From an optimization exercise on the open Yosys and OpenROAD flow, aimed at small area; shortcuts taken in it are not production practice.
At most, simulation tests tie the RTL to the original design; equivalence was not proved.
Not every run is shown, and edits may drop behaviour that the tests do not exercise.
The RTL of runs 5 to 10 was laid out without a check of its function.

[run.sh]
#!/bin/bash
# synth_recipe.tcl (not shown) runs the flow's synth.tcl, then flattens the netlist and writes it again
# the make line also repeats each setting of config.mk as NAME=value (left out here)
make -C /OpenROAD-flow-scripts/flow DESIGN_CONFIG=/design/flow/config.mk WORK_HOME=/design/flow/orfs CLKGATE_MAP_FILE= SYNTH_SCRIPT=/design/flow/synth_recipe.tcl finish
[config.mk]
export PLATFORM = sky130hd
export DESIGN_NAME = distance_meter
export DESIGN_NICKNAME = distance_meter
export VERILOG_FILES = /design/flow/design.v
export SDC_FILE = /design/flow/constraint.sdc
export NUM_CORES = 4
export LEC_CHECK = 0
export CAP_MARGIN = 20
export CORE_MARGIN = 2
export CORE_UTILIZATION = 40
export SLEW_MARGIN = 20
[design.v]
module  ultrasound_ctrl
#(
    parameter   CNT_10US_MAX    =   9'd500          ,
    parameter   CNT_100MS_MAX   =   23'd5000_000    
)
(
    input   wire                sys_clk             , 
    input   wire                sys_rst_n           ,
    input   wire                echo                , 
    output  reg                 trig                ,
    output  reg                 fall_flag_r1        , 
    output  reg     [12:0]      data_bin             
);
reg                 echo_r1             ;
reg                 echo_r2             ;
wire                raise_flag          ; 
wire                fall_flag           ; 
reg     [20:0]      cnt_pulse           ; 
reg     [20:0]      temp_pulse          ;
reg     [22:0]      cnt_100ms           ;
wire                cnt_100ms_flag      ;
assign raise_flag = ((~echo_r2) && (echo_r1)) ? 1'b1 : 1'b0 ;
assign fall_flag  = ((echo_r2) && (~echo_r1)) ? 1'b1 : 1'b0 ;
always @ (posedge sys_clk or negedge sys_rst_n) begin
    if(!sys_rst_n) begin
        echo_r1<=1'b0;
        echo_r2<=1'b0;
    end
    else begin
        echo_r1<=echo;
        echo_r2<=echo_r1;
    end
end
always @ (posedge sys_clk or negedge sys_rst_n) begin
    if(!sys_rst_n)
        cnt_pulse<=21'd0;
    else if(raise_flag)
        cnt_pulse<=21'd1; 
    else if(echo_r2)
        cnt_pulse<=cnt_pulse+1'b1;
    else
        cnt_pulse<=cnt_pulse; 
end
always @ (posedge sys_clk or negedge sys_rst_n ) begin
    if(!sys_rst_n)
        temp_pulse<=21'd0;
    else if(fall_flag)
        temp_pulse<=cnt_pulse;
    else
        temp_pulse<=temp_pulse;     
end
always @ (posedge sys_clk or negedge sys_rst_n ) begin
    if(!sys_rst_n)
        fall_flag_r1<=1'b0;
    else
        fall_flag_r1<=fall_flag;
end
always @ (posedge sys_clk or negedge sys_rst_n ) begin
    if(!sys_rst_n)
        data_bin<=1'b0;
    else if(fall_flag_r1)
        data_bin<=temp_pulse*34/10000;
    else
        data_bin<=data_bin;
end
assign  cnt_100ms_flag  =   cnt_100ms==CNT_100MS_MAX - 1'B1 ;
always @ (posedge sys_clk or negedge sys_rst_n) begin
    if(!sys_rst_n)
        cnt_100ms<=23'd0;
    else if(cnt_100ms_flag)
        cnt_100ms<=23'd0;
    else
        cnt_100ms<=cnt_100ms+1'b1;
end
always @ (posedge sys_clk or negedge sys_rst_n) begin
    if(!sys_rst_n)
        trig<=1'b0;
    else if(cnt_100ms<CNT_10US_MAX)
        trig<=1'b1;
    else
        trig<=1'b0;
end
endmodule
module  filter
(
    input   wire                sys_clk             ,
    input   wire                sys_rst_n           ,
    input   wire    [12:0]      data_bin            ,
    input   wire                fall_flag_r1        ,
    output  wire    [12:0]      data_ave             
);
reg     [12:0]      data_temp   [7:0]           ;
reg     [15:0]      data_sum                    ;
always @ (posedge sys_clk or negedge sys_rst_n) begin
    if(!sys_rst_n) begin
        data_temp[0]<=13'd0;
        data_temp[1]<=13'd0;
        data_temp[2]<=13'd0;
        data_temp[3]<=13'd0;
        data_temp[4]<=13'd0;
        data_temp[5]<=13'd0;
        data_temp[6]<=13'd0;
        data_temp[7]<=13'd0;
    end
    else if(fall_flag_r1) begin
        data_temp[0]<=data_bin  ;
        data_temp[1]<=data_temp[0] ;
        data_temp[2]<=data_temp[1] ;
        data_temp[3]<=data_temp[2] ;
        data_temp[4]<=data_temp[3] ;
        data_temp[5]<=data_temp[4] ;
        data_temp[6]<=data_temp[5] ;
        data_temp[7]<=data_temp[6] ;
    end
end
always @ (posedge sys_clk or negedge sys_rst_n ) begin
    if(!sys_rst_n)
        data_sum<=1'd0;
    else
        data_sum<=data_temp[0]+data_temp[1]+data_temp[2]+data_temp[3]+data_temp[4]+data_temp[5]+data_temp[6]+data_temp[7];
end
assign  data_ave    =   data_sum[15:3]      ; 
endmodule
module  beep_led_alarm
(
    input   wire                sys_clk             ,
    input   wire                sys_rst_n           ,
    input   wire    [12:0]      data_ave            , 
    output  reg                 beep_out            ,
    output  reg                 led_out              
);
parameter CNT_1KHZ_MAX  =   15'd25_000      ;
parameter CNT_500HZ_MAX =   16'd50_000      ;
reg     [14:0]          cnt_1khz            ;
wire                    cnt_1khz_flag       ;
reg     [15:0]          cnt_500hz           ;
wire                    cnt_500hz_flag      ;
reg                     beep_da             ; 
reg                     beep_di             ; 
always @ (posedge sys_clk or negedge sys_rst_n) begin
    if(!sys_rst_n) begin
        led_out<=1'b0;
        beep_out<=1'b0;
    end
    else if(data_ave<=13'd200) begin 
        led_out<=1'b1;
        if(data_ave<=13'd50) 
            beep_out<=beep_da ;
        else if(data_ave<=13'd30) 
            beep_out<=beep_di ;
    end
    else begin
        led_out<=1'b0;
        beep_out<=1'b0;
    end
end
assign  cnt_1khz_flag =cnt_1khz==CNT_1KHZ_MAX-1'B1;
always @ (posedge sys_clk or negedge sys_rst_n) begin
    if(!sys_rst_n)
        cnt_1khz<=15'd0;
    else if(cnt_1khz_flag)
        cnt_1khz<=15'd0;
    else
        cnt_1khz<=cnt_1khz+1'b1;
end
always @ (posedge sys_clk or negedge sys_rst_n) begin
    if(!sys_rst_n)
        beep_da<=1'b0;
    else if(cnt_1khz_flag)
        beep_da<=~beep_da;
    else
        beep_da<=beep_da;
end
assign cnt_500hz_flag=cnt_500hz==CNT_500HZ_MAX-1'B1;
always @ (posedge sys_clk or negedge sys_rst_n ) begin
    if(!sys_rst_n)
        cnt_500hz<=16'd0;
    else if(cnt_500hz_flag)
        cnt_500hz<=16'd0;
    else
        cnt_500hz<=cnt_500hz+1'b1;
end
always @ (posedge sys_clk or negedge sys_rst_n) begin
    if(!sys_rst_n)
        beep_di<=1'b0;
    else if(cnt_500hz_flag)
        beep_di<=~beep_di;
    else
        beep_di<=beep_di;
end
endmodule
module  bin_to_bcd
(
    input   wire                sys_clk             , 
    input   wire                sys_rst_n           ,
    input   wire    [12:0]      data_ave            ,
    output  reg     [15:0]      data_bcd             
);
parameter   SHIFT_CNT_MAX   =   5'd14       ; 
reg                 shift_flag              ;
reg     [4:0]       shift_cnt               ;
reg     [28:0]      data_shift              ;
wire                complete_flag           ;
always @ (posedge sys_clk or negedge sys_rst_n ) begin
    if(!sys_rst_n)
        shift_flag<=1'b0;
    else
        shift_flag<=~shift_flag;
end
wire                shift_cnt_flag          ;
assign  shift_cnt_flag  =   shift_cnt==SHIFT_CNT_MAX    ;
always @ (posedge sys_clk or negedge sys_rst_n) begin
    if(!sys_rst_n)
        shift_cnt<=5'd0;
    else if(shift_flag) begin
        if(shift_cnt_flag)
            shift_cnt<=5'd0;
        else
            shift_cnt<=shift_cnt+1'b1;
    end
    else
        shift_cnt<=shift_cnt        ;
end
always @ (posedge sys_clk or negedge sys_rst_n ) begin
    if(!sys_rst_n)
        data_shift<=29'd0;
    else if((!shift_cnt) && (shift_flag))
        data_shift<={16'b0,data_ave} ; 
    else if((shift_cnt>=1'b1)  && (shift_cnt<=5'd13)) begin
        if(!shift_flag) begin  
            data_shift[16:13]<=(data_shift[16:13] > 4'd4) ? (data_shift[16:13]+4'd3) : data_shift[16:13] ;
            data_shift[20:17]<=(data_shift[20:17] > 4'd4) ? (data_shift[20:17]+4'd3) : data_shift[20:17] ;
            data_shift[24:21]<=(data_shift[24:21] > 4'd4) ? (data_shift[24:21]+4'd3) : data_shift[24:21] ;
            data_shift[28:25]<=(data_shift[28:25] > 4'd4) ? (data_shift[28:25]+4'd3) : data_shift[28:25] ;
        end
        else begin 
            data_shift<=data_shift<<1'b1;
        end
    end
    else
        data_shift<=data_shift;
end
assign  complete_flag   =   (shift_cnt_flag && shift_flag) ? 1'b1: 1'b0 ;
always @(posedge sys_clk or negedge sys_rst_n) begin
    if(!sys_rst_n)
        data_bcd<=16'd0;
    else if(complete_flag)
        data_bcd<=data_shift[28:13] ;
    else
        data_bcd<=data_bcd;
end
endmodule
module  nixie_display
#(
    parameter   CNT_1MS_MAX     =   16'd50_000      
)
(
    input   wire                sys_clk             , 
    input   wire                sys_rst_n           ,
    input   wire    [15:0]      data_bcd            ,
    output  reg     [3:0]       nixie_cs            , 
    output  reg     [7:0]       nixie_seg             
);
localparam  _0 = 8'b0011_1111   ,
            _1 = 8'b0000_0110   ,
            _2 = 8'b0101_1011   ,
            _3 = 8'b0100_1111   ,
            _4 = 8'b0110_0110   ,
            _5 = 8'b0110_1101   ,
            _6 = 8'b0111_1101   ,
            _7 = 8'b0000_0111   ,
            _8 = 8'b0111_1111   ,
            _9 = 8'b0110_1111   ;
parameter   CNT_1S_MAX =   26'd50_000_000       ;
reg     [15:0]          cnt_1ms             ;
wire                    cnt_1ms_flag        ;
reg     [3:0]           disp_num            ; 
assign cnt_1ms_flag =  cnt_1ms==CNT_1MS_MAX-1'B1;
always @ (posedge sys_clk or negedge sys_rst_n) begin
    if(!sys_rst_n)
        cnt_1ms<=16'd0;
    else if(cnt_1ms_flag)
        cnt_1ms<=16'd0;
    else
        cnt_1ms<=cnt_1ms+1'b1;
end
always @ (posedge sys_clk or negedge sys_rst_n) begin
    if(!sys_rst_n)
        nixie_cs<=4'b0000; 
    else if(cnt_1ms_flag) begin
        if(nixie_cs==4'b0000)
            nixie_cs<=4'b0001;
        else
            nixie_cs<={nixie_cs[2:0],nixie_cs[3]};
    end
    else
        nixie_cs<=nixie_cs;
end
always @ (nixie_cs,data_bcd) begin
    case(nixie_cs)
        4'b0001:disp_num<=data_bcd[3:0];
        4'b0010:disp_num<=data_bcd[7:4];
        4'b0100:disp_num<=data_bcd[11:8];
        4'b1000:disp_num<=data_bcd[15:12];
        default:disp_num<=4'd0;
    endcase
end
always @ (disp_num) begin
    case(disp_num)
        4'd0:nixie_seg<=_0  ;
        4'd1:nixie_seg<=_1  ;
        4'd2:nixie_seg<=_2  ;
        4'd3:nixie_seg<=_3  ;
        4'd4:nixie_seg<=_4  ;
        4'd5:nixie_seg<=_5  ;
        4'd6:nixie_seg<=_6  ;
        4'd7:nixie_seg<=_7  ;
        4'd8:nixie_seg<=_8  ;
        4'd9:nixie_seg<=_9  ;
        default:nixie_seg<=_0;
    endcase
end
endmodule
module  distance_meter
(
    input   wire                sys_clk             ,
    input   wire                sys_rst_n           ,
    input   wire                echo                ,
    output  wire                trig                ,
    output  wire    [3:0]       nixie_cs            , 
    output  wire    [7:0]       nixie_seg           , 
    output  wire                led_out             ,
    output  wire                beep_out             
);
wire                fall_flag_r1            ;
wire    [12:0]      data_bin                ; 
wire    [12:0]      data_ave                ; 
wire    [15:0]      data_bcd                ; 
ultrasound_ctrl
#(
    . CNT_10US_MAX    (   9'd500        )  ,
    . CNT_100MS_MAX   (   23'd5000_000  )  
)
ultrasound_ctrl_inst_1
(
    . sys_clk         ( sys_clk      )    , 
    . sys_rst_n       ( sys_rst_n    )    ,
    . echo            ( echo         )    , 
    . trig            ( trig         )    ,
    . fall_flag_r1    ( fall_flag_r1 )    , 
    . data_bin        ( data_bin     )     
);
filter filter_inst_1
(
    . sys_clk        ( sys_clk      )     ,
    . sys_rst_n      ( sys_rst_n    )     ,
    . data_bin       ( data_bin     )     ,
    . fall_flag_r1   ( fall_flag_r1 )     ,
    . data_ave       ( data_ave     )      
);
beep_led_alarm beep_led_alarm_inst_1
(
    . sys_clk       ( sys_clk   )      ,
    . sys_rst_n     ( sys_rst_n )      ,
    . data_ave      ( data_ave  )      , 
    . beep_out      ( beep_out  )      ,
    . led_out       ( led_out   )       
);
bin_to_bcd bin_to_bcd_inst_1
(
    . sys_clk      ( sys_clk   )       , 
    . sys_rst_n    ( sys_rst_n )       ,
    . data_ave     ( data_ave  )       ,
    . data_bcd     ( data_bcd  )        
);
nixie_display
#(
    . CNT_1MS_MAX     (   16'd50_000      )
)
nixie_display_inst_1
(
    .  sys_clk       (sys_clk   )      , 
    .  sys_rst_n     (sys_rst_n )      ,
    .  data_bcd      (data_bcd  )      ,
    .  nixie_cs      (nixie_cs  )      , 
    .  nixie_seg     (nixie_seg )        
);
endmodule
[constraint.sdc]
create_clock -name core_clock -period 20.0 [get_ports {sys_clk}]
set_input_delay 4.0000 -clock core_clock [delete_from_list [all_inputs] [get_ports {sys_clk}]]
set_output_delay 4.0000 -clock core_clock [all_outputs]
set_load 0.01 [all_outputs]
==> flow_metrics.tcl, run 1 <==
set metrics [dict create \
    avgSynthCellArea_um2 9.45 \
    fin_hold_ws_ns 0.472 \
    cp_max_fo 20 \
    seq_cell_count 288 \
    cts_tree "done" \
    ys_seq_elements 288 \
    use_met1_pct 22.0 \
    drv_cap 0 \
    slew_viol_final 0 \
    cp.required_ns 20.41 \
    synth_fa_ha_area_share_pct 12.0 \
    yosysSeqAreaShare_pct 35.3 \
    skew_ns 0.0315 \
    maxSlewHeadroom_pct 33.1 \
    setup_violations 0 \
    globalplace.congestion 0.861 \
    slowest_delay_ns 0.84 \
    cp_common_cell "xnor2_1" \
    outcome "no timing/DRC/antenna violations" \
    synthSimpleGateAreaFrac_pct 16.7 \
    holdCritStartpoint "beep_led_alarm_inst_1.beep_da" \
    grt.overflow.total 0 \
    cts_resized 0 \
    rrSetupSlack_ns 3.76 \
    ff_latch_area_um2 7210 \
    wire_per_inst_um 15.0 \
    antenna_cells 0 \
    dp.cells 2777 \
    ys_warn_count 6 \
    clock.fmax_mhz 61.6 \
    ys.flop_type "dfrtp_1" \
    highest_layer "met4" \
    h-tree-depth 2 \
    dr.pass1.iters 5 \
    via_per_inst 5.52 \
    busiest_layer "met2" \
    min_path_type "flip-flop to flip-flop" \
    clk_pin_slew_ns 0.06 \
]
run 1: metrics by stage:
step	instance area, um^2	utilization (%)
3_5_place_dp	21100	42.1
4_1_cts	22400	44.5
6_report	22400	44.5
2_1_floorplan	20400	-
5_1_grt	22400	44.5
3_3_place_gp	21100	42.1
run 1: worst reg2reg max path, delay by kind of cell (launching register included):
family,cells,cell delay [ns]
xor gates and xnor gates,6,2.38
AOI/OAI and AO/OA,26,9.30
and+or+nand+nor,10,2.66
DFF,1,0.40
buffers and inverters,1,0.05
muxes,2,0.49
adders and majority gates,3,0.83
run 1: cells in the mapped netlist (all sizes together), types with 7 or more instances:
cell type	number
o31a	10
or2	12
and3	19
a31oi	33
xnor2	91
nand3	74
nand2	213
maj3	8
o2111ai	8
o31ai	22
ha	87
a21o	20
a2111oi	7
clkbuf	55
dfrtp	288
o21bai	12
buf	23
a211oi	19
a21oi	100
nand2b	19
a221oi	7
o211ai	26
or3	16
o21ai	129
fa	64
mux2i	20
nor2b	21
a21boi	11
mux2	114
inv	119
o22ai	15
a211o	8
nor3	57
nor4	12
xor2	49
and4	7
nor2	166
o211a	10
o21a	28
and2	30
nand4	27
run 1: how the worst max path moves through the flow:
stage	startpoint	to	slack [ns]	cells past startpoint
floorplan	ultrasound_ctrl_inst_1.temp_pulse[5]	ultrasound_ctrl_inst_1.data_bin[0]	7.13	52
finish	ultrasound_ctrl_inst_1.temp_pulse[5]	ultrasound_ctrl_inst_1.data_bin[0]	3.76	48
global route	ultrasound_ctrl_inst_1.temp_pulse[5]	ultrasound_ctrl_inst_1.data_bin[0]	2.29	48
global placement	ultrasound_ctrl_inst_1.temp_pulse[5]	ultrasound_ctrl_inst_1.data_bin[0]	4.66	48
CTS	ultrasound_ctrl_inst_1.temp_pulse[5]	ultrasound_ctrl_inst_1.data_bin[0]	3.89	48
detailed placement	ultrasound_ctrl_inst_1.temp_pulse[5]	ultrasound_ctrl_inst_1.data_bin[0]	3.98	48
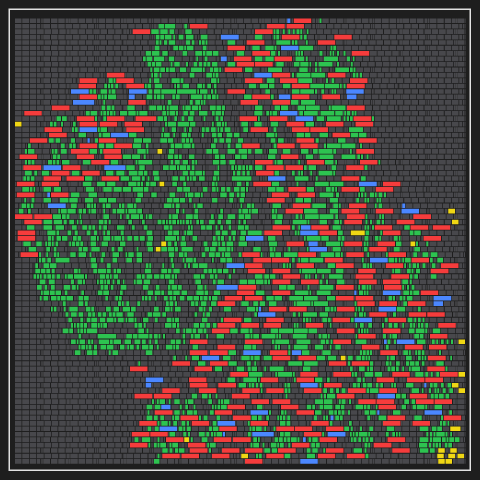
*Placed cells, one colour a class, run 1*
Scale: 2 px per um. Fill, decap, tap and diode cells in grey.
legend:
  red:
    class: flops
    cells: 288
  green:
    class: all other logic
    cells: 1793
  blue:
    class: clock drivers and dummy loads
    cells: 63
  yellow:
    class: other buffers and delay cells
    cells: 24
Seq area share: 32.2%
Final Cell Area: 22400 um^2
final core utilization: 44.5%
Rows: 82

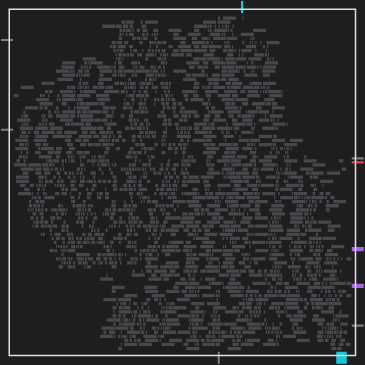
*Ports around the boundary, run 1*
Scale: 1.5 px per um. Pins as bars across the die edge, other pins in grey.
legend:
  red:
    port: `led_out`
    pins: 1
    direction: output
    edge: east
  purple:
    port: `nixie_cs`
    pins: 4
    direction: output
    edge: east
  cyan:
    port: `nixie_seg`
    pins: 8
    direction: output
    edge: 7 south, 1 north
all pins by edge: 8 south, 7 east, 2 west, 1 north
die span in x: 230 um
# port buffers: 16
Vert. Die Dim: 230 um

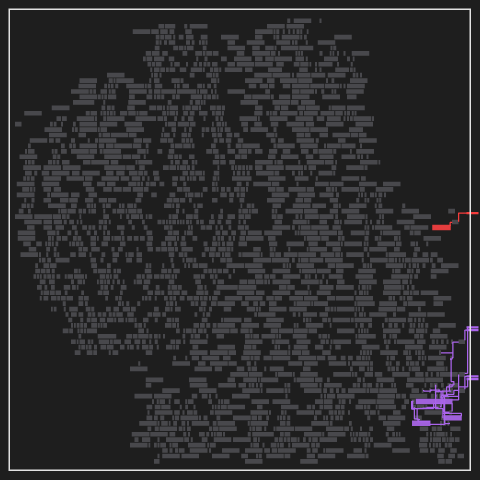
*Nets reached from selected ports, run 1*
Scale: 2 px per um.
legend:
  purple:
    port: `nixie_cs`
    bits: 4
    direction: output
    edge: east
    end_cells: 4
    buffers: 4
    wire: 296 um
  red:
    port: `led_out`
    bits: 1
    direction: output
    edge: east
    end_cells: 1
    buffers: 1
    wire: 12.2 um
I/O pins: 18

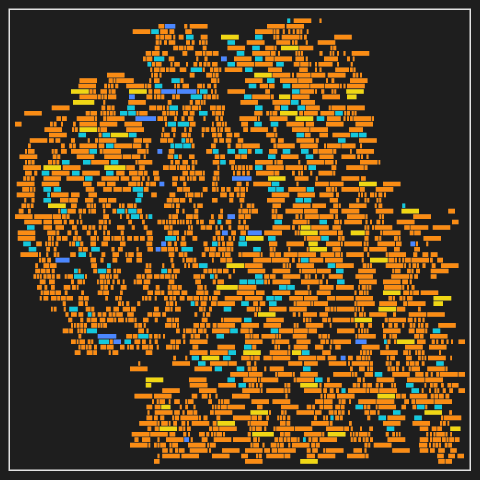
*Cells by drive strength, run 1*
Scale: 2 px per um.
legend:
  orange:
    size: drive 1 or less
    cells: 1929
    share: 89%
  yellow:
    size: drive 6 and up
    cells: 51
    share: 2.4%
  cyan:
    size: drive 2
    cells: 167
    share: 7.7%
  blue:
    size: drive 3 to 4
    cells: 21
    share: 0.97%
area grow syn2layout: 9.73%
Final Worst Setup Slack: 3.76 ns
Non-clk bufs: 24

### Routing congestion, run 1

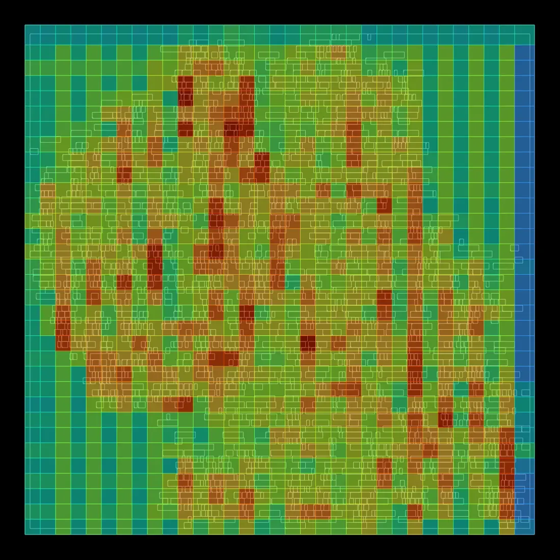

==> run 2: a larger rewrite; changed files in full <==
==> design.v <==
module distance_meter
(
    input  wire       sys_clk,
    input  wire       sys_rst_n,
    input  wire       echo,
    output reg        trig,
    output wire [3:0] nixie_cs,
    output wire [7:0] nixie_seg,
    output reg        led_out,
    output reg        beep_out
);
reg e1, e2, ff1, ff2;
wire rise = e1 & ~e2;
wire fall = e2 & ~e1;
always @(posedge sys_clk or negedge sys_rst_n)
    if (!sys_rst_n) begin
        e1 <= 1'b0; e2 <= 1'b0; ff1 <= 1'b0; ff2 <= 1'b0;
    end else begin
        e1 <= echo; e2 <= e1; ff1 <= fall; ff2 <= ff1;
    end
reg [12:0] d;
reg [8:0]  j;
reg [4:0]  s;
wire s_lo = ~|s[4:1];                                    
wire jt   = j[8] & j[5] & j[2] & (s_lo ? j[1] : j[0]);   
wire wrap = d[12] & d[11] & d[9] & d[8] & d[7] & d[6] & d[4] & d[3] & d[1]
          & j[6] & j[4] & j[3] & j[2];
always @(posedge sys_clk or negedge sys_rst_n)
    if (!sys_rst_n) begin
        d <= 13'd0; j <= 9'd0; s <= 5'd0;
    end else if (rise) begin
        d <= 13'd0; j <= 9'd1; s <= 5'd0;
    end else if (e1 & e2) begin
        if (wrap) begin
            d <= 13'd0; j <= 9'd0; s <= 5'd0;
        end else if (jt) begin
            d <= d + 13'd1; j <= 9'd0;
            s <= s_lo ? s + 5'd15 : s - 5'd2;
        end else
            j <= j + 9'd1;
    end
reg [4:0] c;                  
reg       nw, conv;
always @(posedge sys_clk or negedge sys_rst_n)
    if (!sys_rst_n) c <= 5'd0;
    else            c <= (c == 5'd29) ? 5'd0 : c + 5'd1;
reg  [3:0]  ph;               
reg         act;              
reg  [12:0] r0, r1, r2, r3, r4, r5, r6;
reg  [9:0]  acc;              
reg  [2:0]  cy;               
wire [12:0] nxt = {cy, acc};  
wire dbit = d[ph];
wire [3:0] tot = r0[0] + r1[0] + r2[0] + r3[0] + r4[0] + r5[0] + r6[0] + dbit
               + (act && ph != 4'd0 ? cy : 3'd0);
wire start = conv & (ph == 4'd12) & (c >= 5'd2) & (c <= 5'd14);
always @(posedge sys_clk or negedge sys_rst_n)
    if (!sys_rst_n) begin
        ph <= 4'd0; act <= 1'b0;
    end else begin
        ph  <= (ph == 4'd12) ? 4'd0 : ph + 4'd1;
        if (ph == 4'd12) act <= start;
    end
always @(posedge sys_clk or negedge sys_rst_n)
    if (!sys_rst_n) begin
        r0 <= 13'd0; r1 <= 13'd0; r2 <= 13'd0; r3 <= 13'd0;
        r4 <= 13'd0; r5 <= 13'd0; r6 <= 13'd0;
    end else if (act) begin
        r0 <= {dbit,  r0[12:1]};
        r1 <= {r0[0], r1[12:1]};
        r2 <= {r1[0], r2[12:1]};
        r3 <= {r2[0], r3[12:1]};
        r4 <= {r3[0], r4[12:1]};
        r5 <= {r4[0], r5[12:1]};
        r6 <= {r5[0], r6[12:1]};
    end else begin
        r0 <= {r0[0], r0[12:1]};
        r1 <= {r1[0], r1[12:1]};
        r2 <= {r2[0], r2[12:1]};
        r3 <= {r3[0], r3[12:1]};
        r4 <= {r4[0], r4[12:1]};
        r5 <= {r5[0], r5[12:1]};
        r6 <= {r6[0], r6[12:1]};
    end
always @(posedge sys_clk or negedge sys_rst_n)
    if (!sys_rst_n) begin
        acc <= 10'd0; cy <= 3'd0;
    end else if (act) begin
        acc <= {tot[0], acc[9:1]};
        cy  <= tot[3:1];
    end
reg gt200, gt50;
always @(posedge sys_clk or negedge sys_rst_n)
    if (!sys_rst_n) begin
        gt200 <= 1'b0; gt50 <= 1'b0;
    end else if (ff2) begin
        gt200 <= nxt > 13'd200;
        gt50  <= nxt > 13'd50;
    end
reg  [12:0] bin;
reg  [14:0] w;                
reg  [14:0] bcd;
function [3:0] add3(input [3:0] x);
    add3 = (x > 4'd4) ? x + 4'd3 : x;
endfunction
wire [14:0] wa = {w[14:12], add3(w[11:8]), add3(w[7:4]), add3(w[3:0])};
always @(posedge sys_clk or negedge sys_rst_n)
    if (!sys_rst_n) begin
        nw <= 1'b0; conv <= 1'b0;
    end else begin
        if (ff2) nw <= 1'b1;
        else if (c == 5'd1) nw <= 1'b0;
        if (c == 5'd1) conv <= nw;
        else if (c == 5'd29) conv <= 1'b0;
    end
always @(posedge sys_clk or negedge sys_rst_n)
    if (!sys_rst_n) begin
        bin <= 13'd0; w <= 15'd0;
    end else if (c == 5'd1) begin
        bin <= nxt; w <= 15'd0;
    end else if (c[0] && c >= 5'd3 && c <= 5'd27) begin
        bin <= {bin[11:0], 1'b0};
        w   <= {wa[13:0], bin[12]};
    end
always @(posedge sys_clk or negedge sys_rst_n)
    if (!sys_rst_n) bcd <= 15'd0;
    else if (c == 5'd29 && conv) bcd <= w;
reg [8:0] tb;                 
reg [5:0] ta;                 
reg       tt;                 
reg [6:0] tc;                 
wire bt = &{tb[8:4], tb[1:0]};           
wire at = ta[5] & ta[4] & ta[0];         
wire ct = tc[6] & tc[5] & tc[1] & tc[0]; 
wire tick = bt & at & tt;                
always @(posedge sys_clk or negedge sys_rst_n)
    if (!sys_rst_n) begin
        tb <= 9'd0; ta <= 6'd0; tt <= 1'b0; tc <= 7'd0; trig <= 1'b0;
    end else begin
        tb <= bt ? 9'd0 : tb + 9'd1;
        if (bt) ta <= at ? 6'd0 : ta + 6'd1;
        if (bt & at) tt <= ~tt;
        if (tick) tc <= ct ? 7'd0 : tc + 7'd1;
        trig <= ~|{tc, tt, ta};
    end
always @(posedge sys_clk or negedge sys_rst_n)
    if (!sys_rst_n) begin
        led_out <= 1'b0; beep_out <= 1'b0;
    end else if (!gt200) begin
        led_out <= 1'b1;
        if (!gt50) beep_out <= tt;
    end else begin
        led_out <= 1'b0; beep_out <= 1'b0;
    end
reg       on;
reg [1:0] pos;
always @(posedge sys_clk or negedge sys_rst_n)
    if (!sys_rst_n) begin
        on <= 1'b0; pos <= 2'd0;
    end else if (tick) begin
        on <= 1'b1;
        if (on) pos <= pos + 2'd1;
    end
assign nixie_cs = {on & (pos == 2'd3), on & (pos == 2'd2),
                   on & (pos == 2'd1), on & (pos == 2'd0)};
reg [3:0] dg;
always @(*)
    case (pos)
        2'd0: dg = bcd[3:0];
        2'd1: dg = bcd[7:4];
        2'd2: dg = bcd[11:8];
        default: dg = {1'b0, bcd[14:12]};
    endcase
wire [3:0] D = on ? dg : 4'd0;
assign nixie_seg[0] = D[3] | D[1] | ~(D[2] ^ D[0]);
assign nixie_seg[1] = ~D[2] | ~(D[1] ^ D[0]);
assign nixie_seg[2] = D[2] | ~D[1] | D[0];
assign nixie_seg[3] = D[3] | (~D[2] & ~D[0]) | (D[1] & ~D[0]) | (~D[2] & D[1])
                    | (D[2] & ~D[1] & D[0]);
assign nixie_seg[4] = (~D[2] & ~D[0]) | (D[1] & ~D[0]);
assign nixie_seg[5] = D[3] | (~D[1] & ~D[0]) | (D[2] & ~D[1]) | (D[2] & ~D[0]);
assign nixie_seg[6] = D[3] | (D[2] ^ D[1]) | (D[1] & ~D[0]);
assign nixie_seg[7] = 1'b0;
endmodule
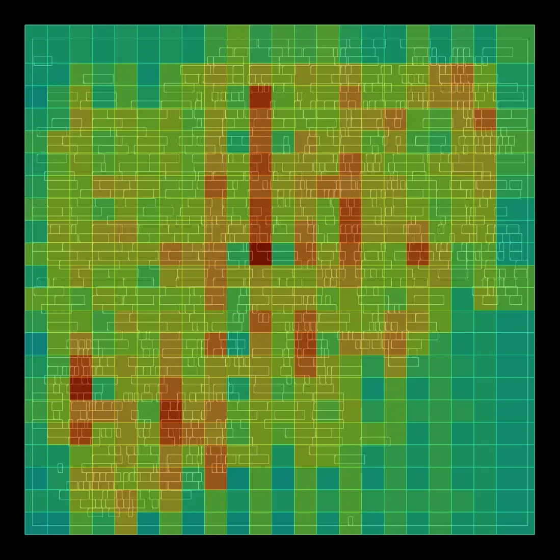
*Routing congestion, run 2*
routed len/inst: 14.3 um
final core utilization: 46.5%
met1 usage: 20.4%

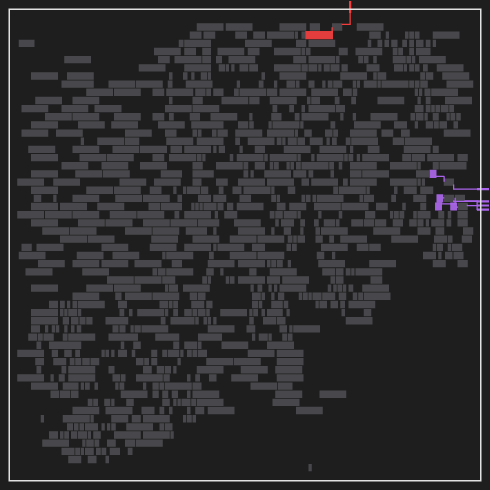
*Nets reached from selected ports, run 2*
Scale: 3 px per um.
legend:
  purple:
    port: `nixie_cs`
    bits: 4
    direction: output
    edge: east
    end_cells: 4
    buffers: 4
    wire: 40.7 um
  red:
    port: `led_out`
    bits: 1
    direction: output
    edge: north
    end_cells: 1
    buffers: 1
    wire: 9.00 um

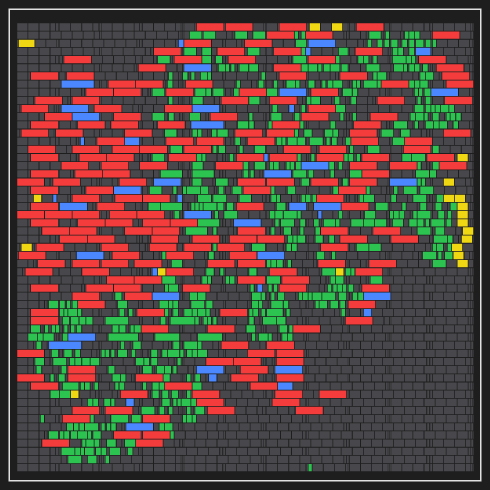
*Placed cells, one colour a class, run 2*
Scale: 3 px per um. Fill, decap, tap and diode cells in grey.
legend:
  red:
    class: flops
    cells: 221
  yellow:
    class: other buffers and delay cells
    cells: 20
  blue:
    class: clock drivers and dummy loads
    cells: 44
  green:
    class: all other logic
    cells: 549
Seq area share: 52.2%
Final Cell Area: 10600 um^2
Core ar.: 22800 um^2
Rows: 55

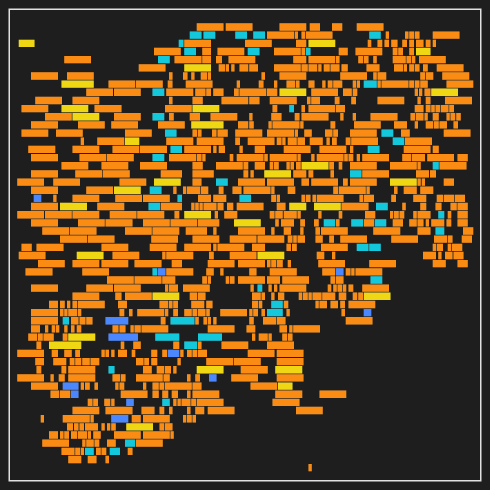
*Cells by drive strength, run 2*
Scale: 3 px per um.
legend:
  cyan:
    size: drive 2
    cells: 50
    share: 6.0%
  orange:
    size: drive 1 or less
    cells: 740
    share: 89%
  blue:
    size: drive 3 to 4
    cells: 12
    share: 1.4%
  yellow:
    size: drive 6 and up
    cells: 32
    share: 3.8%
Final Worst Setup Slack: 12.77 ns
Non-clk bufs: 20

==> run 2 against run 1 <==
Compared with the run above: clock skew is 0.020 ns lower; synthesized cell count is 63% lower; still clean on timing, DRC and antenna; flip-flop and latch count is 67 lower.
==> flow_metrics.tcl, run 2 <==
set metrics [dict create \
    grt.overflow.total 0 \
    layout-area-overhead-vs-synth_pct 13.7 \
    cp_max_fo 5 \
    globalplace.congestion 0.763 \
    skew_ns 0.0111 \
    die_w_um 157 \
    dp.cells 1103 \
    ys_seq_elements 221 \
    io_pins 18 \
    numPortBuffers 16 \
    cp.required_ns 16.00 \
    cp_common_cell "ha_1" \
    rrSetupSlack_ns 16.25 \
    antenna_cells 0 \
    clk_pin_slew_ns 0.06 \
    outcome "no timing/DRC/antenna violations" \
    avgSynthCellArea_um2 11.7 \
    slew_viol_final 0 \
    via_per_inst 5.04 \
    min_path_type "flip-flop to flip-flop" \
    maxSlewHeadroom_pct 37.0 \
    cts_resized 0 \
    setup_violations 0 \
    slowest_delay_ns 0.51 \
    cts_tree "done" \
    fin_hold_ws_ns 0.344 \
    die_y_um 157 \
    ys.flop_type "dfrtp_1" \
    crit_path_end "nixie_seg[5]" \
    synthTopCellsByCount "dfrtp_1, nand2_1, o21ai_0, nor2_1, inv_1" \
    clock.fmax_mhz 138 \
    yosysMostFrequentCell "dfrtp_1" \
    cp.depth 8 \
]
[run 2: worst min-delay path by stage]
stage / from / endpoint / slack, ns / depth (start not counted)
6_report: r2[6] / r2[5] / 0.34 / 0
5_1_grt: r5[2] / r5[1] / 0.35 / 0
4_1_cts: r1[12] / r1[11] / 0.35 / 0
3_5_place_dp: r1[5] / r1[4] / 0.33 / 0
3_3_place_gp: r3[5] / r3[4] / 0.33 / 0
2_1_floorplan: ff1 / ff2 / 0.33 / 0
[run 2: through the flow]
step | instance area [um^2] | setup slack (ns) | util, %
5_1_grt | 10600 | 12.65 | 46.5
4_1_cts | 10600 | 12.76 | 46.5
6_report | 10600 | 12.77 | 46.5
3_5_place_dp | 9780 | 13.31 | 42.9
3_3_place_gp | 9770 | 13.38 | 42.9
2_1_floorplan | 9320 | 13.96 | -
[run 2: final cells by class]
cell class,count,area (um^2),share of cell area [%]
Tap cell,313,392,3.70
Inverter,39,146,1.38
Clock buffer,31,657,6.20
Clock inverter,13,159,1.50
Multi-Input combinational cell,510,3520,33.2
Timing Repair Buffer,20,195,1.84
Sequential cell,221,5530,52.2
[run 2: kinds of logic (layout without fill, tap and decap cells)]
logic type | Yosys count | after routing | synth area share, %
mux | 48 | 48 | 5.99
compound gates | 166 | 166 | 11.6
buf+inv | 68 | 103 | 2.98
flops | 221 | 221 | 59.3
other cells | 1 | 1 | 0.0402
simple gates | 235 | 235 | 12.4
fa+ha+maj | 41 | 41 | 5.91
xor+xnor | 19 | 19 | 1.79
[run 2: layer usage]
layer	global-route usage, %	vias to the layer above	wire (um)
li1	-	2838	-
met1	20.4	2832	8240
met2	22.0	81	7300
met3	2.27	32	458
met4	4.24	0	438
met5	0	-	0
### Ports around the boundary, run 2

Scale: 2 px per um. Pins as bars across the die edge, other pins in grey.
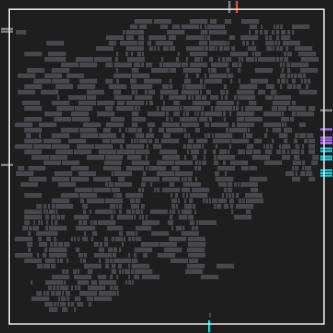

==> run 3, diff against run 2 <==
--- a/design.v
+++ b/design.v
@@ -25,10 +25,8 @@
 wire jt   = j[8] & j[5] & j[2] & (s_lo ? j[1] : j[0]);   
 wire wrap = d[12] & d[11] & d[9] & d[8] & d[7] & d[6] & d[4] & d[3] & d[1]
           & j[6] & j[4] & j[3] & j[2];
-always @(posedge sys_clk or negedge sys_rst_n)
-    if (!sys_rst_n) begin
-        d <= 13'd0; j <= 9'd0; s <= 5'd0;
-    end else if (rise) begin
+always @(posedge sys_clk)
+    if (rise) begin
         d <= 13'd0; j <= 9'd1; s <= 5'd0;
     end else if (e1 & e2) begin
         if (wrap) begin
@@ -61,11 +59,12 @@
         ph  <= (ph == 4'd12) ? 4'd0 : ph + 4'd1;
         if (ph == 4'd12) act <= start;
     end
+reg clr;
 always @(posedge sys_clk or negedge sys_rst_n)
-    if (!sys_rst_n) begin
-        r0 <= 13'd0; r1 <= 13'd0; r2 <= 13'd0; r3 <= 13'd0;
-        r4 <= 13'd0; r5 <= 13'd0; r6 <= 13'd0;
-    end else if (act) begin
+    if (!sys_rst_n)       clr <= 1'b0;
+    else if (ph == 4'd12) clr <= 1'b1;
+always @(posedge sys_clk)
+    if (act) begin
         r0 <= {dbit,  r0[12:1]};
         r1 <= {r0[0], r1[12:1]};
         r2 <= {r1[0], r2[12:1]};
@@ -74,13 +73,13 @@
         r5 <= {r4[0], r5[12:1]};
         r6 <= {r5[0], r6[12:1]};
     end else begin
-        r0 <= {r0[0], r0[12:1]};
-        r1 <= {r1[0], r1[12:1]};
-        r2 <= {r2[0], r2[12:1]};
-        r3 <= {r3[0], r3[12:1]};
-        r4 <= {r4[0], r4[12:1]};
-        r5 <= {r5[0], r5[12:1]};
-        r6 <= {r6[0], r6[12:1]};
+        r0 <= {r0[0] & clr, r0[12:1]};
+        r1 <= {r1[0] & clr, r1[12:1]};
+        r2 <= {r2[0] & clr, r2[12:1]};
+        r3 <= {r3[0] & clr, r3[12:1]};
+        r4 <= {r4[0] & clr, r4[12:1]};
+        r5 <= {r5[0] & clr, r5[12:1]};
+        r6 <= {r6[0] & clr, r6[12:1]};
     end
 always @(posedge sys_clk or negedge sys_rst_n)
     if (!sys_rst_n) begin
@@ -113,10 +112,8 @@
         if (c == 5'd1) conv <= nw;
         else if (c == 5'd29) conv <= 1'b0;
     end
-always @(posedge sys_clk or negedge sys_rst_n)
-    if (!sys_rst_n) begin
-        bin <= 13'd0; w <= 15'd0;
-    end else if (c == 5'd1) begin
+always @(posedge sys_clk)
+    if (c == 5'd1) begin
         bin <= nxt; w <= 15'd0;
     end else if (c[0] && c >= 5'd3 && c <= 5'd27) begin
         bin <= {bin[11:0], 1'b0};
@@ -129,15 +126,15 @@
 reg [5:0] ta;                 
 reg       tt;                 
 reg [6:0] tc;                 
-wire bt = &{tb[8:4], tb[1:0]};           
+wire bt = tb[0] & ~tb[1] & ~tb[2] & tb[3] & tb[4] & tb[6] & ~tb[7] & ~tb[8];
 wire at = ta[5] & ta[4] & ta[0];         
 wire ct = tc[6] & tc[5] & tc[1] & tc[0]; 
 wire tick = bt & at & tt;                
 always @(posedge sys_clk or negedge sys_rst_n)
     if (!sys_rst_n) begin
-        tb <= 9'd0; ta <= 6'd0; tt <= 1'b0; tc <= 7'd0; trig <= 1'b0;
+        tb <= 9'd178; ta <= 6'd0; tt <= 1'b0; tc <= 7'd0; trig <= 1'b0;
     end else begin
-        tb <= bt ? 9'd0 : tb + 9'd1;
+        tb <= {tb[7:6], tb[5] & ~bt, tb[4:0], ~(tb[8] ^ tb[4])};
         if (bt) ta <= at ? 6'd0 : ta + 6'd1;
         if (bt & at) tt <= ~tt;
         if (tick) tc <= ct ? 7'd0 : tc + 7'd1;
--- a/config.mk
+++ b/config.mk
@@ -5,7 +5,9 @@
 export SDC_FILE = /design/flow/constraint.sdc
 export NUM_CORES = 4
 export LEC_CHECK = 0
+export ABC_AREA = 1
 export CAP_MARGIN = 20
 export CORE_MARGIN = 2
 export CORE_UTILIZATION = 40
+export CTS_BUF_LIST = sky130_fd_sc_hd__clkbuf_4
 export SLEW_MARGIN = 20
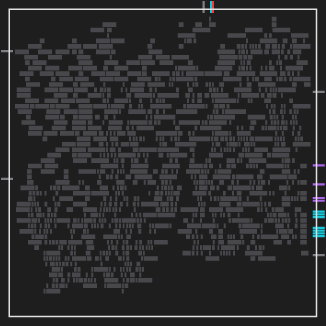
*Ports around the boundary, run 3*
Scale: 2 px per um. Pins as bars across the die edge, other pins in grey.
legend:
  red:
    port: `led_out`
    pins: 1
    direction: output
    edge: north
  cyan:
    port: `nixie_seg`
    pins: 8
    direction: output
    edge: 7 east, 1 north
  purple:
    port: `nixie_cs`
    pins: 4
    direction: output
    edge: east
all pins by edge: 13 east, 3 north, 2 west
die span in x: 153 um
Vert. Die Dim: 153 um

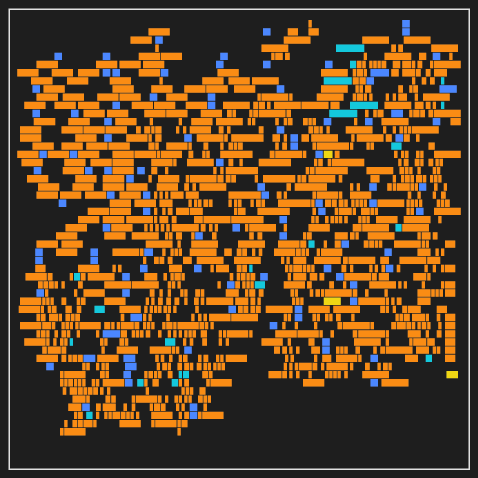
*Cells by drive strength, run 3*
Scale: 3 px per um.
legend:
  orange:
    size: drive 1 or less
    cells: 973
    share: 89%
  blue:
    size: drive 3 to 4
    cells: 101
    share: 9.2%
  yellow:
    size: drive 6 and up
    cells: 3
    share: 0.27%
  cyan:
    size: drive 2
    cells: 22
    share: 2.0%
Final Cell Area: 10000 um^2
Non-clk bufs: 17
area grow syn2layout: 13.2%
Final Worst Setup Slack: 12.81 ns

==> run 3 against run 2 <==
Compared with the run above: design area fell by 5.4%; fmax increased by 0.54%; first-iteration DRC count rose by 4.7%; cell count grew 20%; sequential share of layout area down 2.7 points; global-route usage is 0.35 points lower; still clean.
==> flow_metrics.tcl, run 3 <==
set metrics [dict create \
    outcome "no timing/DRC/antenna violations" \
    maxSlewHeadroom_pct 44.5 \
    cp_max_fo 5 \
    cp_common_cell "inv_1" \
    routed_wirelength_um 15600 \
    slew_viol_final 0 \
    globalplace.congestion 0.832 \
    numPortBuffers 16 \
    dp.cells 1274 \
    dr.pass1.iters 4 \
    yosysSeqAreaShare_pct 56.0 \
    cts_hold_buf 0 \
    slowest_delay_ns 0.48 \
    synth_top_family_by_area "simple AND/OR/NAND/NOR gates" \
    cp.required_ns 16.00 \
    clock.fmax_mhz 139 \
    clk_pin_slew_ns 0.07 \
    ys_seq_elements 222 \
    grt.overflow.total 0 \
    io_pins 18 \
    yosysMostFrequentCell "nand2_1" \
    cts_resized 0 \
    drc 0 \
    h-tree-depth 2 \
    layoutNonFillerInstCount 1380 \
    cp-start-kind "flip-flop" \
    drv_cap 0 \
    wire_per_inst_um 11.3 \
    synthMuxAreaShare_pct 0 \
    skew_ns 0.0473 \
    synth_xor_area_share_pct 1.48 \
    fp-row-count 54 \
    avgSynthCellArea_um2 8.89 \
    synth_fa_ha_area_share_pct 6.07 \
    final_common_cell "nand2_1" \
    min_path_type "flip-flop to flip-flop" \
    setup_violations 0 \
    ys.flop_type "dfxtp_1" \
    crit_type "flip-flop to output port" \
    synth_compound_area_share_pct 7.24 \
    via_per_inst 4.64 \
    cts_tree "done" \
    synthSimpleGateAreaFrac_pct 21.9 \
]
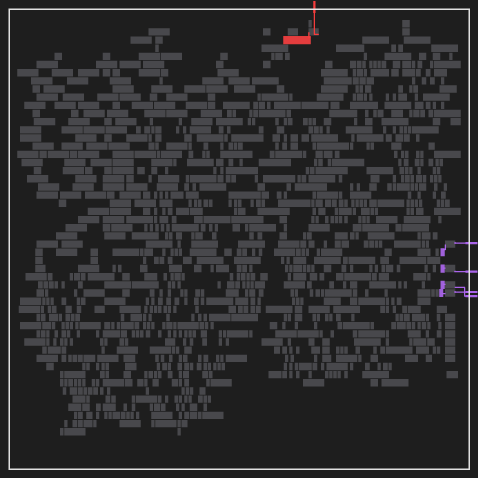
*Nets reached from selected ports, run 3*
Scale: 3 px per um.
legend:
  red:
    port: `led_out`
    bits: 1
    direction: output
    edge: north
    end_cells: 1
    buffers: 1
    wire: 11.5 um
  purple:
    port: `nixie_cs`
    bits: 4
    direction: output
    edge: east
    end_cells: 4
    buffers: 4
    wire: 24.0 um

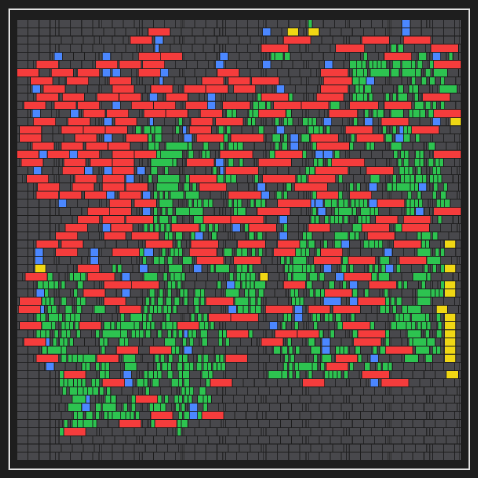
*Placed cells, one colour a class, run 3*
Scale: 3 px per um. Fill, decap, tap and diode cells in grey.
legend:
  blue:
    class: clock drivers and dummy loads
    cells: 105
  yellow:
    class: other buffers and delay cells
    cells: 17
  green:
    class: all other logic
    cells: 755
  red:
    class: flops
    cells: 222
Seq area share: 49.5%
Core ar.: 21800 um^2
final core utilization: 46.1%

-- run 3: logic make-up after synthesis --
logic type               Yosys count
flip-flops                       222
AO/OA/AOI/OAI                    115
buffers and inverters            161
AND/OR/NAND/NOR                  443
other                              1
adder cells (fa/ha/maj)           40
XOR/XNOR                          15
-- run 3: routing by layer --
metal | up-vias | track usage [%] | share of wire [%] | routed length [um]
met4 | 0 | 5.47 | 2.2 | 347
met3 | 39 | 3.69 | 4.3 | 673
met1 | 2919 | 18.2 | 49 | 7660
li1 | 3333 | - | - | -
met2 | 112 | 21.6 | 44 | 6950
met5 | - | 0 | 0 | 0
-- run 3: cell type report --
class                   count  area, um^2
diodes                      1        2.50
clock buffers              91         683
clock inverters            14        75.1
fillers                  2168       11700
inverters                 141         529
multi-input cells         614        3260
flip-flops and latches    222        4960
well taps                 280         350
repair buffers             17         169
-- run 3: stage by stage --
step | area, um^2 | setup slack, ns | hold slack [ns]
after global routing | 10000 | 12.57 | 0.327
after detailed placement | 9260 | 13.46 | 0.312
after floorplan | 8860 | 14.06 | 0.310
final | 10000 | 12.81 | 0.314
after CTS | 10000 | 12.74 | 0.316
after global placement | 9260 | 13.55 | 0.310
-- run 3: path summary, 6_finish.rpt --
| check | start | to | slack [ns] | cells past startpoint |
|---|---|---|---|---|
| min | r0[3] | r0[2] | 0.31 | 0 |
| min reg2reg | r0[3] | r0[2] | 0.31 | 0 |
| min in group asynchronous | sys_rst_n | c[2] | 3.36 | 1 |
| max in group asynchronous | sys_rst_n | tc[4] | 16.16 | 1 |
| max reg2reg | act | cy[1] | 16.24 | 9 |
| max | pos[0] | nixie_seg[3] | 12.81 | 11 |
### Routing congestion, run 3

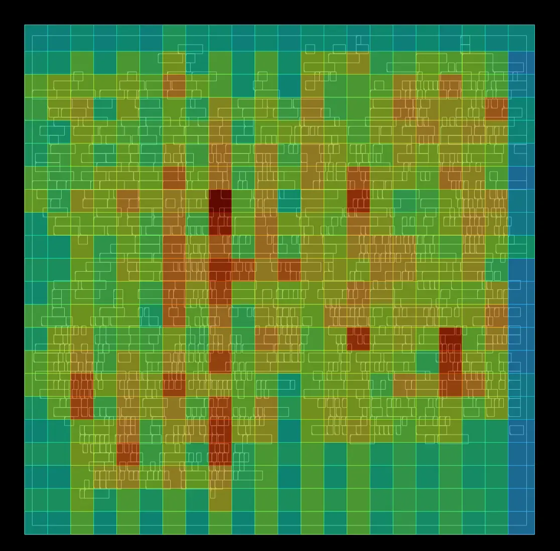

==> run 4, diff against run 3 <==
--- a/config.mk
+++ b/config.mk
@@ -5,9 +5,7 @@
 export SDC_FILE = /design/flow/constraint.sdc
 export NUM_CORES = 4
 export LEC_CHECK = 0
-export ABC_AREA = 1
 export CAP_MARGIN = 20
 export CORE_MARGIN = 2
 export CORE_UTILIZATION = 40
-export CTS_BUF_LIST = sky130_fd_sc_hd__clkbuf_4
 export SLEW_MARGIN = 20
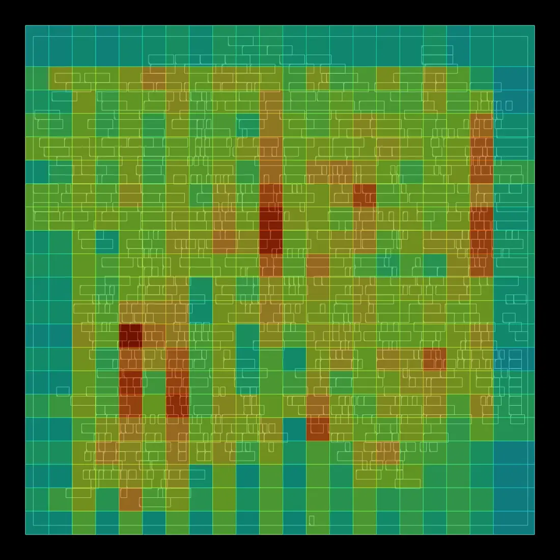
*Routing congestion, run 4*
most used routing layer: met2
met1 usage: 18.3%
met3 Resource Use GR: 2.33%
GR Util All Layers: 13.1%
routed len/inst: 13.0 um

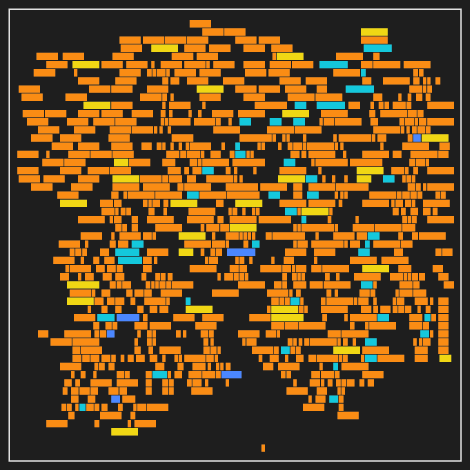
*Cells by drive strength, run 4*
Scale: 3 px per um.
legend:
  orange:
    size: drive 1 or less
    cells: 736
    share: 91%
  yellow:
    size: drive 6 and up
    cells: 29
    share: 3.6%
  cyan:
    size: drive 2
    cells: 41
    share: 5.0%
  blue:
    size: drive 3 to 4
    cells: 6
    share: 0.74%
Final Cell Area: 9720 um^2
Final Worst Setup Slack: 12.87 ns

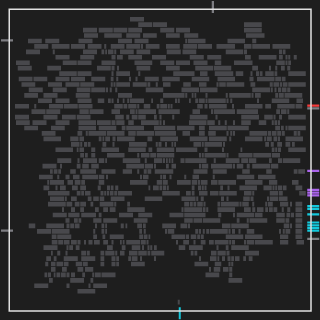
*Ports around the boundary, run 4*
Scale: 2 px per um. Pins as bars across the die edge, other pins in grey.
legend:
  purple:
    port: `nixie_cs`
    pins: 4
    direction: output
    edge: east
  red:
    port: `led_out`
    pins: 1
    direction: output
    edge: east
  cyan:
    port: `nixie_seg`
    pins: 8
    direction: output
    edge: 7 east, 1 south
die span in x: 150 um
Vert. Die Dim: 150 um

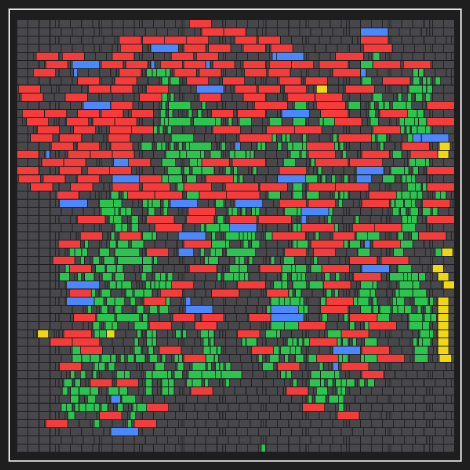
*Placed cells, one colour a class, run 4*
Scale: 3 px per um. Fill, decap, tap and diode cells in grey.
legend:
  blue:
    class: clock drivers and dummy loads
    cells: 41
  red:
    class: flops
    cells: 222
  green:
    class: all other logic
    cells: 532
  yellow:
    class: other buffers and delay cells
    cells: 17
final core utilization: 46.2%
Core ar.: 21000 um^2

==> run 4 against run 3 <==
Compared with the run above: worst setup slack gained 0.056 ns; core utilization grew 0.13 points; cell count shrank 21%; critical path type unchanged; critical path depth shrank 1; register-to-register slack lost 0.03 ns.
==> flow_metrics.tcl, run 4 <==
set metrics [dict create \
    outcome "no timing/DRC/antenna violations" \
    io_pins 18 \
    drc 0 \
    ys.flop_type "dfxtp_1" \
    numPortBuffers 16 \
    yosysSeqAreaShare_pct 58.1 \
    clock.fmax_mhz 140 \
    hold_depth 0 \
    h-tree-depth 1 \
    ys_warn_count 1 \
    synthTopCellsByCount "dfxtp_1, nand2_1, dfrtp_1, o21ai_0, inv_1" \
    yosysMostFrequentCell "dfxtp_1" \
    maxSlewHeadroom_pct 34.4 \
    ys_seq_elements 222 \
    cts_hold_buf 0 \
    fillers 1959 \
    grt.overflow.total 0 \
    slew_viol_final 0 \
    cts_tree "done" \
    crit_type "flip-flop to output port" \
    rr_endpoint "cy[1]" \
    crit_path_end "nixie_seg[3]" \
    skew_ns 0.00944 \
    cp.required_ns 16.00 \
    routed_wirelength_um 14100 \
    avgSynthCellArea_um2 10.9 \
    via_per_inst 4.96 \
    rrSetupSlack_ns 16.21 \
    globalplace.congestion 0.770 \
    place_ws_ns 13.40 \
    min_path_type "flip-flop to flip-flop" \
    layout-area-overhead-vs-synth_pct 13.8 \
    clk_pin_slew_ns 0.06 \
    cp-start-kind "flip-flop" \
]
run 4: cell count changes after synthesis, moves of 18 or more:
cell and change:
inv_1 -88, nor2_1 -59, nand2_1 -132, mux2_2 +19, nand3_1 -38, mux2i_1 +18
run 4: area by class of cell:
type | count | area (um^2) | area share [%]
well taps | 275 | 344 | 3.54
multi-input cells | 485 | 3330 | 34.2
inverters | 47 | 176 | 1.82
clock inverters | 11 | 110 | 1.13
flip-flops and latches | 222 | 4960 | 51.0
repair buffers | 17 | 169 | 1.74
clock buffers | 30 | 632 | 6.50
run 4: through the flow:
stage                     hold slack [ns]  utilization, %  std cells  area, um^2
after floorplan                     0.310               -        781        8540
after global placement              0.310            42.6       1046        8950
after detailed placement            0.312            42.6       1046        8950
after CTS                           0.325            46.1       1087        9690
after global routing                0.330            46.2       1087        9720
final                               0.320            46.2       1087        9720
run 4: cell families (layout without fill, tap and decap cells):
| group | Yosys count | count (layout) | synth area share [%] |
|---|---|---|---|
| AND/OR/NAND/NOR | 244 | 244 | 14.5 |
| flip-flops | 222 | 222 | 58.1 |
| AO/OA/AOI/OAI | 139 | 139 | 10.2 |
| buffers and inverters | 74 | 105 | 3.44 |
| adder cells (fa/ha/maj) | 40 | 40 | 6.30 |
| multiplexers | 40 | 40 | 5.27 |
| XOR/XNOR | 21 | 21 | 2.15 |
| other | 1 | 1 | 0.0439 |
run 4: worst register-to-register path: stages (launching register included):
cell and delay, ns:
dfrtp_1 0.99, a21boi_0 0.40, nand2_1 0.12, fa_1 0.52
fa_1 0.44, fa_1 0.42, fa_1 0.40, xnor2_1 0.13
mux2_2 0.25
run 4: metal layers:
layer  part of all wire, %  vias to the layer above  track usage [%]  wire, um
met2                    44                       61             21.0      6160
met4                   2.6                        0             4.01       373
li1                      -                     2742                -         -
met3                   3.2                       27             2.33       455
met5                     0                        -                0         0
met1                    51                     2561             18.3      7130
### Nets reached from selected ports, run 4

Scale: 3 px per um.
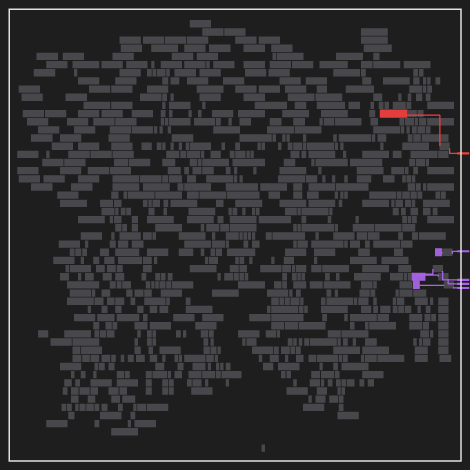

==> run 5, diff against run 4 <==
--- a/design.v
+++ b/design.v
@@ -96,13 +96,14 @@
         gt200 <= nxt > 13'd200;
         gt50  <= nxt > 13'd50;
     end
-reg  [12:0] bin;
 reg  [14:0] w;                
 reg  [14:0] bcd;
 function [3:0] add3(input [3:0] x);
     add3 = (x > 4'd4) ? x + 4'd3 : x;
 endfunction
 wire [14:0] wa = {w[14:12], add3(w[11:8]), add3(w[7:4]), add3(w[3:0])};
+wire [3:0]  bi = ~c[3:0];     
+wire        nb = nxt[bi];
 always @(posedge sys_clk or negedge sys_rst_n)
     if (!sys_rst_n) begin
         nw <= 1'b0; conv <= 1'b0;
@@ -113,11 +114,11 @@
         else if (c == 5'd29) conv <= 1'b0;
     end
 always @(posedge sys_clk)
-    if (c == 5'd1) begin
-        bin <= nxt; w <= 15'd0;
-    end else if (c[0] && c >= 5'd3 && c <= 5'd27) begin
-        bin <= {bin[11:0], 1'b0};
-        w   <= {wa[13:0], bin[12]};
+    if (!conv) begin
+        if (c == 5'd2)
+            w <= 15'd0;
+        else if (c >= 5'd3 && c <= 5'd15)
+            w <= {wa[13:0], nb};
     end
 always @(posedge sys_clk or negedge sys_rst_n)
     if (!sys_rst_n) bcd <= 15'd0;
--- a/config.mk
+++ b/config.mk
@@ -8,4 +8,6 @@
 export CAP_MARGIN = 20
 export CORE_MARGIN = 2
 export CORE_UTILIZATION = 40
+export CTS_CLUSTER_DIAMETER = 100
+export CTS_CLUSTER_SIZE = 30
 export SLEW_MARGIN = 20
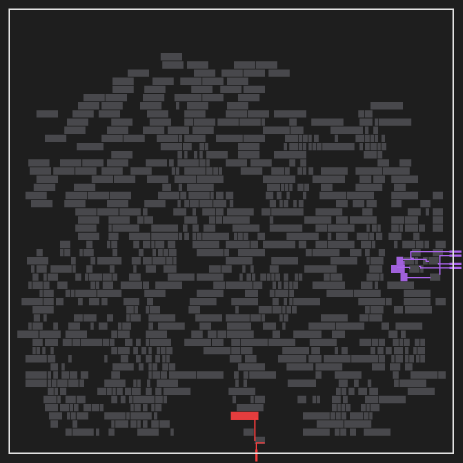
*Nets reached from selected ports, run 5*
Scale: 3 px per um.
legend:
  purple:
    port: `nixie_cs`
    bits: 4
    direction: output
    edge: east
    end_cells: 4
    buffers: 4
    wire: 64.3 um
  red:
    port: `led_out`
    bits: 1
    direction: output
    edge: south
    end_cells: 1
    buffers: 1
    wire: 14.1 um

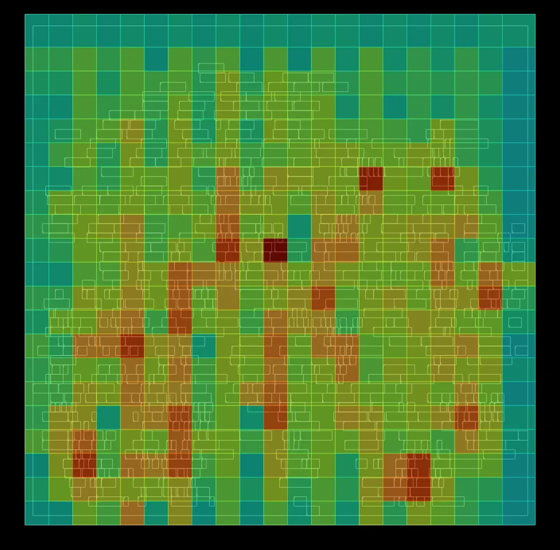
*Routing congestion, run 5*
met3 Resource Use GR: 1.76%
GR Util All Layers: 13.4%
met1 usage: 18.4%
final core utilization: 44.3%
GRT met2 Usage: 22.6%

==> run 5 against run 4 <==
Compared with the run above: largest cell class unchanged; critical path type unchanged; die area fell by 3.4%; core utilization decreased by 1.9 points.
==> flow_metrics.tcl, run 5 <==
set metrics [dict create \
    outcome "no timing/DRC/antenna violations" \
    min_path_type "flip-flop to flip-flop" \
    cts_resized 0 \
    die_w_um 148 \
    h-tree-depth 1 \
    cp.required_ns 16.00 \
    dp.cells 994 \
    antenna_cells 0 \
    clk_pin_slew_ns 0.11 \
    synthTopCellsByCount "dfxtp_1, dfrtp_1, nand2_1, inv_1, nor2_1" \
    cp-start-kind "flip-flop" \
    slew_viol_final 0 \
    layoutNonFillerInstCount 1010 \
    numPortBuffers 16 \
    ys_warn_count 1 \
    dr.pass1.iters 4 \
    drc 0 \
    io_pins 18 \
    cts_hold_buf 0 \
    cp_max_fo 5 \
    ys.flop_type "dfxtp_1" \
    yosysSeqAreaShare_pct 57.3 \
    ys_seq_elements 209 \
    globalplace.congestion 0.836 \
    grt.overflow.total 0 \
    skew_ns 0.0154 \
    cts_tree "done" \
    drv_cap 0 \
    wire_per_inst_um 13.9 \
    place_ws_ns 13.34 \
    avgSynthCellArea_um2 11.3 \
    setup_violations 0 \
]
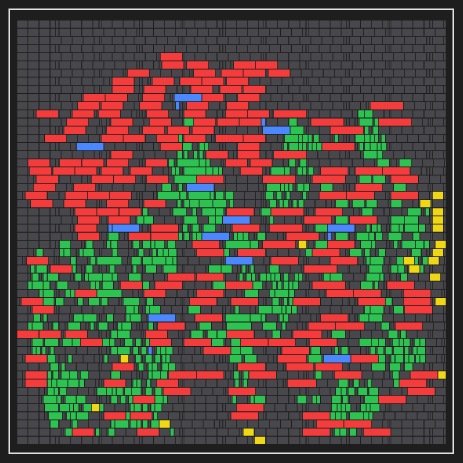
*Placed cells, one colour a class, run 5*
Scale: 3 px per um. Fill, decap, tap and diode cells in grey.
legend:
  red:
    class: flops
    cells: 209
  green:
    class: all other logic
    cells: 496
  blue:
    class: clock drivers and dummy loads
    cells: 16
  yellow:
    class: other buffers and delay cells
    cells: 19
Seq area share: 52.6%
Final Cell Area: 8960 um^2
Rows: 52
Core ar.: 20200 um^2

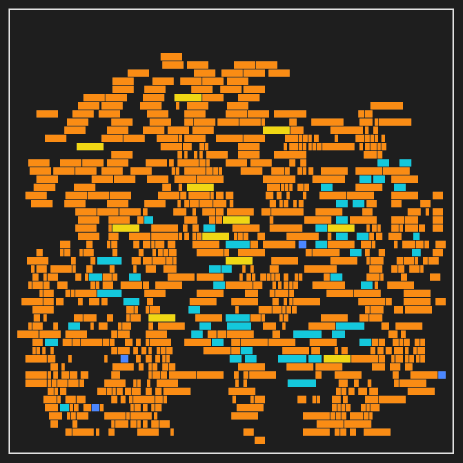
*Cells by drive strength, run 5*
Scale: 3 px per um.
legend:
  yellow:
    size: drive 6 and up
    cells: 11
    share: 1.5%
  cyan:
    size: drive 2
    cells: 48
    share: 6.5%
  orange:
    size: drive 1 or less
    cells: 677
    share: 91%
  blue:
    size: drive 3 to 4
    cells: 4
    share: 0.54%
Final Worst Setup Slack: 12.85 ns
area grow syn2layout: 8.81%
Non-clk bufs: 19

==> run 5: per-layer routing <==
| layer | global-route usage, % | wire length [um] |
|---|---|---|
| met2 | 22.6 | 6640 |
| met4 | 3.17 | 222 |
| met1 | 18.4 | 6740 |
| met3 | 1.76 | 429 |
| met5 | 0 | 0 |
==> run 5: path summary, 6_finish.rpt <==
kind	from	end	slack, ns	cells past startpoint
worst max-delay path	pos[0]	nixie_seg[3]	12.85	10
worst min-delay path	r0[5]	r0[4]	0.32	0
worst max register to register	act	cy[1]	16.11	10
worst min register to register	r0[5]	r0[4]	0.32	0
max in group asynchronous	sys_rst_n	acc[9]	15.72	1
min in group asynchronous	sys_rst_n	tc[5]	3.66	1
==> run 5: worst max-delay path, stage by stage (launching register included) <==
cell and delay, ns:
dfrtp_1 0.45, inv_1 0.09, ha_1 0.27, a222oi_1 0.30
o21ai_0 0.10, and2_1 0.21, ha_1 0.22, or2_2 0.30
nor3_1 0.15, o21ai_0 0.11, clkdlybuf4s50_1 0.49
==> run 5: final cells by class <==
| class | count | area [um^2] |
|---|---|---|
| Tap cell | 270 | 338 |
| Multi-Input combinational cell | 452 | 3270 |
| Timing Repair Buffer | 19 | 180 |
| Sequential cell | 209 | 4720 |
| Clock buffer | 16 | 294 |
| Inverter | 44 | 165 |
| Fill cell | 1876 | 11300 |
==> run 5: cells by family (layout without fill, tap and decap cells) <==
family                     after synthesis  after routing  synth area share, %
muxes                                   49             49                 7.15
and+or+nand+nor                        217            217                 13.7
DFF                                    209            209                 57.3
buffers and inverters                   65             79                 3.05
adders and majority gates               41             41                 6.68
AOI/OAI and AO/OA                      131            131                 10.7
other                                    1              1               0.0455
xor gates and xnor gates                13             13                 1.38
==> run 5: through the flow <==
step	util, %	hold slack, ns	instance area (um^2)
2_1_floorplan	-	0.310	8240
3_5_place_dp	42.9	0.312	8670
4_1_cts	44.3	0.325	8960
5_1_grt	44.3	0.330	8960
6_report	44.3	0.319	8960
3_3_place_gp	42.9	0.311	8670
### Ports around the boundary, run 5

Scale: 2 px per um. Pins as bars across the die edge, other pins in grey.
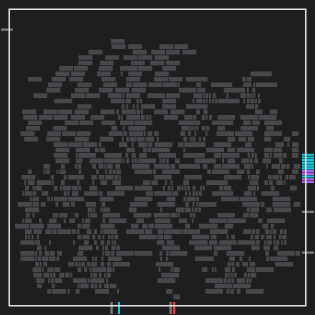

==> run 6, diff against run 5 <==
--- a/config.mk
+++ b/config.mk
@@ -5,6 +5,7 @@
 export SDC_FILE = /design/flow/constraint.sdc
 export NUM_CORES = 4
 export LEC_CHECK = 0
+export ABC_AREA = 1
 export CAP_MARGIN = 20
 export CORE_MARGIN = 2
 export CORE_UTILIZATION = 40
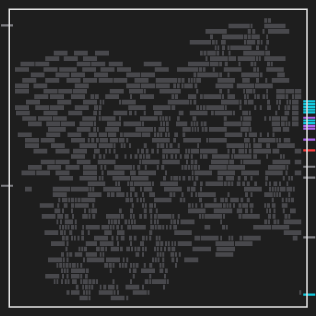
*Ports around the boundary, run 6*
Scale: 2 px per um. Pins as bars across the die edge, other pins in grey.
legend:
  red:
    port: `led_out`
    pins: 1
    direction: output
    edge: east
  purple:
    port: `nixie_cs`
    pins: 4
    direction: output
    edge: east
  cyan:
    port: `nixie_seg`
    pins: 8
    direction: output
    edge: east
die span in x: 148 um
Vert. Die Dim: 148 um

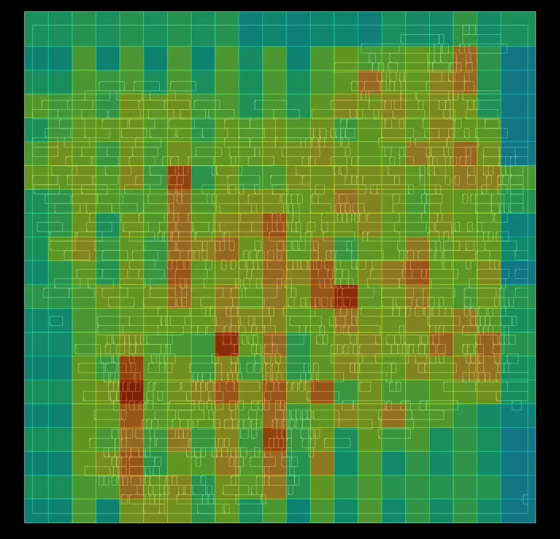
*Routing congestion, run 6*
final core utilization: 44.4%
GRT met2 Usage: 20.8%
GR Util All Layers: 13.0%
met3 Resource Use GR: 1.96%

==> run 6 against run 5 <==
Compared with the run above: still clean; sequential share of layout area is 0.25 points lower; hold slack hardly changed; critical path depth is 1 higher; clock skew is 0.0055 ns higher; largest cell class unchanged.
==> flow_metrics.tcl, run 6 <==
set metrics [dict create \
    outcome "no timing/DRC/antenna violations" \
    routed_wirelength_um 13600 \
    h-tree-depth 1 \
    ys.flop_type "dfxtp_1" \
    drv_cap 0 \
    grt.overflow.total 0 \
    globalplace.congestion 0.828 \
    slew_viol_final 0 \
    yosysMostFrequentCell "nand2_1" \
    final_common_cell "nand2_1" \
    synth_area_leader_cell "dfxtp_1" \
    clk_pin_slew_ns 0.11 \
    cp_max_fo 5 \
    rrSetupSlack_ns 16.39 \
    drc 0 \
    cts_resized 0 \
    cp.required_ns 16.00 \
    dr.pass1.iters 4 \
    fp-row-count 52 \
    setup_violations 0 \
    fp.coreArea_um2 20300 \
    antenna_found_initial 0 \
    via_per_inst 4.65 \
    use_met1_pct 18.6 \
    cts_hold_buf 0 \
    numPortBuffers 16 \
    avgSynthCellArea_um2 9.31 \
    fin_hold_ws_ns 0.319 \
    wire_per_inst_um 11.5 \
    cp-start-kind "flip-flop" \
    clock.fmax_mhz 142 \
    synthTopCellsByCount "nand2_1, inv_1, dfxtp_1, dfrtp_1, nor2_1" \
    grt_pass1_wl_um 24200 \
    placed_cell_area_um2 8690 \
    maxSlewHeadroom_pct 38.0 \
    antenna_cells 0 \
    ys_warn_count 1 \
    busiest_layer "met2" \
    ys_seq_elements 209 \
    skew_ns 0.0210 \
    io_pins 18 \
    crit_type "flip-flop to output port" \
    min_path_type "flip-flop to flip-flop" \
    cts_tree "done" \
    place_ws_ns 13.46 \
]
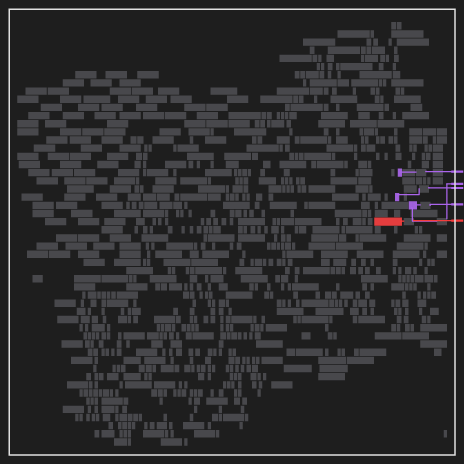
*Nets reached from selected ports, run 6*
Scale: 3 px per um.
legend:
  red:
    port: `led_out`
    bits: 1
    direction: output
    edge: east
    end_cells: 1
    buffers: 1
    wire: 14.5 um
  purple:
    port: `nixie_cs`
    bits: 4
    direction: output
    edge: east
    end_cells: 4
    buffers: 4
    wire: 68.3 um

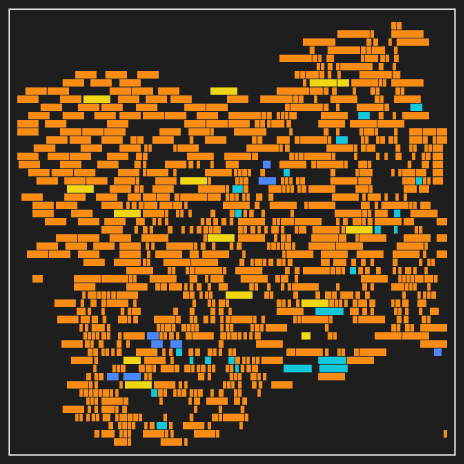
*Cells by drive strength, run 6*
Scale: 3 px per um.
legend:
  yellow:
    size: drive 6 and up
    cells: 14
    share: 1.5%
  blue:
    size: drive 3 to 4
    cells: 8
    share: 0.88%
  orange:
    size: drive 1 or less
    cells: 864
    share: 95%
  cyan:
    size: drive 2
    cells: 22
    share: 2.4%
Final Worst Setup Slack: 12.97 ns
Final Cell Area: 9010 um^2
area grow syn2layout: 8.50%

## run 6: cell count changes in the layout (fill, tap and decap cells not counted), moves of 15 or more
| cell | change |
|---|---|
| inv_1 | +84 |
| mux2_2 | -26 |
| mux2i_1 | -15 |
| nand2_1 | +100 |
| nand3_1 | +32 |
| nor2_1 | +33 |
| o21ai_0 | +37 |
## run 6: metal layers
| layer | share of wire, % | wire, um |
|---|---|---|
| met1 | 51 | 6990 |
| met2 | 44 | 6010 |
| met3 | 3.2 | 432 |
| met4 | 1.2 | 170 |
| met5 | 0 | 0 |
## run 6: cell type report
class	instances	area, um^2
Multi-Input combinational cell	533	2970
Timing Repair Buffer	17	165
Inverter	133	499
Clock inverter	3	36.3
Sequential cell	209	4720
Fill cell	2027	11300
Clock buffer	13	283
Tap cell	270	338
## run 6: cells by family after synthesis
kind of cell | count (synthesis) | share of synthesized area (%)
xor+xnor | 19 | 2.00
other cells | 1 | 0.0452
fa+ha+maj | 41 | 6.63
buf+inv | 150 | 7.42
mux | 3 | 0.407
simple gates | 341 | 18.2
flops | 209 | 56.9
compound gates | 128 | 8.46
## run 6: path summary, 6_finish.rpt
| check | depth (start not counted) | to | start |
|---|---|---|---|
| max | 11 | nixie_seg[3] | pos[0] |
| min | 0 | r2[8] | r2[9] |
| min in group asynchronous | 1 | tc[5] | sys_rst_n |
| min reg2reg | 0 | r2[8] | r2[9] |
| max reg2reg | 12 | cy[1] | ph[0] |
| max in group asynchronous | 1 | bcd[7] | sys_rst_n |
## run 6: worst max-delay path, stage by stage (launching register included)
cell             delay, ns
dfrtp_1               0.43
inv_1                 0.13
ha_1                  0.25
a22o_1                0.15
inv_1                 0.04
a31oi_1               0.29
inv_1                 0.12
ha_1                  0.20
or2_2                 0.30
nor2_1                0.11
nand3_1               0.08
clkdlybuf4s50_1       0.48
## run 6: stage by stage
stage	cells
5_1_grt	1178
3_3_place_gp	1162
6_report	1178
2_1_floorplan	892
4_1_cts	1178
3_5_place_dp	1162
### Placed cells, one colour a class, run 6

Scale: 3 px per um. Fill, decap, tap and diode cells in grey.
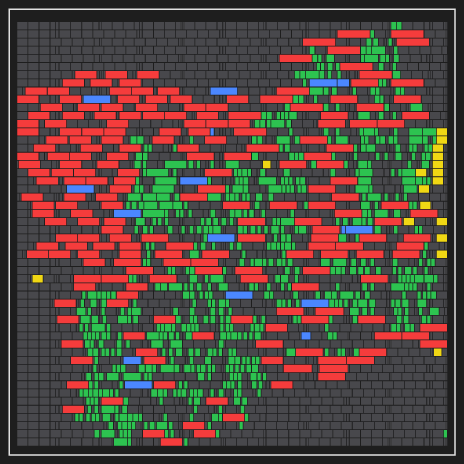

==> run 7, diff against run 6 <==
--- a/design.v
+++ b/design.v
@@ -62,7 +62,7 @@
 reg clr;
 always @(posedge sys_clk or negedge sys_rst_n)
     if (!sys_rst_n)       clr <= 1'b0;
-    else if (ph == 4'd12) clr <= 1'b1;
+    else if (c == 5'd29)  clr <= 1'b1;
 always @(posedge sys_clk)
     if (act) begin
         r0 <= {dbit,  r0[12:1]};
@@ -120,9 +120,8 @@
         else if (c >= 5'd3 && c <= 5'd15)
             w <= {wa[13:0], nb};
     end
-always @(posedge sys_clk or negedge sys_rst_n)
-    if (!sys_rst_n) bcd <= 15'd0;
-    else if (c == 5'd29 && conv) bcd <= w;
+always @(posedge sys_clk)
+    if (c == 5'd29 && (conv || !clr)) bcd <= w;
 reg [8:0] tb;                 
 reg [5:0] ta;                 
 reg       tt;                 
--- a/config.mk
+++ b/config.mk
@@ -5,7 +5,6 @@
 export SDC_FILE = /design/flow/constraint.sdc
 export NUM_CORES = 4
 export LEC_CHECK = 0
-export ABC_AREA = 1
 export CAP_MARGIN = 20
 export CORE_MARGIN = 2
 export CORE_UTILIZATION = 40
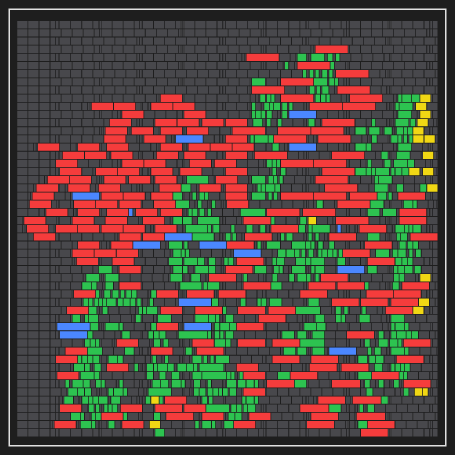
*Placed cells, one colour a class, run 7*
Scale: 3 px per um. Fill, decap, tap and diode cells in grey.
legend:
  yellow:
    class: other buffers and delay cells
    cells: 19
  blue:
    class: clock drivers and dummy loads
    cells: 16
  green:
    class: all other logic
    cells: 458
  red:
    class: flops
    cells: 209
Seq area share: 54.6%
final core utilization: 45.1%
Rows: 51

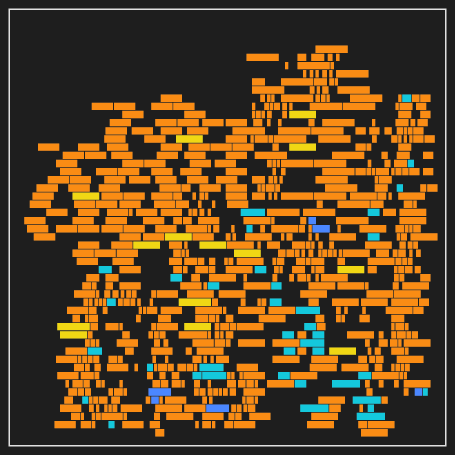
*Cells by drive strength, run 7*
Scale: 3 px per um.
legend:
  blue:
    size: drive 3 to 4
    cells: 6
    share: 0.85%
  orange:
    size: drive 1 or less
    cells: 645
    share: 92%
  cyan:
    size: drive 2
    cells: 37
    share: 5.3%
  yellow:
    size: drive 6 and up
    cells: 14
    share: 2.0%
Final Worst Setup Slack: 12.84 ns
Final Cell Area: 8770 um^2
area grow syn2layout: 10.3%

==> run 7 against run 6 <==
Compared with the run above: non-clock buffer count up 2; synthesized area shrank 4.2%; worst setup slack worse by 0.13 ns; highest routed layer unchanged.
==> flow_metrics.tcl, run 7 <==
set metrics [dict create \
    ys.flop_type "dfxtp_1" \
    multiInputGateArea_um2 2960 \
    fin_hold_ws_ns 0.320 \
    synth_compound_area_share_pct 9.94 \
    grt.overflow.total 0 \
    yosysMostFrequentCell "dfxtp_1" \
    antenna_found_initial 0 \
    cp-start-kind "flip-flop" \
    placed_cell_area_um2 8400 \
    final_common_cell "dfxtp_1" \
    antenna_cells 0 \
    synthTopCellsByCount "dfxtp_1, dfrtp_1, nor2_1, nand2_1, o21ai_0" \
    skew_ns 0.0314 \
    grt_pass1_wl_um 23000 \
    holdCritStartpoint "r2[3]" \
    globalplace.congestion 0.757 \
    endpoint_kind "output port" \
    ff_latch_area_um2 4790 \
    numPortBuffers 16 \
    avgSynthCellArea_um2 11.6 \
    wire_per_inst_um 13.7 \
    ys_seq_elements 209 \
    path_cells "inv_1, ha_1, a222oi_1, o21ai_0, and2_1, ha_1, or2_2, nor3_1, o21ai_0, clkdlybuf4s50_1" \
    min_path_type "flip-flop to flip-flop" \
    synth_fa_ha_area_share_pct 6.92 \
    synthMuxAreaShare_pct 4.26 \
    regToRegStartpoint "act" \
    grt_use_total_pct 12.7 \
    h-tree-depth 1 \
    dr.pass1.iters 4 \
    cp_max_fo 5 \
    cp.required_ns 16.00 \
    synth_top_family_by_area "simple AND/OR/NAND/NOR gates" \
    via_per_inst 5.12 \
    synthSimpleGateAreaFrac_pct 13.7 \
    maxSlewHeadroom_pct 33.9 \
    drc 0 \
    ys_warn_count 1 \
    clock.fmax_mhz 140 \
    cts_hold_buf 0 \
    cts_resized 0 \
    routed_wirelength_um 13200 \
    rrSetupSlack_ns 16.13 \
    slew_viol_final 0 \
    crit_type "flip-flop to output port" \
    synth_area_leader_cell "dfxtp_1" \
    outcome "no timing/DRC/antenna violations" \
    clk_pin_slew_ns 0.11 \
    synth_xor_area_share_pct 2.20 \
    cts_tree "done" \
    slowest_stage "clkdlybuf4s50_1" \
]
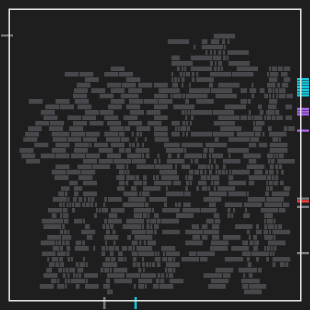
*Ports around the boundary, run 7*
Scale: 2 px per um. Pins as bars across the die edge, other pins in grey.
legend:
  purple:
    port: `nixie_cs`
    pins: 4
    direction: output
    edge: east
  red:
    port: `led_out`
    pins: 1
    direction: output
    edge: east
  cyan:
    port: `nixie_seg`
    pins: 8
    direction: output
    edge: 7 east, 1 south
Vert. Die Dim: 145 um
die span in x: 145 um

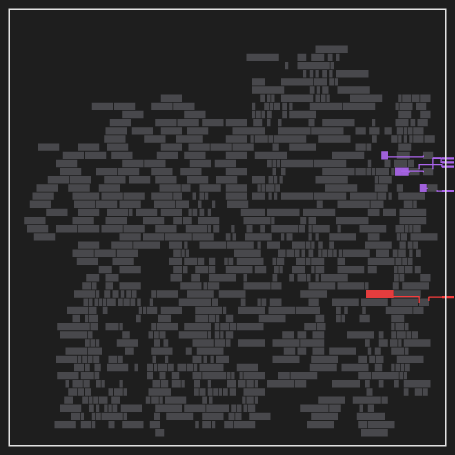
*Nets reached from selected ports, run 7*
Scale: 3 px per um.
legend:
  purple:
    port: `nixie_cs`
    bits: 4
    direction: output
    edge: east
    end_cells: 4
    buffers: 4
    wire: 46.1 um
  red:
    port: `led_out`
    bits: 1
    direction: output
    edge: east
    end_cells: 1
    buffers: 1
    wire: 17.0 um

-- run 7: cell count changes in the layout (fill, tap and decap cells not counted), moves of 11 or more --
cell      delta
nand2_1    -110
nand3_1     -35
o21ai_1     -11
nand4_1     -12
edfxtp_1    +15
inv_1       -90
dfrtp_1     -15
o21ai_0     -29
nor2_1      -17
-- run 7: layout make-up --
cell class | instances | area share [%]
Multi-Input combinational cell | 420 | 33.7
Sequential cell | 209 | 54.6
Clock buffer | 14 | 3.51
Timing Repair Buffer | 19 | 2.03
Clock inverter | 2 | 0.685
Tap cell | 265 | 3.78
Inverter | 38 | 1.63
-- run 7: per-layer routing --
| layer | up-vias | global-route usage (%) | wire (um) |
|---|---|---|---|
| met5 | - | 0 | 0 |
| met4 | 0 | 3.42 | 261 |
| met3 | 19 | 1.79 | 368 |
| met2 | 58 | 22.1 | 6350 |
| met1 | 2439 | 16.7 | 6260 |
| li1 | 2437 | - | - |
-- run 7: cells by family after synthesis --
family	Yosys count
AND/OR/NAND/NOR	211
XOR/XNOR	20
other	1
flip-flops	209
multiplexers	24
AO/OA/AOI/OAI	123
adder cells (fa/ha/maj)	41
buffers and inverters	54
-- run 7: critical path, delay by kind of cell (launching register included) --
family	cells	cell delay [ns]
and+or+nand+nor	3	0.62
buffers and inverters	2	0.58
AOI/OAI and AO/OA	3	0.54
adders and majority gates	2	0.50
DFF	1	0.45
-- run 7: final timing paths --
| check | depth (start not counted) | end |
|---|---|---|
| hold reg to reg | 0 | r2[2] |
| hold / removal | 0 | r2[2] |
| min in group asynchronous | 2 | ta[2] |
| setup / recovery | 10 | nixie_seg[3] |
| max in group asynchronous | 2 | acc[9] |
| setup reg to reg | 10 | cy[1] |
-- run 7: per-stage QoR --
step           instances  worst slack, ns  util (%)
6_report             967            12.84      45.1
5_1_grt              967            12.65      45.1
4_1_cts              967            12.82      45.0
3_5_place_dp         951            13.33      43.2
3_3_place_gp         951            13.45      43.2
2_1_floorplan        683            13.96         -
### Routing congestion, run 7

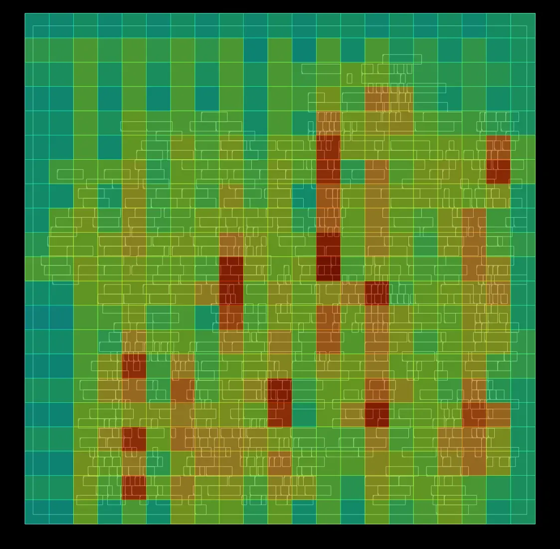

==> run 8, diff against run 7 <==
==> flow/run.sh (new file) <==
#!/bin/bash
# Standard layout, with two changes: the clock tree is built without dummy
# loads and with larger sink clusters, and the ports get the smallest buffer.
set -euo pipefail
export CTS_ARGS="-sink_clustering_enable -repair_clock_nets -dont_use_dummy_load -sink_clustering_size 30 -sink_clustering_max_diameter 100"
export BUFFER_PORTS_ARGS="-buffer_cell sky130_fd_sc_hd__buf_1"
bash standard.sh > standard.log 2>&1
==> standard.sh (new file) <==
#!/bin/bash
# synth_recipe.tcl (not shown) runs the flow's synth.tcl, then flattens the netlist and writes it again
# the make line also repeats each setting of config.mk as NAME=value (left out here)
make -C /OpenROAD-flow-scripts/flow DESIGN_CONFIG=/design/flow/config.mk WORK_HOME=/design/flow/orfs CLKGATE_MAP_FILE= SYNTH_SCRIPT=/design/flow/synth_recipe.tcl "${@:-finish}"
--- a/config.mk
+++ b/config.mk
@@ -8,6 +8,4 @@
 export CAP_MARGIN = 20
 export CORE_MARGIN = 2
 export CORE_UTILIZATION = 40
-export CTS_CLUSTER_DIAMETER = 100
-export CTS_CLUSTER_SIZE = 30
 export SLEW_MARGIN = 20
removed: run.sh
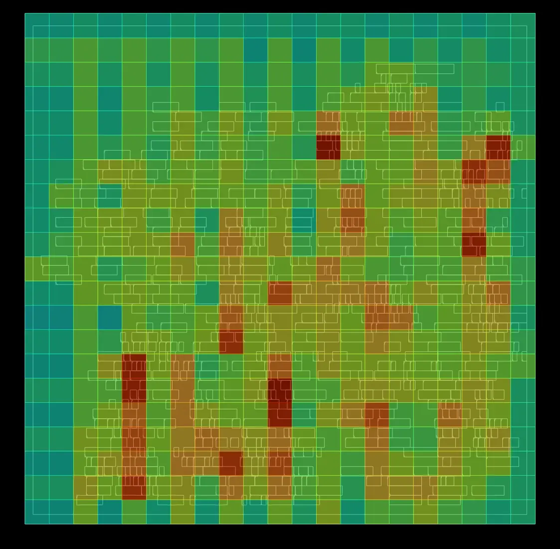
*Routing congestion, run 8*
final core utilization: 44.1%
routed len/inst: 13.5 um
GRT met2 Usage: 20.8%
GR Util All Layers: 12.7%

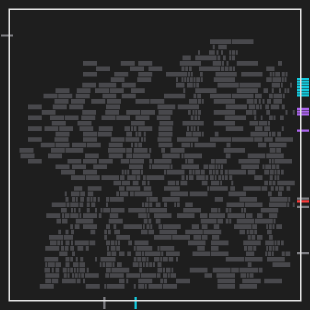
*Ports around the boundary, run 8*
Scale: 2 px per um. Pins as bars across the die edge, other pins in grey.
legend:
  cyan:
    port: `nixie_seg`
    pins: 8
    direction: output
    edge: 7 east, 1 south
  purple:
    port: `nixie_cs`
    pins: 4
    direction: output
    edge: east
  red:
    port: `led_out`
    pins: 1
    direction: output
    edge: east
all pins by edge: 15 east, 2 south, 1 west

==> run 8 against run 7 <==
Compared with the run above: critical endpoint unchanged; fmax rose by 4.4%; largest cell class unchanged; global-route usage hardly changed; synthesized area is the same; design area shrank 2.1%; still clean.
==> flow_metrics.tcl, run 8 <==
set metrics [dict create \
    via_per_inst 5.13 \
    maxSlewHeadroom_pct 31.2 \
    final_common_cell "dfxtp_1" \
    dp.cells 951 \
    fp-row-count 51 \
    cts_resized 0 \
    antenna_cells 0 \
    avgSynthCellArea_um2 11.6 \
    crit_type "flip-flop to output port" \
    synth_area_leader_cell "dfxtp_1" \
    highest_layer "met4" \
    endpoint_kind "output port" \
    yosysMostFrequentCell "dfxtp_1" \
    layout-area-overhead-vs-synth_pct 7.98 \
    globalplace.congestion 0.779 \
    die_w_um 145 \
    ys.flop_type "dfxtp_1" \
    layoutNonFillerInstCount 962 \
    setup_violations 0 \
    cp_max_fo 5 \
    h-tree-depth 1 \
    use_met1_pct 17.7 \
    grt_pass1_wl_um 23000 \
    antenna_found_initial 0 \
    die_y_um 145 \
    dr_wl_met2_um 6080 \
    drc 0 \
    drv_cap 0 \
    use_met3_pct 2.01 \
    skew_ns 0.0648 \
    cts_tree "done" \
    clk_pin_slew_ns 0.11 \
    ys_seq_elements 209 \
    clock.fmax_mhz 146 \
    outcome "no timing/DRC/antenna violations" \
    io_pins 18 \
    wl_met3_um 476 \
]
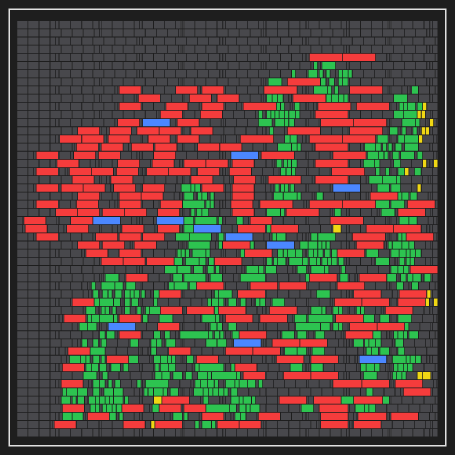
*Placed cells, one colour a class, run 8*
Scale: 3 px per um. Fill, decap, tap and diode cells in grey.
legend:
  yellow:
    class: other buffers and delay cells
    cells: 19
  blue:
    class: cells driving clock nets
    cells: 11
  red:
    class: flops
    cells: 209
  green:
    class: all other logic
    cells: 458
Final Cell Area: 8590 um^2
Core ar.: 19500 um^2
Seq area share: 55.8%

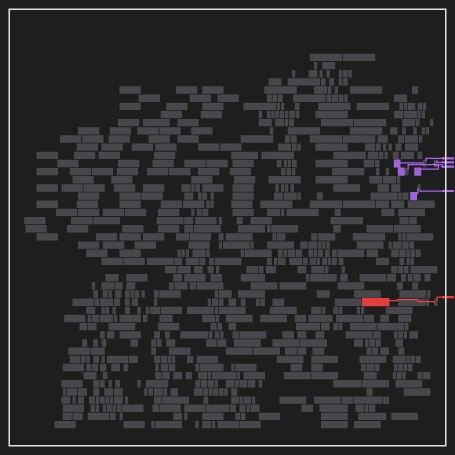
*Nets reached from selected ports, run 8*
Scale: 3 px per um.
legend:
  red:
    port: `led_out`
    bits: 1
    direction: output
    edge: east
    end_cells: 1
    buffers: 1
    wire: 20.0 um
  purple:
    port: `nixie_cs`
    bits: 4
    direction: output
    edge: east
    end_cells: 4
    buffers: 4
    wire: 51.4 um

==> run 8: cell count changes in the layout (fill, tap and decap cells not counted), sizes merged <==
| cell | delta |
|---|---|
| buf | +14 |
| bufinv | -1 |
| clkbuf | -2 |
| clkdlybuf4s50 | -15 |
| clkinv | -1 |
==> run 8: cells by family after synthesis <==
| logic type | count (synthesis) | synth area share (%) |
|---|---|---|
| simple gates | 211 | 13.7 |
| flops | 209 | 60.3 |
| compound gates | 123 | 9.94 |
| buf+inv | 54 | 2.64 |
| fa+ha+maj | 41 | 6.92 |
| mux | 24 | 4.26 |
| xor+xnor | 20 | 2.20 |
| other cells | 1 | 0.0472 |
==> run 8: critical path, stage by stage (launching register included) <==
cell      delay (ns)
dfrtp_1         0.45
inv_1           0.09
ha_1            0.27
a222oi_1        0.31
o21ai_0         0.11
and2_1          0.21
ha_1            0.23
or2_2           0.29
nor3_1          0.16
o21ai_0         0.14
buf_1           0.15
==> run 8: cell type report <==
cell class	count	area, um^2
Clock buffer	11	275
Fill cell	1767	10900
Inverter	38	143
Multi-Input combinational cell	420	2960
Sequential cell	209	4790
Tap cell	265	332
Timing Repair Buffer	19	83.8
==> run 8: final timing paths <==
check                      startpoint      endpoint  slack [ns]  cells past startpoint
setup / recovery               pos[0]  nixie_seg[3]       13.14                     10
setup reg to reg                  act         cy[1]       16.09                     10
min in group asynchronous   sys_rst_n         ta[2]        3.70                      2
hold / removal                 r6[11]        r6[10]        0.30                      0
max in group asynchronous   sys_rst_n        acc[9]       15.73                      2
hold reg to reg                r6[11]        r6[10]        0.30                      0
==> run 8: stage by stage <==
step / worst slack (ns) / instance area [um^2] / utilization, % / hold WS, ns
floorplan: 13.96 / 7950 / - / 0.310
global placement: 13.80 / 8310 / 42.7 / 0.310
detailed placement: 13.63 / 8310 / 42.7 / 0.312
CTS: 13.11 / 8580 / 44.1 / 0.290
global route: 12.94 / 8590 / 44.1 / 0.286
finish: 13.14 / 8590 / 44.1 / 0.301
### Cells by drive strength, run 8

Scale: 3 px per um.
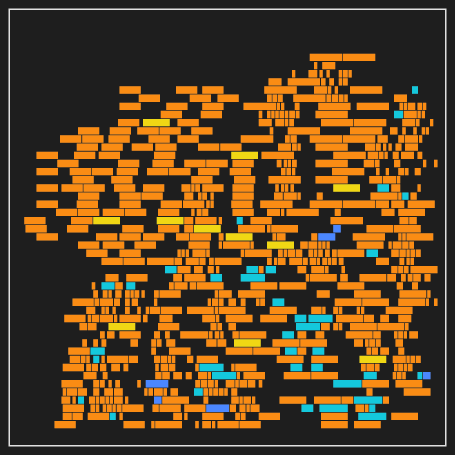

==> run 9, diff against run 8 <==
--- a/design.v
+++ b/design.v
@@ -9,6 +9,17 @@
     output reg        led_out,
     output reg        beep_out
 );
+function [15:0] inc(input [15:0] x);
+    integer i;
+    reg     cy;
+    begin
+        cy = 1'b1;
+        for (i = 0; i < 16; i = i + 1) begin
+            inc[i] = x[i] ^ cy;
+            cy     = cy & x[i];
+        end
+    end
+endfunction
 reg e1, e2, ff1, ff2;
 wire rise = e1 & ~e2;
 wire fall = e2 & ~e1;
@@ -18,30 +29,32 @@
     end else begin
         e1 <= echo; e2 <= e1; ff1 <= fall; ff2 <= ff1;
     end
+localparam [8:0] J0 = 9'd46, J1 = 9'd93;
 reg [12:0] d;
 reg [8:0]  j;
 reg [4:0]  s;
 wire s_lo = ~|s[4:1];                                    
-wire jt   = j[8] & j[5] & j[2] & (s_lo ? j[1] : j[0]);   
+wire jt   = s_lo ? ((j & 9'b010110111) == 9'b010010101)    
+                 : ((j & 9'b101011011) == 9'b001001010);   
 wire wrap = d[12] & d[11] & d[9] & d[8] & d[7] & d[6] & d[4] & d[3] & d[1]
-          & j[6] & j[4] & j[3] & j[2];
+          & ((j & 9'b100001011) == 9'b100001011);
 always @(posedge sys_clk)
     if (rise) begin
-        d <= 13'd0; j <= 9'd1; s <= 5'd0;
+        d <= 13'd0; j <= J1; s <= 5'd0;
     end else if (e1 & e2) begin
         if (wrap) begin
-            d <= 13'd0; j <= 9'd0; s <= 5'd0;
+            d <= 13'd0; j <= J0; s <= 5'd0;
         end else if (jt) begin
-            d <= d + 13'd1; j <= 9'd0;
+            d <= inc(d); j <= J0;
             s <= s_lo ? s + 5'd15 : s - 5'd2;
         end else
-            j <= j + 9'd1;
+            j <= {j[7:0], ~(j[8] ^ j[4])};
     end
 reg [4:0] c;                  
 reg       nw, conv;
 always @(posedge sys_clk or negedge sys_rst_n)
     if (!sys_rst_n) c <= 5'd0;
-    else            c <= (c == 5'd29) ? 5'd0 : c + 5'd1;
+    else            c <= (c == 5'd29) ? 5'd0 : inc(c);
 reg  [3:0]  ph;               
 reg         act;              
 reg  [12:0] r0, r1, r2, r3, r4, r5, r6;
@@ -56,7 +69,7 @@
     if (!sys_rst_n) begin
         ph <= 4'd0; act <= 1'b0;
     end else begin
-        ph  <= (ph == 4'd12) ? 4'd0 : ph + 4'd1;
+        ph  <= (ph == 4'd12) ? 4'd0 : inc(ph);
         if (ph == 4'd12) act <= start;
     end
 reg clr;
@@ -135,9 +148,9 @@
         tb <= 9'd178; ta <= 6'd0; tt <= 1'b0; tc <= 7'd0; trig <= 1'b0;
     end else begin
         tb <= {tb[7:6], tb[5] & ~bt, tb[4:0], ~(tb[8] ^ tb[4])};
-        if (bt) ta <= at ? 6'd0 : ta + 6'd1;
+        if (bt) ta <= at ? 6'd0 : inc(ta);
         if (bt & at) tt <= ~tt;
-        if (tick) tc <= ct ? 7'd0 : tc + 7'd1;
+        if (tick) tc <= ct ? 7'd0 : inc(tc);
         trig <= ~|{tc, tt, ta};
     end
 always @(posedge sys_clk or negedge sys_rst_n)
--- a/config.mk
+++ b/config.mk
@@ -7,5 +7,6 @@
 export LEC_CHECK = 0
 export CAP_MARGIN = 20
 export CORE_MARGIN = 2
-export CORE_UTILIZATION = 40
+export CORE_UTILIZATION = 65
+export PLACE_DENSITY = 0.8
 export SLEW_MARGIN = 20
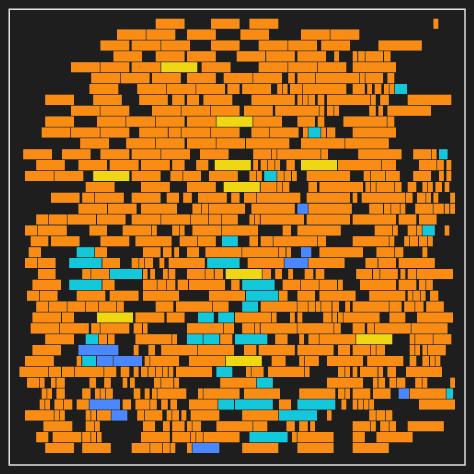
*Cells by drive strength, run 9*
Scale: 4 px per um.
legend:
  cyan:
    size: drive 2
    cells: 29
    share: 4.6%
  orange:
    size: drive 1 or less
    cells: 583
    share: 92%
  yellow:
    size: drive 6 and up
    cells: 10
    share: 1.6%
  blue:
    size: drive 3 to 4
    cells: 10
    share: 1.6%
Final Worst Setup Slack: 13.27 ns
area grow syn2layout: 5.71%
Final Cell Area: 8250 um^2

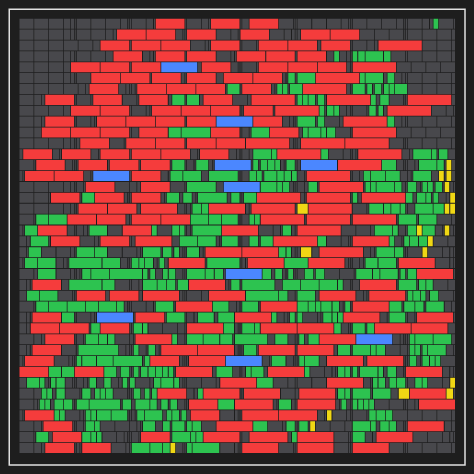
*Placed cells, one colour a class, run 9*
Scale: 4 px per um. Fill, decap, tap and diode cells in grey.
legend:
  green:
    class: all other logic
    cells: 394
  yellow:
    class: other buffers and delay cells
    cells: 19
  red:
    class: flops
    cells: 209
  blue:
    class: cells driving clock nets
    cells: 10
Rows: 40
final core utilization: 69.6%
Seq area share: 58.1%
Core ar.: 11900 um^2

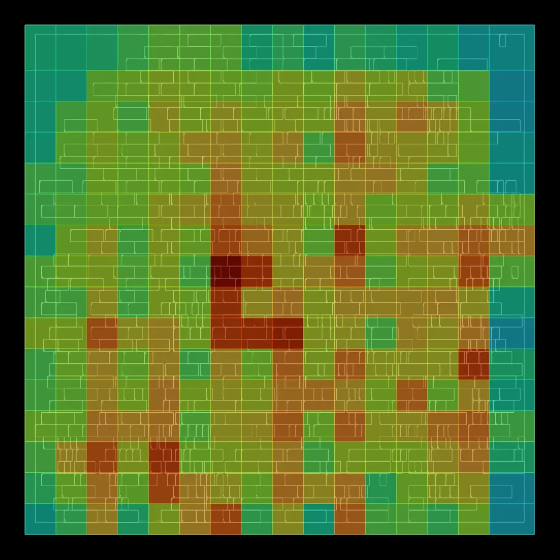
*Routing congestion, run 9*
met3 Resource Use GR: 2.44%
GRT met2 Usage: 33.8%
routed len/inst: 15.5 um
met1 usage: 27.9%
GR Util All Layers: 19.8%

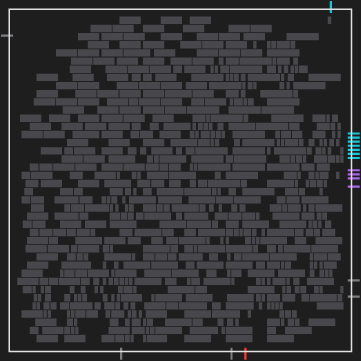
*Ports around the boundary, run 9*
Scale: 3 px per um. Pins as bars across the die edge, other pins in grey.
legend:
  cyan:
    port: `nixie_seg`
    pins: 8
    direction: output
    edge: 7 east, 1 north
  red:
    port: `led_out`
    pins: 1
    direction: output
    edge: south
  purple:
    port: `nixie_cs`
    pins: 4
    direction: output
    edge: east
all pins by edge: 13 east, 3 south, 1 north, 1 west
Vert. Die Dim: 114 um
die span in x: 114 um

==> run 9 against run 8 <==
Compared with the run above: synthesized cell count down 9.4%; still clean; critical path depth down 2; fmax up 2.0%; largest cell class unchanged; die area down 39%; design area down 3.9%; worst setup slack better by 0.14 ns; flip-flop and latch count unchanged; routed wire length down 6.8%; first-iteration DRC count down 3.3%; core utilization up 25 points; cell count down 19%.
==> flow_metrics.tcl, run 9 <==
set metrics [dict create \
    outcome "no timing/DRC/antenna violations" \
    grt_pass1_wl_um 21000 \
    drv_cap 0 \
    n_tap_cell 147 \
    globalplace.congestion 0.807 \
    place_ws_ns 13.76 \
    min_path_type "flip-flop to flip-flop" \
    maxSlewHeadroom_pct 41.3 \
    cts_tree "done" \
    yosysMostFrequentCell "dfxtp_1" \
    via_per_inst 5.80 \
    synth_area_leader_cell "dfxtp_1" \
    routed_wirelength_um 12100 \
    clock.fmax_mhz 149 \
    final_common_cell "dfxtp_1" \
    io_pins 18 \
    numPortBuffers 16 \
    setup_violations 0 \
    drc 0 \
    endpoint_kind "output port" \
    ys_warn_count 1 \
    nClkBuffers 10 \
    buf_share_pct 1.02 \
    rrSetupSlack_ns 16.27 \
    antenna_cells 0 \
    multi_input_cells 359 \
    avgSynthCellArea_um2 12.6 \
    cp-start-kind "flip-flop" \
]
-- run 9: changes by cell type in the layout (fill, tap and decap cells not counted), moves of 9 or more --
| cell | before | now |
|---|---|---|
| a22o_1 | 4 | 19 |
| nor2_1 | 54 | 41 |
| nand2_1 | 51 | 40 |
| a21oi_1 | 31 | 22 |
| ha_1 | 36 | 53 |
| o21ai_1 | 0 | 11 |
| nand3_1 | 21 | 10 |
| o21ai_0 | 39 | 17 |
-- run 9: per-stage QoR --
step	instances	cell area [um^2]	hold slack (ns)
floorplan	619	7810	0.310
finish	779	8250	0.327
detailed placement	769	8000	0.312
CTS	779	8250	0.334
global placement	769	8000	0.310
global route	779	8250	0.340
-- run 9: per-layer routing --
layer	up-vias	part of all wire, %	track usage [%]
li1	2209	-	-
met1	2235	46	27.9
met2	60	49	33.8
met3	15	2.9	2.44
met4	0	1.3	3.90
met5	-	0	0
-- run 9: worst paths after layout --
| kind | from | cells past startpoint | endpoint |
|---|---|---|---|
| hold / removal | r5[7] | 0 | r5[6] |
| min in group asynchronous | sys_rst_n | 1 | ta[4] |
| hold reg to reg | r5[7] | 0 | r5[6] |
| max in group asynchronous | sys_rst_n | 2 | acc[7] |
| setup reg to reg | act | 10 | cy[2] |
| setup / recovery | pos[0] | 8 | nixie_seg[6] |
-- run 9: cells by family after synthesis --
| logic type | count (synthesis) | synth area share (%) |
|---|---|---|
| mux | 22 | 4.17 |
| buf+inv | 51 | 2.76 |
| xor+xnor | 13 | 1.46 |
| flops | 209 | 61.4 |
| other cells | 1 | 0.0480 |
| compound gates | 107 | 9.63 |
| simple gates | 158 | 10.7 |
| fa+ha+maj | 58 | 9.78 |
-- run 9: worst max-delay path, stage by stage, from the launching register on --
cell	delay (ns)
dfrtp_1	0.44
inv_1	0.09
ha_1	0.26
a222oi_1	0.32
o21ai_0	0.11
and2_1	0.21
ha_1	0.28
or3b_2	0.44
buf_1	0.14
### Nets reached from selected ports, run 9

Scale: 4 px per um.
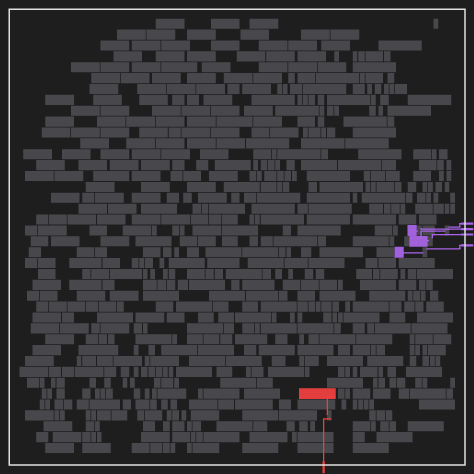

==> run 10, diff against run 9 <==
--- a/design.v
+++ b/design.v
@@ -29,41 +29,70 @@
     end else begin
         e1 <= echo; e2 <= e1; ff1 <= fall; ff2 <= ff1;
     end
+reg  [3:0]  ph;               
 localparam [8:0] J0 = 9'd46, J1 = 9'd93;
-reg [12:0] d;
+reg [12:0] dr;                
 reg [8:0]  j;
 reg [4:0]  s;
+reg        pend, dcy;         
+reg        zreq, zact;        
+reg        eqa, is7130;       
 wire s_lo = ~|s[4:1];                                    
 wire jt   = s_lo ? ((j & 9'b010110111) == 9'b010010101)    
                  : ((j & 9'b101011011) == 9'b001001010);   
-wire wrap = d[12] & d[11] & d[9] & d[8] & d[7] & d[6] & d[4] & d[3] & d[1]
-          & ((j & 9'b100001011) == 9'b100001011);
+wire wrap = is7130 & ((j & 9'b100001011) == 9'b100001011);
+wire hi   = e1 & e2;
 always @(posedge sys_clk)
     if (rise) begin
-        d <= 13'd0; j <= J1; s <= 5'd0;
-    end else if (e1 & e2) begin
+        j <= J1; s <= 5'd0;
+    end else if (hi) begin
         if (wrap) begin
-            d <= 13'd0; j <= J0; s <= 5'd0;
+            j <= J0; s <= 5'd0;
         end else if (jt) begin
-            d <= inc(d); j <= J0;
+            j <= J0;
             s <= s_lo ? s + 5'd15 : s - 5'd2;
         end else
             j <= {j[7:0], ~(j[8] ^ j[4])};
     end
+wire ph0  = (ph == 4'd0);
+wire ph12 = (ph == 4'd12);
+wire cin  = ph0 ? pend : dcy;
+wire dbit = ~zact & (dr[0] ^ cin);       
+wire k7130 = (ph == 4'd1) | (ph == 4'd3) | (ph == 4'd4) | (ph == 4'd6)
+           | (ph == 4'd7) | (ph == 4'd8) | (ph == 4'd9) | (ph == 4'd11)
+           | ph12;
+wire eqn  = (ph0 | eqa) & (dbit | ~k7130);
+always @(posedge sys_clk) begin
+    dr   <= {dbit, dr[12:1]};
+    dcy  <= cin & dr[0];
+    pend <= (hi & jt & ~wrap & ~rise) | (pend & ~ph0 & ~rise);
+    zreq <= rise | (hi & wrap) | (zreq & ~ph12);
+    if (ph12) zact <= zreq;
+    eqa  <= eqn;
+    if (ph12) is7130 <= eqn;
+end
 reg [4:0] c;                  
 reg       nw, conv;
 always @(posedge sys_clk or negedge sys_rst_n)
     if (!sys_rst_n) c <= 5'd0;
     else            c <= (c == 5'd29) ? 5'd0 : inc(c);
-reg  [3:0]  ph;               
 reg         act;              
 reg  [12:0] r0, r1, r2, r3, r4, r5, r6;
 reg  [9:0]  acc;              
 reg  [2:0]  cy;               
 wire [12:0] nxt = {cy, acc};  
-wire dbit = d[ph];
-wire [3:0] tot = r0[0] + r1[0] + r2[0] + r3[0] + r4[0] + r5[0] + r6[0] + dbit
-               + (act && ph != 4'd0 ? cy : 3'd0);
+function [1:0] fa(input a, input b, input c);    
+    fa = {(a & b) | (a & c) | (b & c), a ^ b ^ c};
+endfunction
+wire [2:0] cyi = (act && ph != 4'd0) ? cy : 3'd0;
+wire [1:0] f1 = fa(r0[0], r1[0], r2[0]);
+wire [1:0] f2 = fa(r3[0], r4[0], r5[0]);
+wire [1:0] f3 = fa(r6[0], dbit, cyi[0]);
+wire [1:0] f4 = fa(f1[0], f2[0], f3[0]);
+wire [1:0] f5 = fa(f1[1], f2[1], f3[1]);
+wire [1:0] f6 = fa(f5[0], f4[1], cyi[1]);
+wire [1:0] f7 = fa(f5[1], f6[1], cyi[2]);
+wire [3:0] tot = {f7[1], f7[0], f6[0], f4[0]};
 wire start = conv & (ph == 4'd12) & (c >= 5'd2) & (c <= 5'd14);
 always @(posedge sys_clk or negedge sys_rst_n)
     if (!sys_rst_n) begin
@@ -112,7 +141,10 @@
 reg  [14:0] w;                
 reg  [14:0] bcd;
 function [3:0] add3(input [3:0] x);
-    add3 = (x > 4'd4) ? x + 4'd3 : x;
+    add3 = {x[3] | (x[2] & x[0]) | (x[2] & x[1]),
+            (x[2] & ~x[1] & ~x[0]) | (x[3] & x[0]),
+            (x[1] & ~x[2]) | (x[1] & x[0]) | (x[3] & ~x[0]),
+            (~x[3] & ~x[2] & x[0]) | (x[2] & x[1] & ~x[0]) | (x[3] & ~x[0])};
 endfunction
 wire [14:0] wa = {w[14:12], add3(w[11:8]), add3(w[7:4]), add3(w[3:0])};
 wire [3:0]  bi = ~c[3:0];     
==> flow/run.sh (replaced) <==
#!/bin/bash
# Standard layout, with two changes: the clock tree is built without dummy
# loads and with chosen clusters and buffers, and the ports get the smallest buffer.
set -euo pipefail
export CTS_ARGS="-sink_clustering_enable -repair_clock_nets -dont_use_dummy_load -buf_list sky130_fd_sc_hd__clkbuf_8 -sink_clustering_size 20 -sink_clustering_max_diameter 80"
export BUFFER_PORTS_ARGS="-buffer_cell sky130_fd_sc_hd__buf_1"
bash standard.sh > standard.log 2>&1
--- a/config.mk
+++ b/config.mk
@@ -7,6 +7,5 @@
 export LEC_CHECK = 0
 export CAP_MARGIN = 20
 export CORE_MARGIN = 2
-export CORE_UTILIZATION = 65
-export PLACE_DENSITY = 0.8
+export CORE_UTILIZATION = 50
 export SLEW_MARGIN = 20
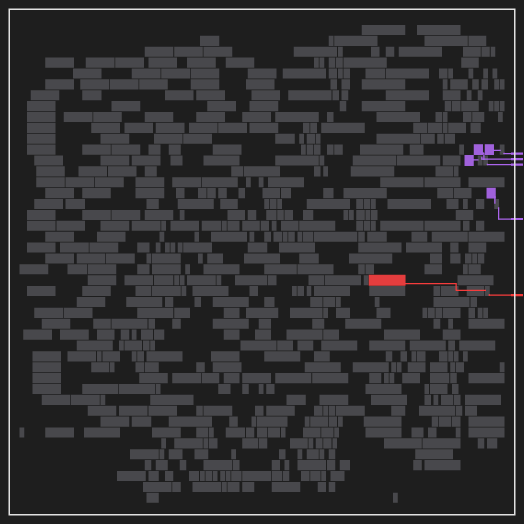
*Nets reached from selected ports, run 10*
Scale: 4 px per um.
legend:
  purple:
    port: `nixie_cs`
    bits: 4
    direction: output
    edge: east
    end_cells: 4
    buffers: 4
    wire: 30.1 um
  red:
    port: `led_out`
    bits: 1
    direction: output
    edge: east
    end_cells: 1
    buffers: 1
    wire: 27.9 um

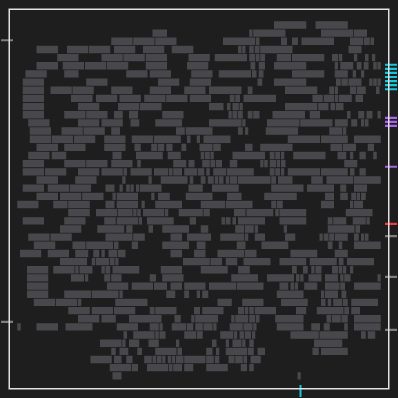
*Ports around the boundary, run 10*
Scale: 3 px per um. Pins as bars across the die edge, other pins in grey.
legend:
  red:
    port: `led_out`
    pins: 1
    direction: output
    edge: east
  purple:
    port: `nixie_cs`
    pins: 4
    direction: output
    edge: east
  cyan:
    port: `nixie_seg`
    pins: 8
    direction: output
    edge: 7 east, 1 south
all pins by edge: 15 east, 2 west, 1 south
Vert. Die Dim: 126 um
die span in x: 126 um

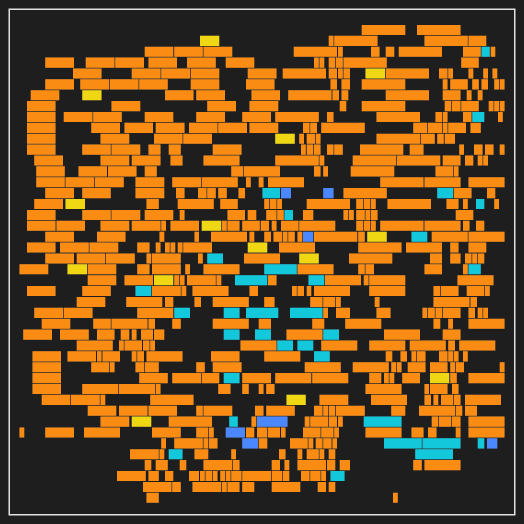
*Cells by drive strength, run 10*
Scale: 4 px per um.
legend:
  cyan:
    size: drive 2
    cells: 32
    share: 5.4%
  blue:
    size: drive 3 to 4
    cells: 7
    share: 1.2%
  yellow:
    size: drive 6 and up
    cells: 14
    share: 2.3%
  orange:
    size: drive 1 or less
    cells: 543
    share: 91%
Final Worst Setup Slack: 13.21 ns
Non-clk bufs: 20
area grow syn2layout: 5.95%

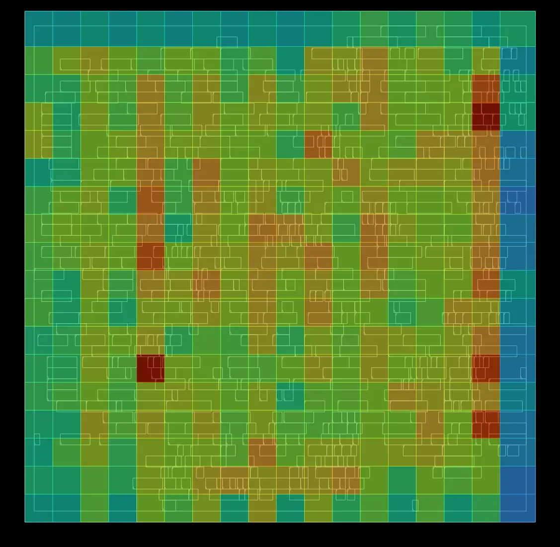
*Routing congestion, run 10*
met3 Resource Use GR: 2.12%
GRT met2 Usage: 22.5%
routed len/inst: 13.9 um
final core utilization: 54.3%
GR Util All Layers: 14.3%

==> run 10 against run 9 <==
Compared with the run above: register-to-register slack got worse by 0.67 ns; first-iteration DRC count unchanged; largest cell class unchanged; flip-flop and latch count increased by 6; synthesized area decreased by 4.6%; non-clock buffer count increased by 1; sequential share of layout area increased by 4.4 points; worst setup slack got worse by 0.063 ns.
==> flow_metrics.tcl, run 10 <==
set metrics [dict create \
    outcome "no timing/DRC/antenna violations" \
    setup_violations 0 \
    grt.overflow.total 0 \
    ys_warn_count 1 \
    cp.buffers_inverters 2 \
    holdPathEnd "r5[5]" \
    clock_path_buffers 3 \
    slowest_stage "or4_1" \
    placed_cell_area_um2 7700 \
    cp_top_family "simple AND/OR/NAND/NOR gates" \
    reg2reg_depth 15 \
    cts_resized 0 \
    maxSlewHeadroom_pct 41.5 \
    crit_type "flip-flop to output port" \
    ys.flop_type "dfxtp_1" \
    cp-start-kind "flip-flop" \
    cp_common_cell "ha_1" \
    dr.pass1.iters 4 \
    min_path_type "flip-flop to flip-flop" \
    slowest_delay_ns 0.52 \
    h-tree-depth 1 \
    synth_area_leader_cell "dfxtp_1" \
    final_common_cell "dfxtp_1" \
    avgSynthCellArea_um2 12.9 \
    post-cts-setup-buffer-count 0 \
    drv_cap 0 \
    dp.cells 766 \
    rrSetupSlack_ns 15.60 \
    drc 0 \
    fp.coreArea_um2 14500 \
    endpoint_kind "output port" \
    fp-row-count 44 \
    layoutNonFillerInstCount 780 \
    path_cells "inv_1, ha_1, a222oi_1, o21ai_0, and2_1, ha_1, or4_1, buf_1" \
    drt_iter0_drc 297 \
    antenna_found_initial 0 \
    clock.fmax_mhz 147 \
    yosysSeqAreaShare_pct 66.3 \
    routed_wirelength_um 10900 \
    clk_pin_slew_ns 0.11 \
    insertion_delay_ns 0.48 \
    antenna_cells 0 \
    via_per_inst 5.21 \
    grt_pass1_wl_um 19100 \
    io_pins 18 \
    globalplace.congestion 0.774 \
    cts_hold_buf 0 \
    numPortBuffers 16 \
    hold_depth 0 \
    cts_tree "done" \
    rr_endpoint "cy[1]" \
    regToRegStartpoint "ph[0]" \
    cp_max_fo 5 \
    skew_ns 0.0294 \
    place_ws_ns 13.71 \
    synthTopCellsByCount "dfxtp_1, dfrtp_1, inv_1, ha_1, edfxtp_1" \
]
## run 10: worst max path at each step
stage	start	to	slack, ns	cells after the start
after floorplan	pos[0]	nixie_seg[3]	13.96	9
after global placement	pos[0]	nixie_seg[5]	13.82	8
after global routing	pos[0]	nixie_seg[5]	13.02	8
final	pos[0]	nixie_seg[5]	13.21	8
after CTS	pos[0]	nixie_seg[5]	13.18	8
after detailed placement	pos[0]	nixie_seg[5]	13.71	8
## run 10: final cells by class
class / instances / area [um^2]
fill: 1235 / 6650
sequential: 215 / 4930
multi-input combinational: 300 / 2260
tap: 184 / 230
clock buffer: 14 / 193
inverter: 47 / 176
timing repair buffer: 20 / 91.3
## run 10: routing by layer
layer  share of wire, %  GRT usage [%]
met1                 50           20.7
met2                 45           22.5
met3                3.1           2.12
met4                2.5           4.33
met5                  0              0
## run 10: cells by family after synthesis
kind of cell             synth area share, %
AO/OA/AOI/OAI                           8.40
XOR/XNOR                                1.06
adder cells (fa/ha/maj)                 7.60
buffers and inverters                   3.39
flip-flops                              66.3
multiplexers                            3.46
other                                 0.0504
AND/OR/NAND/NOR                         9.76
## run 10: per-stage QoR
| stage | hold slack (ns) |
|---|---|
| 4_1_cts | 0.324 |
| 6_report | 0.315 |
| 5_1_grt | 0.330 |
| 3_3_place_gp | 0.312 |
| 3_5_place_dp | 0.312 |
| 2_1_floorplan | 0.310 |
### Placed cells, one colour a class, run 10

Scale: 4 px per um. Fill, decap, tap and diode cells in grey.
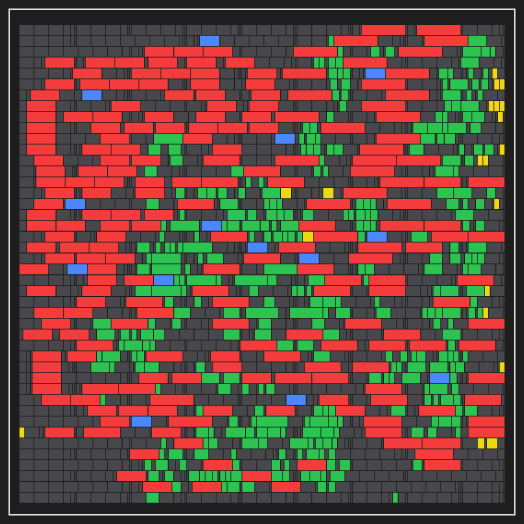

==> run 11, diff against run 10 <==
--- a/design.v
+++ b/design.v
@@ -29,7 +29,9 @@
     end else begin
         e1 <= echo; e2 <= e1; ff1 <= fall; ff2 <= ff1;
     end
-reg  [3:0]  ph;               
+reg  [3:0]  ph;
+wire ph0  = ~|ph[2:0];                    
+wire ph12 = ph[3] & ~ph[2] & ~ph[0];      
 localparam [8:0] J0 = 9'd46, J1 = 9'd93;
 reg [12:0] dr;                
 reg [8:0]  j;
@@ -54,13 +56,9 @@
         end else
             j <= {j[7:0], ~(j[8] ^ j[4])};
     end
-wire ph0  = (ph == 4'd0);
-wire ph12 = (ph == 4'd12);
 wire cin  = ph0 ? pend : dcy;
 wire dbit = ~zact & (dr[0] ^ cin);       
-wire k7130 = (ph == 4'd1) | (ph == 4'd3) | (ph == 4'd4) | (ph == 4'd6)
-           | (ph == 4'd7) | (ph == 4'd8) | (ph == 4'd9) | (ph == 4'd11)
-           | ph12;
+wire k7130 = ~((ph == 4'd0) | (ph == 4'd3) | (ph == 4'd13) | (ph == 4'd2));
 wire eqn  = (ph0 | eqa) & (dbit | ~k7130);
 always @(posedge sys_clk) begin
     dr   <= {dbit, dr[12:1]};
@@ -84,7 +82,7 @@
 function [1:0] fa(input a, input b, input c);    
     fa = {(a & b) | (a & c) | (b & c), a ^ b ^ c};
 endfunction
-wire [2:0] cyi = (act && ph != 4'd0) ? cy : 3'd0;
+wire [2:0] cyi = (act && !ph0) ? cy : 3'd0;
 wire [1:0] f1 = fa(r0[0], r1[0], r2[0]);
 wire [1:0] f2 = fa(r3[0], r4[0], r5[0]);
 wire [1:0] f3 = fa(r6[0], dbit, cyi[0]);
@@ -93,13 +91,13 @@
 wire [1:0] f6 = fa(f5[0], f4[1], cyi[1]);
 wire [1:0] f7 = fa(f5[1], f6[1], cyi[2]);
 wire [3:0] tot = {f7[1], f7[0], f6[0], f4[0]};
-wire start = conv & (ph == 4'd12) & (c >= 5'd2) & (c <= 5'd14);
+wire start = conv & ph12 & (c >= 5'd2) & (c <= 5'd14);
 always @(posedge sys_clk or negedge sys_rst_n)
     if (!sys_rst_n) begin
         ph <= 4'd0; act <= 1'b0;
     end else begin
-        ph  <= (ph == 4'd12) ? 4'd0 : inc(ph);
-        if (ph == 4'd12) act <= start;
+        ph  <= {ph[2], ph[1] & ~ph12, ph[0], ~(ph[3] ^ ph[2])};
+        if (ph12) act <= start;
     end
 reg clr;
 always @(posedge sys_clk or negedge sys_rst_n)
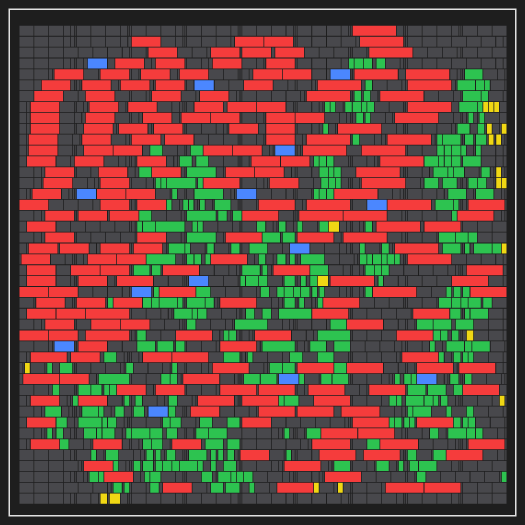
*Placed cells, one colour a class, run 11*
Scale: 4 px per um. Fill, decap, tap and diode cells in grey.
legend:
  red:
    class: flops
    cells: 215
  blue:
    class: cells driving clock nets
    cells: 14
  green:
    class: all other logic
    cells: 346
  yellow:
    class: other buffers and delay cells
    cells: 20
Rows: 44
final core utilization: 54.2%
Core ar.: 14600 um^2

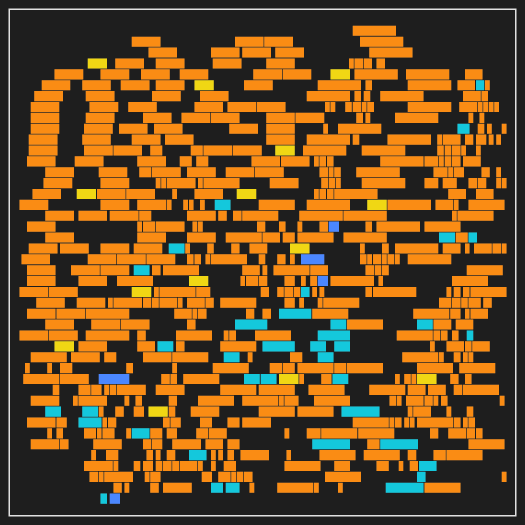
*Cells by drive strength, run 11*
Scale: 4 px per um.
legend:
  cyan:
    size: drive 2
    cells: 37
    share: 6.2%
  orange:
    size: drive 1 or less
    cells: 539
    share: 91%
  yellow:
    size: drive 6 and up
    cells: 14
    share: 2.4%
  blue:
    size: drive 3 to 4
    cells: 5
    share: 0.84%
area grow syn2layout: 5.91%
Final Cell Area: 7910 um^2

==> run 11 against run 10 <==
Compared with the run above: worst setup slack got worse by 0.055 ns; via count increased by 0.37%; routed wire length increased by 1.9%; register-to-register slack improved by 0.70 ns; synthesized area increased by 0.35%; hold slack improved by 0.0040 ns; sequential share of layout area decreased by 0.20 points; count of clock-buffer cells in the layout unchanged; core utilization about the same; flip-flop and latch count unchanged; critical endpoint is now nixie_seg[3]; largest cell class unchanged.
==> flow_metrics.tcl, run 11 <==
set metrics [dict create \
    h-tree-depth 1 \
    grtUsageMet2_pct 23.5 \
    slowest_delay_ns 0.46 \
    final_common_cell "dfxtp_1" \
    avgSynthCellArea_um2 13.0 \
    reg2reg_depth 12 \
    drv_cap 0 \
    skew_ns 0.0248 \
    wl_met3_um 351 \
    clock_path_buffers 3 \
    dr.pass1.iters 4 \
    busiest_layer "met2" \
    cts_tree "done" \
    cp_top_family "simple AND/OR/NAND/NOR gates" \
    cp.depth 10 \
    via_per_inst 5.24 \
    outcome "no timing/DRC/antenna violations" \
    clk_pin_slew_ns 0.12 \
    globalplace.congestion 0.761 \
    cp.buffers_inverters 2 \
    m1WireLength_um 5430 \
    yosysSeqAreaShare_pct 66.0 \
    numPortBuffers 16 \
    holdCritStartpoint "r6[1]" \
    endpoint_kind "output port" \
    routed_wirelength_um 11100 \
    highest_layer "met4" \
]
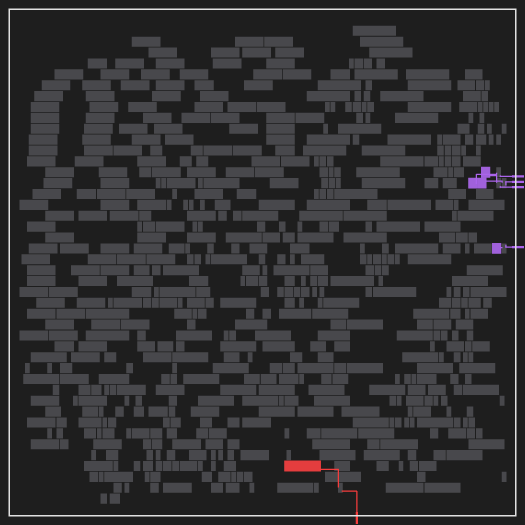
*Nets reached from selected ports, run 11*
Scale: 4 px per um.
legend:
  purple:
    port: `nixie_cs`
    bits: 4
    direction: output
    edge: east
    end_cells: 4
    buffers: 4
    wire: 27.2 um
  red:
    port: `led_out`
    bits: 1
    direction: output
    edge: south
    end_cells: 1
    buffers: 1
    wire: 18.3 um

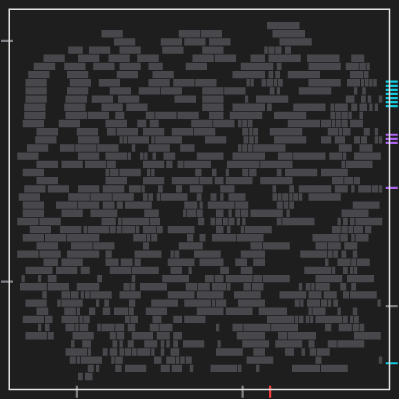
*Ports around the boundary, run 11*
Scale: 3 px per um. Pins as bars across the die edge, other pins in grey.
legend:
  cyan:
    port: `nixie_seg`
    pins: 8
    direction: output
    edge: east
  red:
    port: `led_out`
    pins: 1
    direction: output
    edge: south
  purple:
    port: `nixie_cs`
    pins: 4
    direction: output
    edge: east
die span in x: 126 um
Vert. Die Dim: 126 um

-- run 11: cell types whose count changed in the layout (fill, tap and decap cells not counted), sizes merged, moves of 3 or more --
| cell | previous run | this run |
|---|---|---|
| nand2 | 31 | 26 |
| nand4 | 4 | 8 |
| a21oi | 19 | 22 |
| a31oi | 6 | 3 |
| o2bb2ai | 0 | 3 |
| xnor2 | 7 | 4 |
-- run 11: logic make-up after synthesis --
kind of cell	after synthesis	share of synthesized area (%)
compound gates	95	8.51
mux	20	3.58
buf+inv	60	3.35
simple gates	138	10.3
other cells	1	0.0502
xor+xnor	8	0.938
fa+ha+maj	39	7.23
flops	215	66.0
-- run 11: area by class of cell --
type	instances	area, um^2
multi-input cells	301	2300
well taps	184	230
repair buffers	20	88.8
inverters	45	169
clock buffers	14	193
flip-flops and latches	215	4930
fillers	1237	6680
-- run 11: per-stage QoR --
| step | setup WS, ns | area (um^2) | utilization [%] | hold slack (ns) | cells |
|---|---|---|---|---|---|
| 3_3_place_gp | 13.82 | 7710 | 52.8 | 0.312 | 764 |
| 2_1_floorplan | 13.96 | 7470 | - | 0.310 | 576 |
| 6_report | 13.15 | 7910 | 54.2 | 0.319 | 779 |
| 4_1_cts | 13.12 | 7900 | 54.2 | 0.318 | 778 |
| 5_1_grt | 12.85 | 7910 | 54.2 | 0.320 | 779 |
| 3_5_place_dp | 13.68 | 7710 | 52.8 | 0.312 | 764 |

-- static timing again, ports no longer ideal --
No port has a modelled driver above. Below, the same layouts with a new extraction and two added sets of constraints.
Step 1 sets driving cells, clkbuf_16 on the clock port and buf_2 on the other inputs (assumed; they add their load-dependent delay and slew).
Step 2 also shifts input and output timing later by t, the mid clock arrival at the registers, as if the neighbouring blocks saw the same clock.
Slacks: ideal / step 1 / step 2; pairs: ideal / step 1.
run | t, ns | slack for setup (ns) | worst setup path after step 2
run 1 | 0.593 | 3.759 / 3.759 / 3.759 | register to register
run 2 | 0.557 | 12.774 / 12.730 / 13.288 | register to output
run 3 | 0.696 | 12.813 / 12.775 / 13.471 | register to output
run 4 | 0.536 | 12.869 / 12.826 / 13.361 | register to output
run 5 | 0.494 | 12.852 / 12.810 / 13.304 | register to output
run 6 | 0.497 | 12.966 / 12.924 / 13.421 | register to output
run 7 | 0.484 | 12.835 / 12.795 / 13.279 | register to output
run 8 | 0.471 | 13.135 / 13.092 / 13.562 | register to output
run 9 | 0.479 | 13.272 / 13.235 / 13.715 | register to output
run 10 | 0.506 | 13.209 / 13.173 / 13.679 | register to output
run 11 | 0.511 | 13.154 / 13.122 / 13.633 | register to output
After both steps every run listed still meets setup and hold.
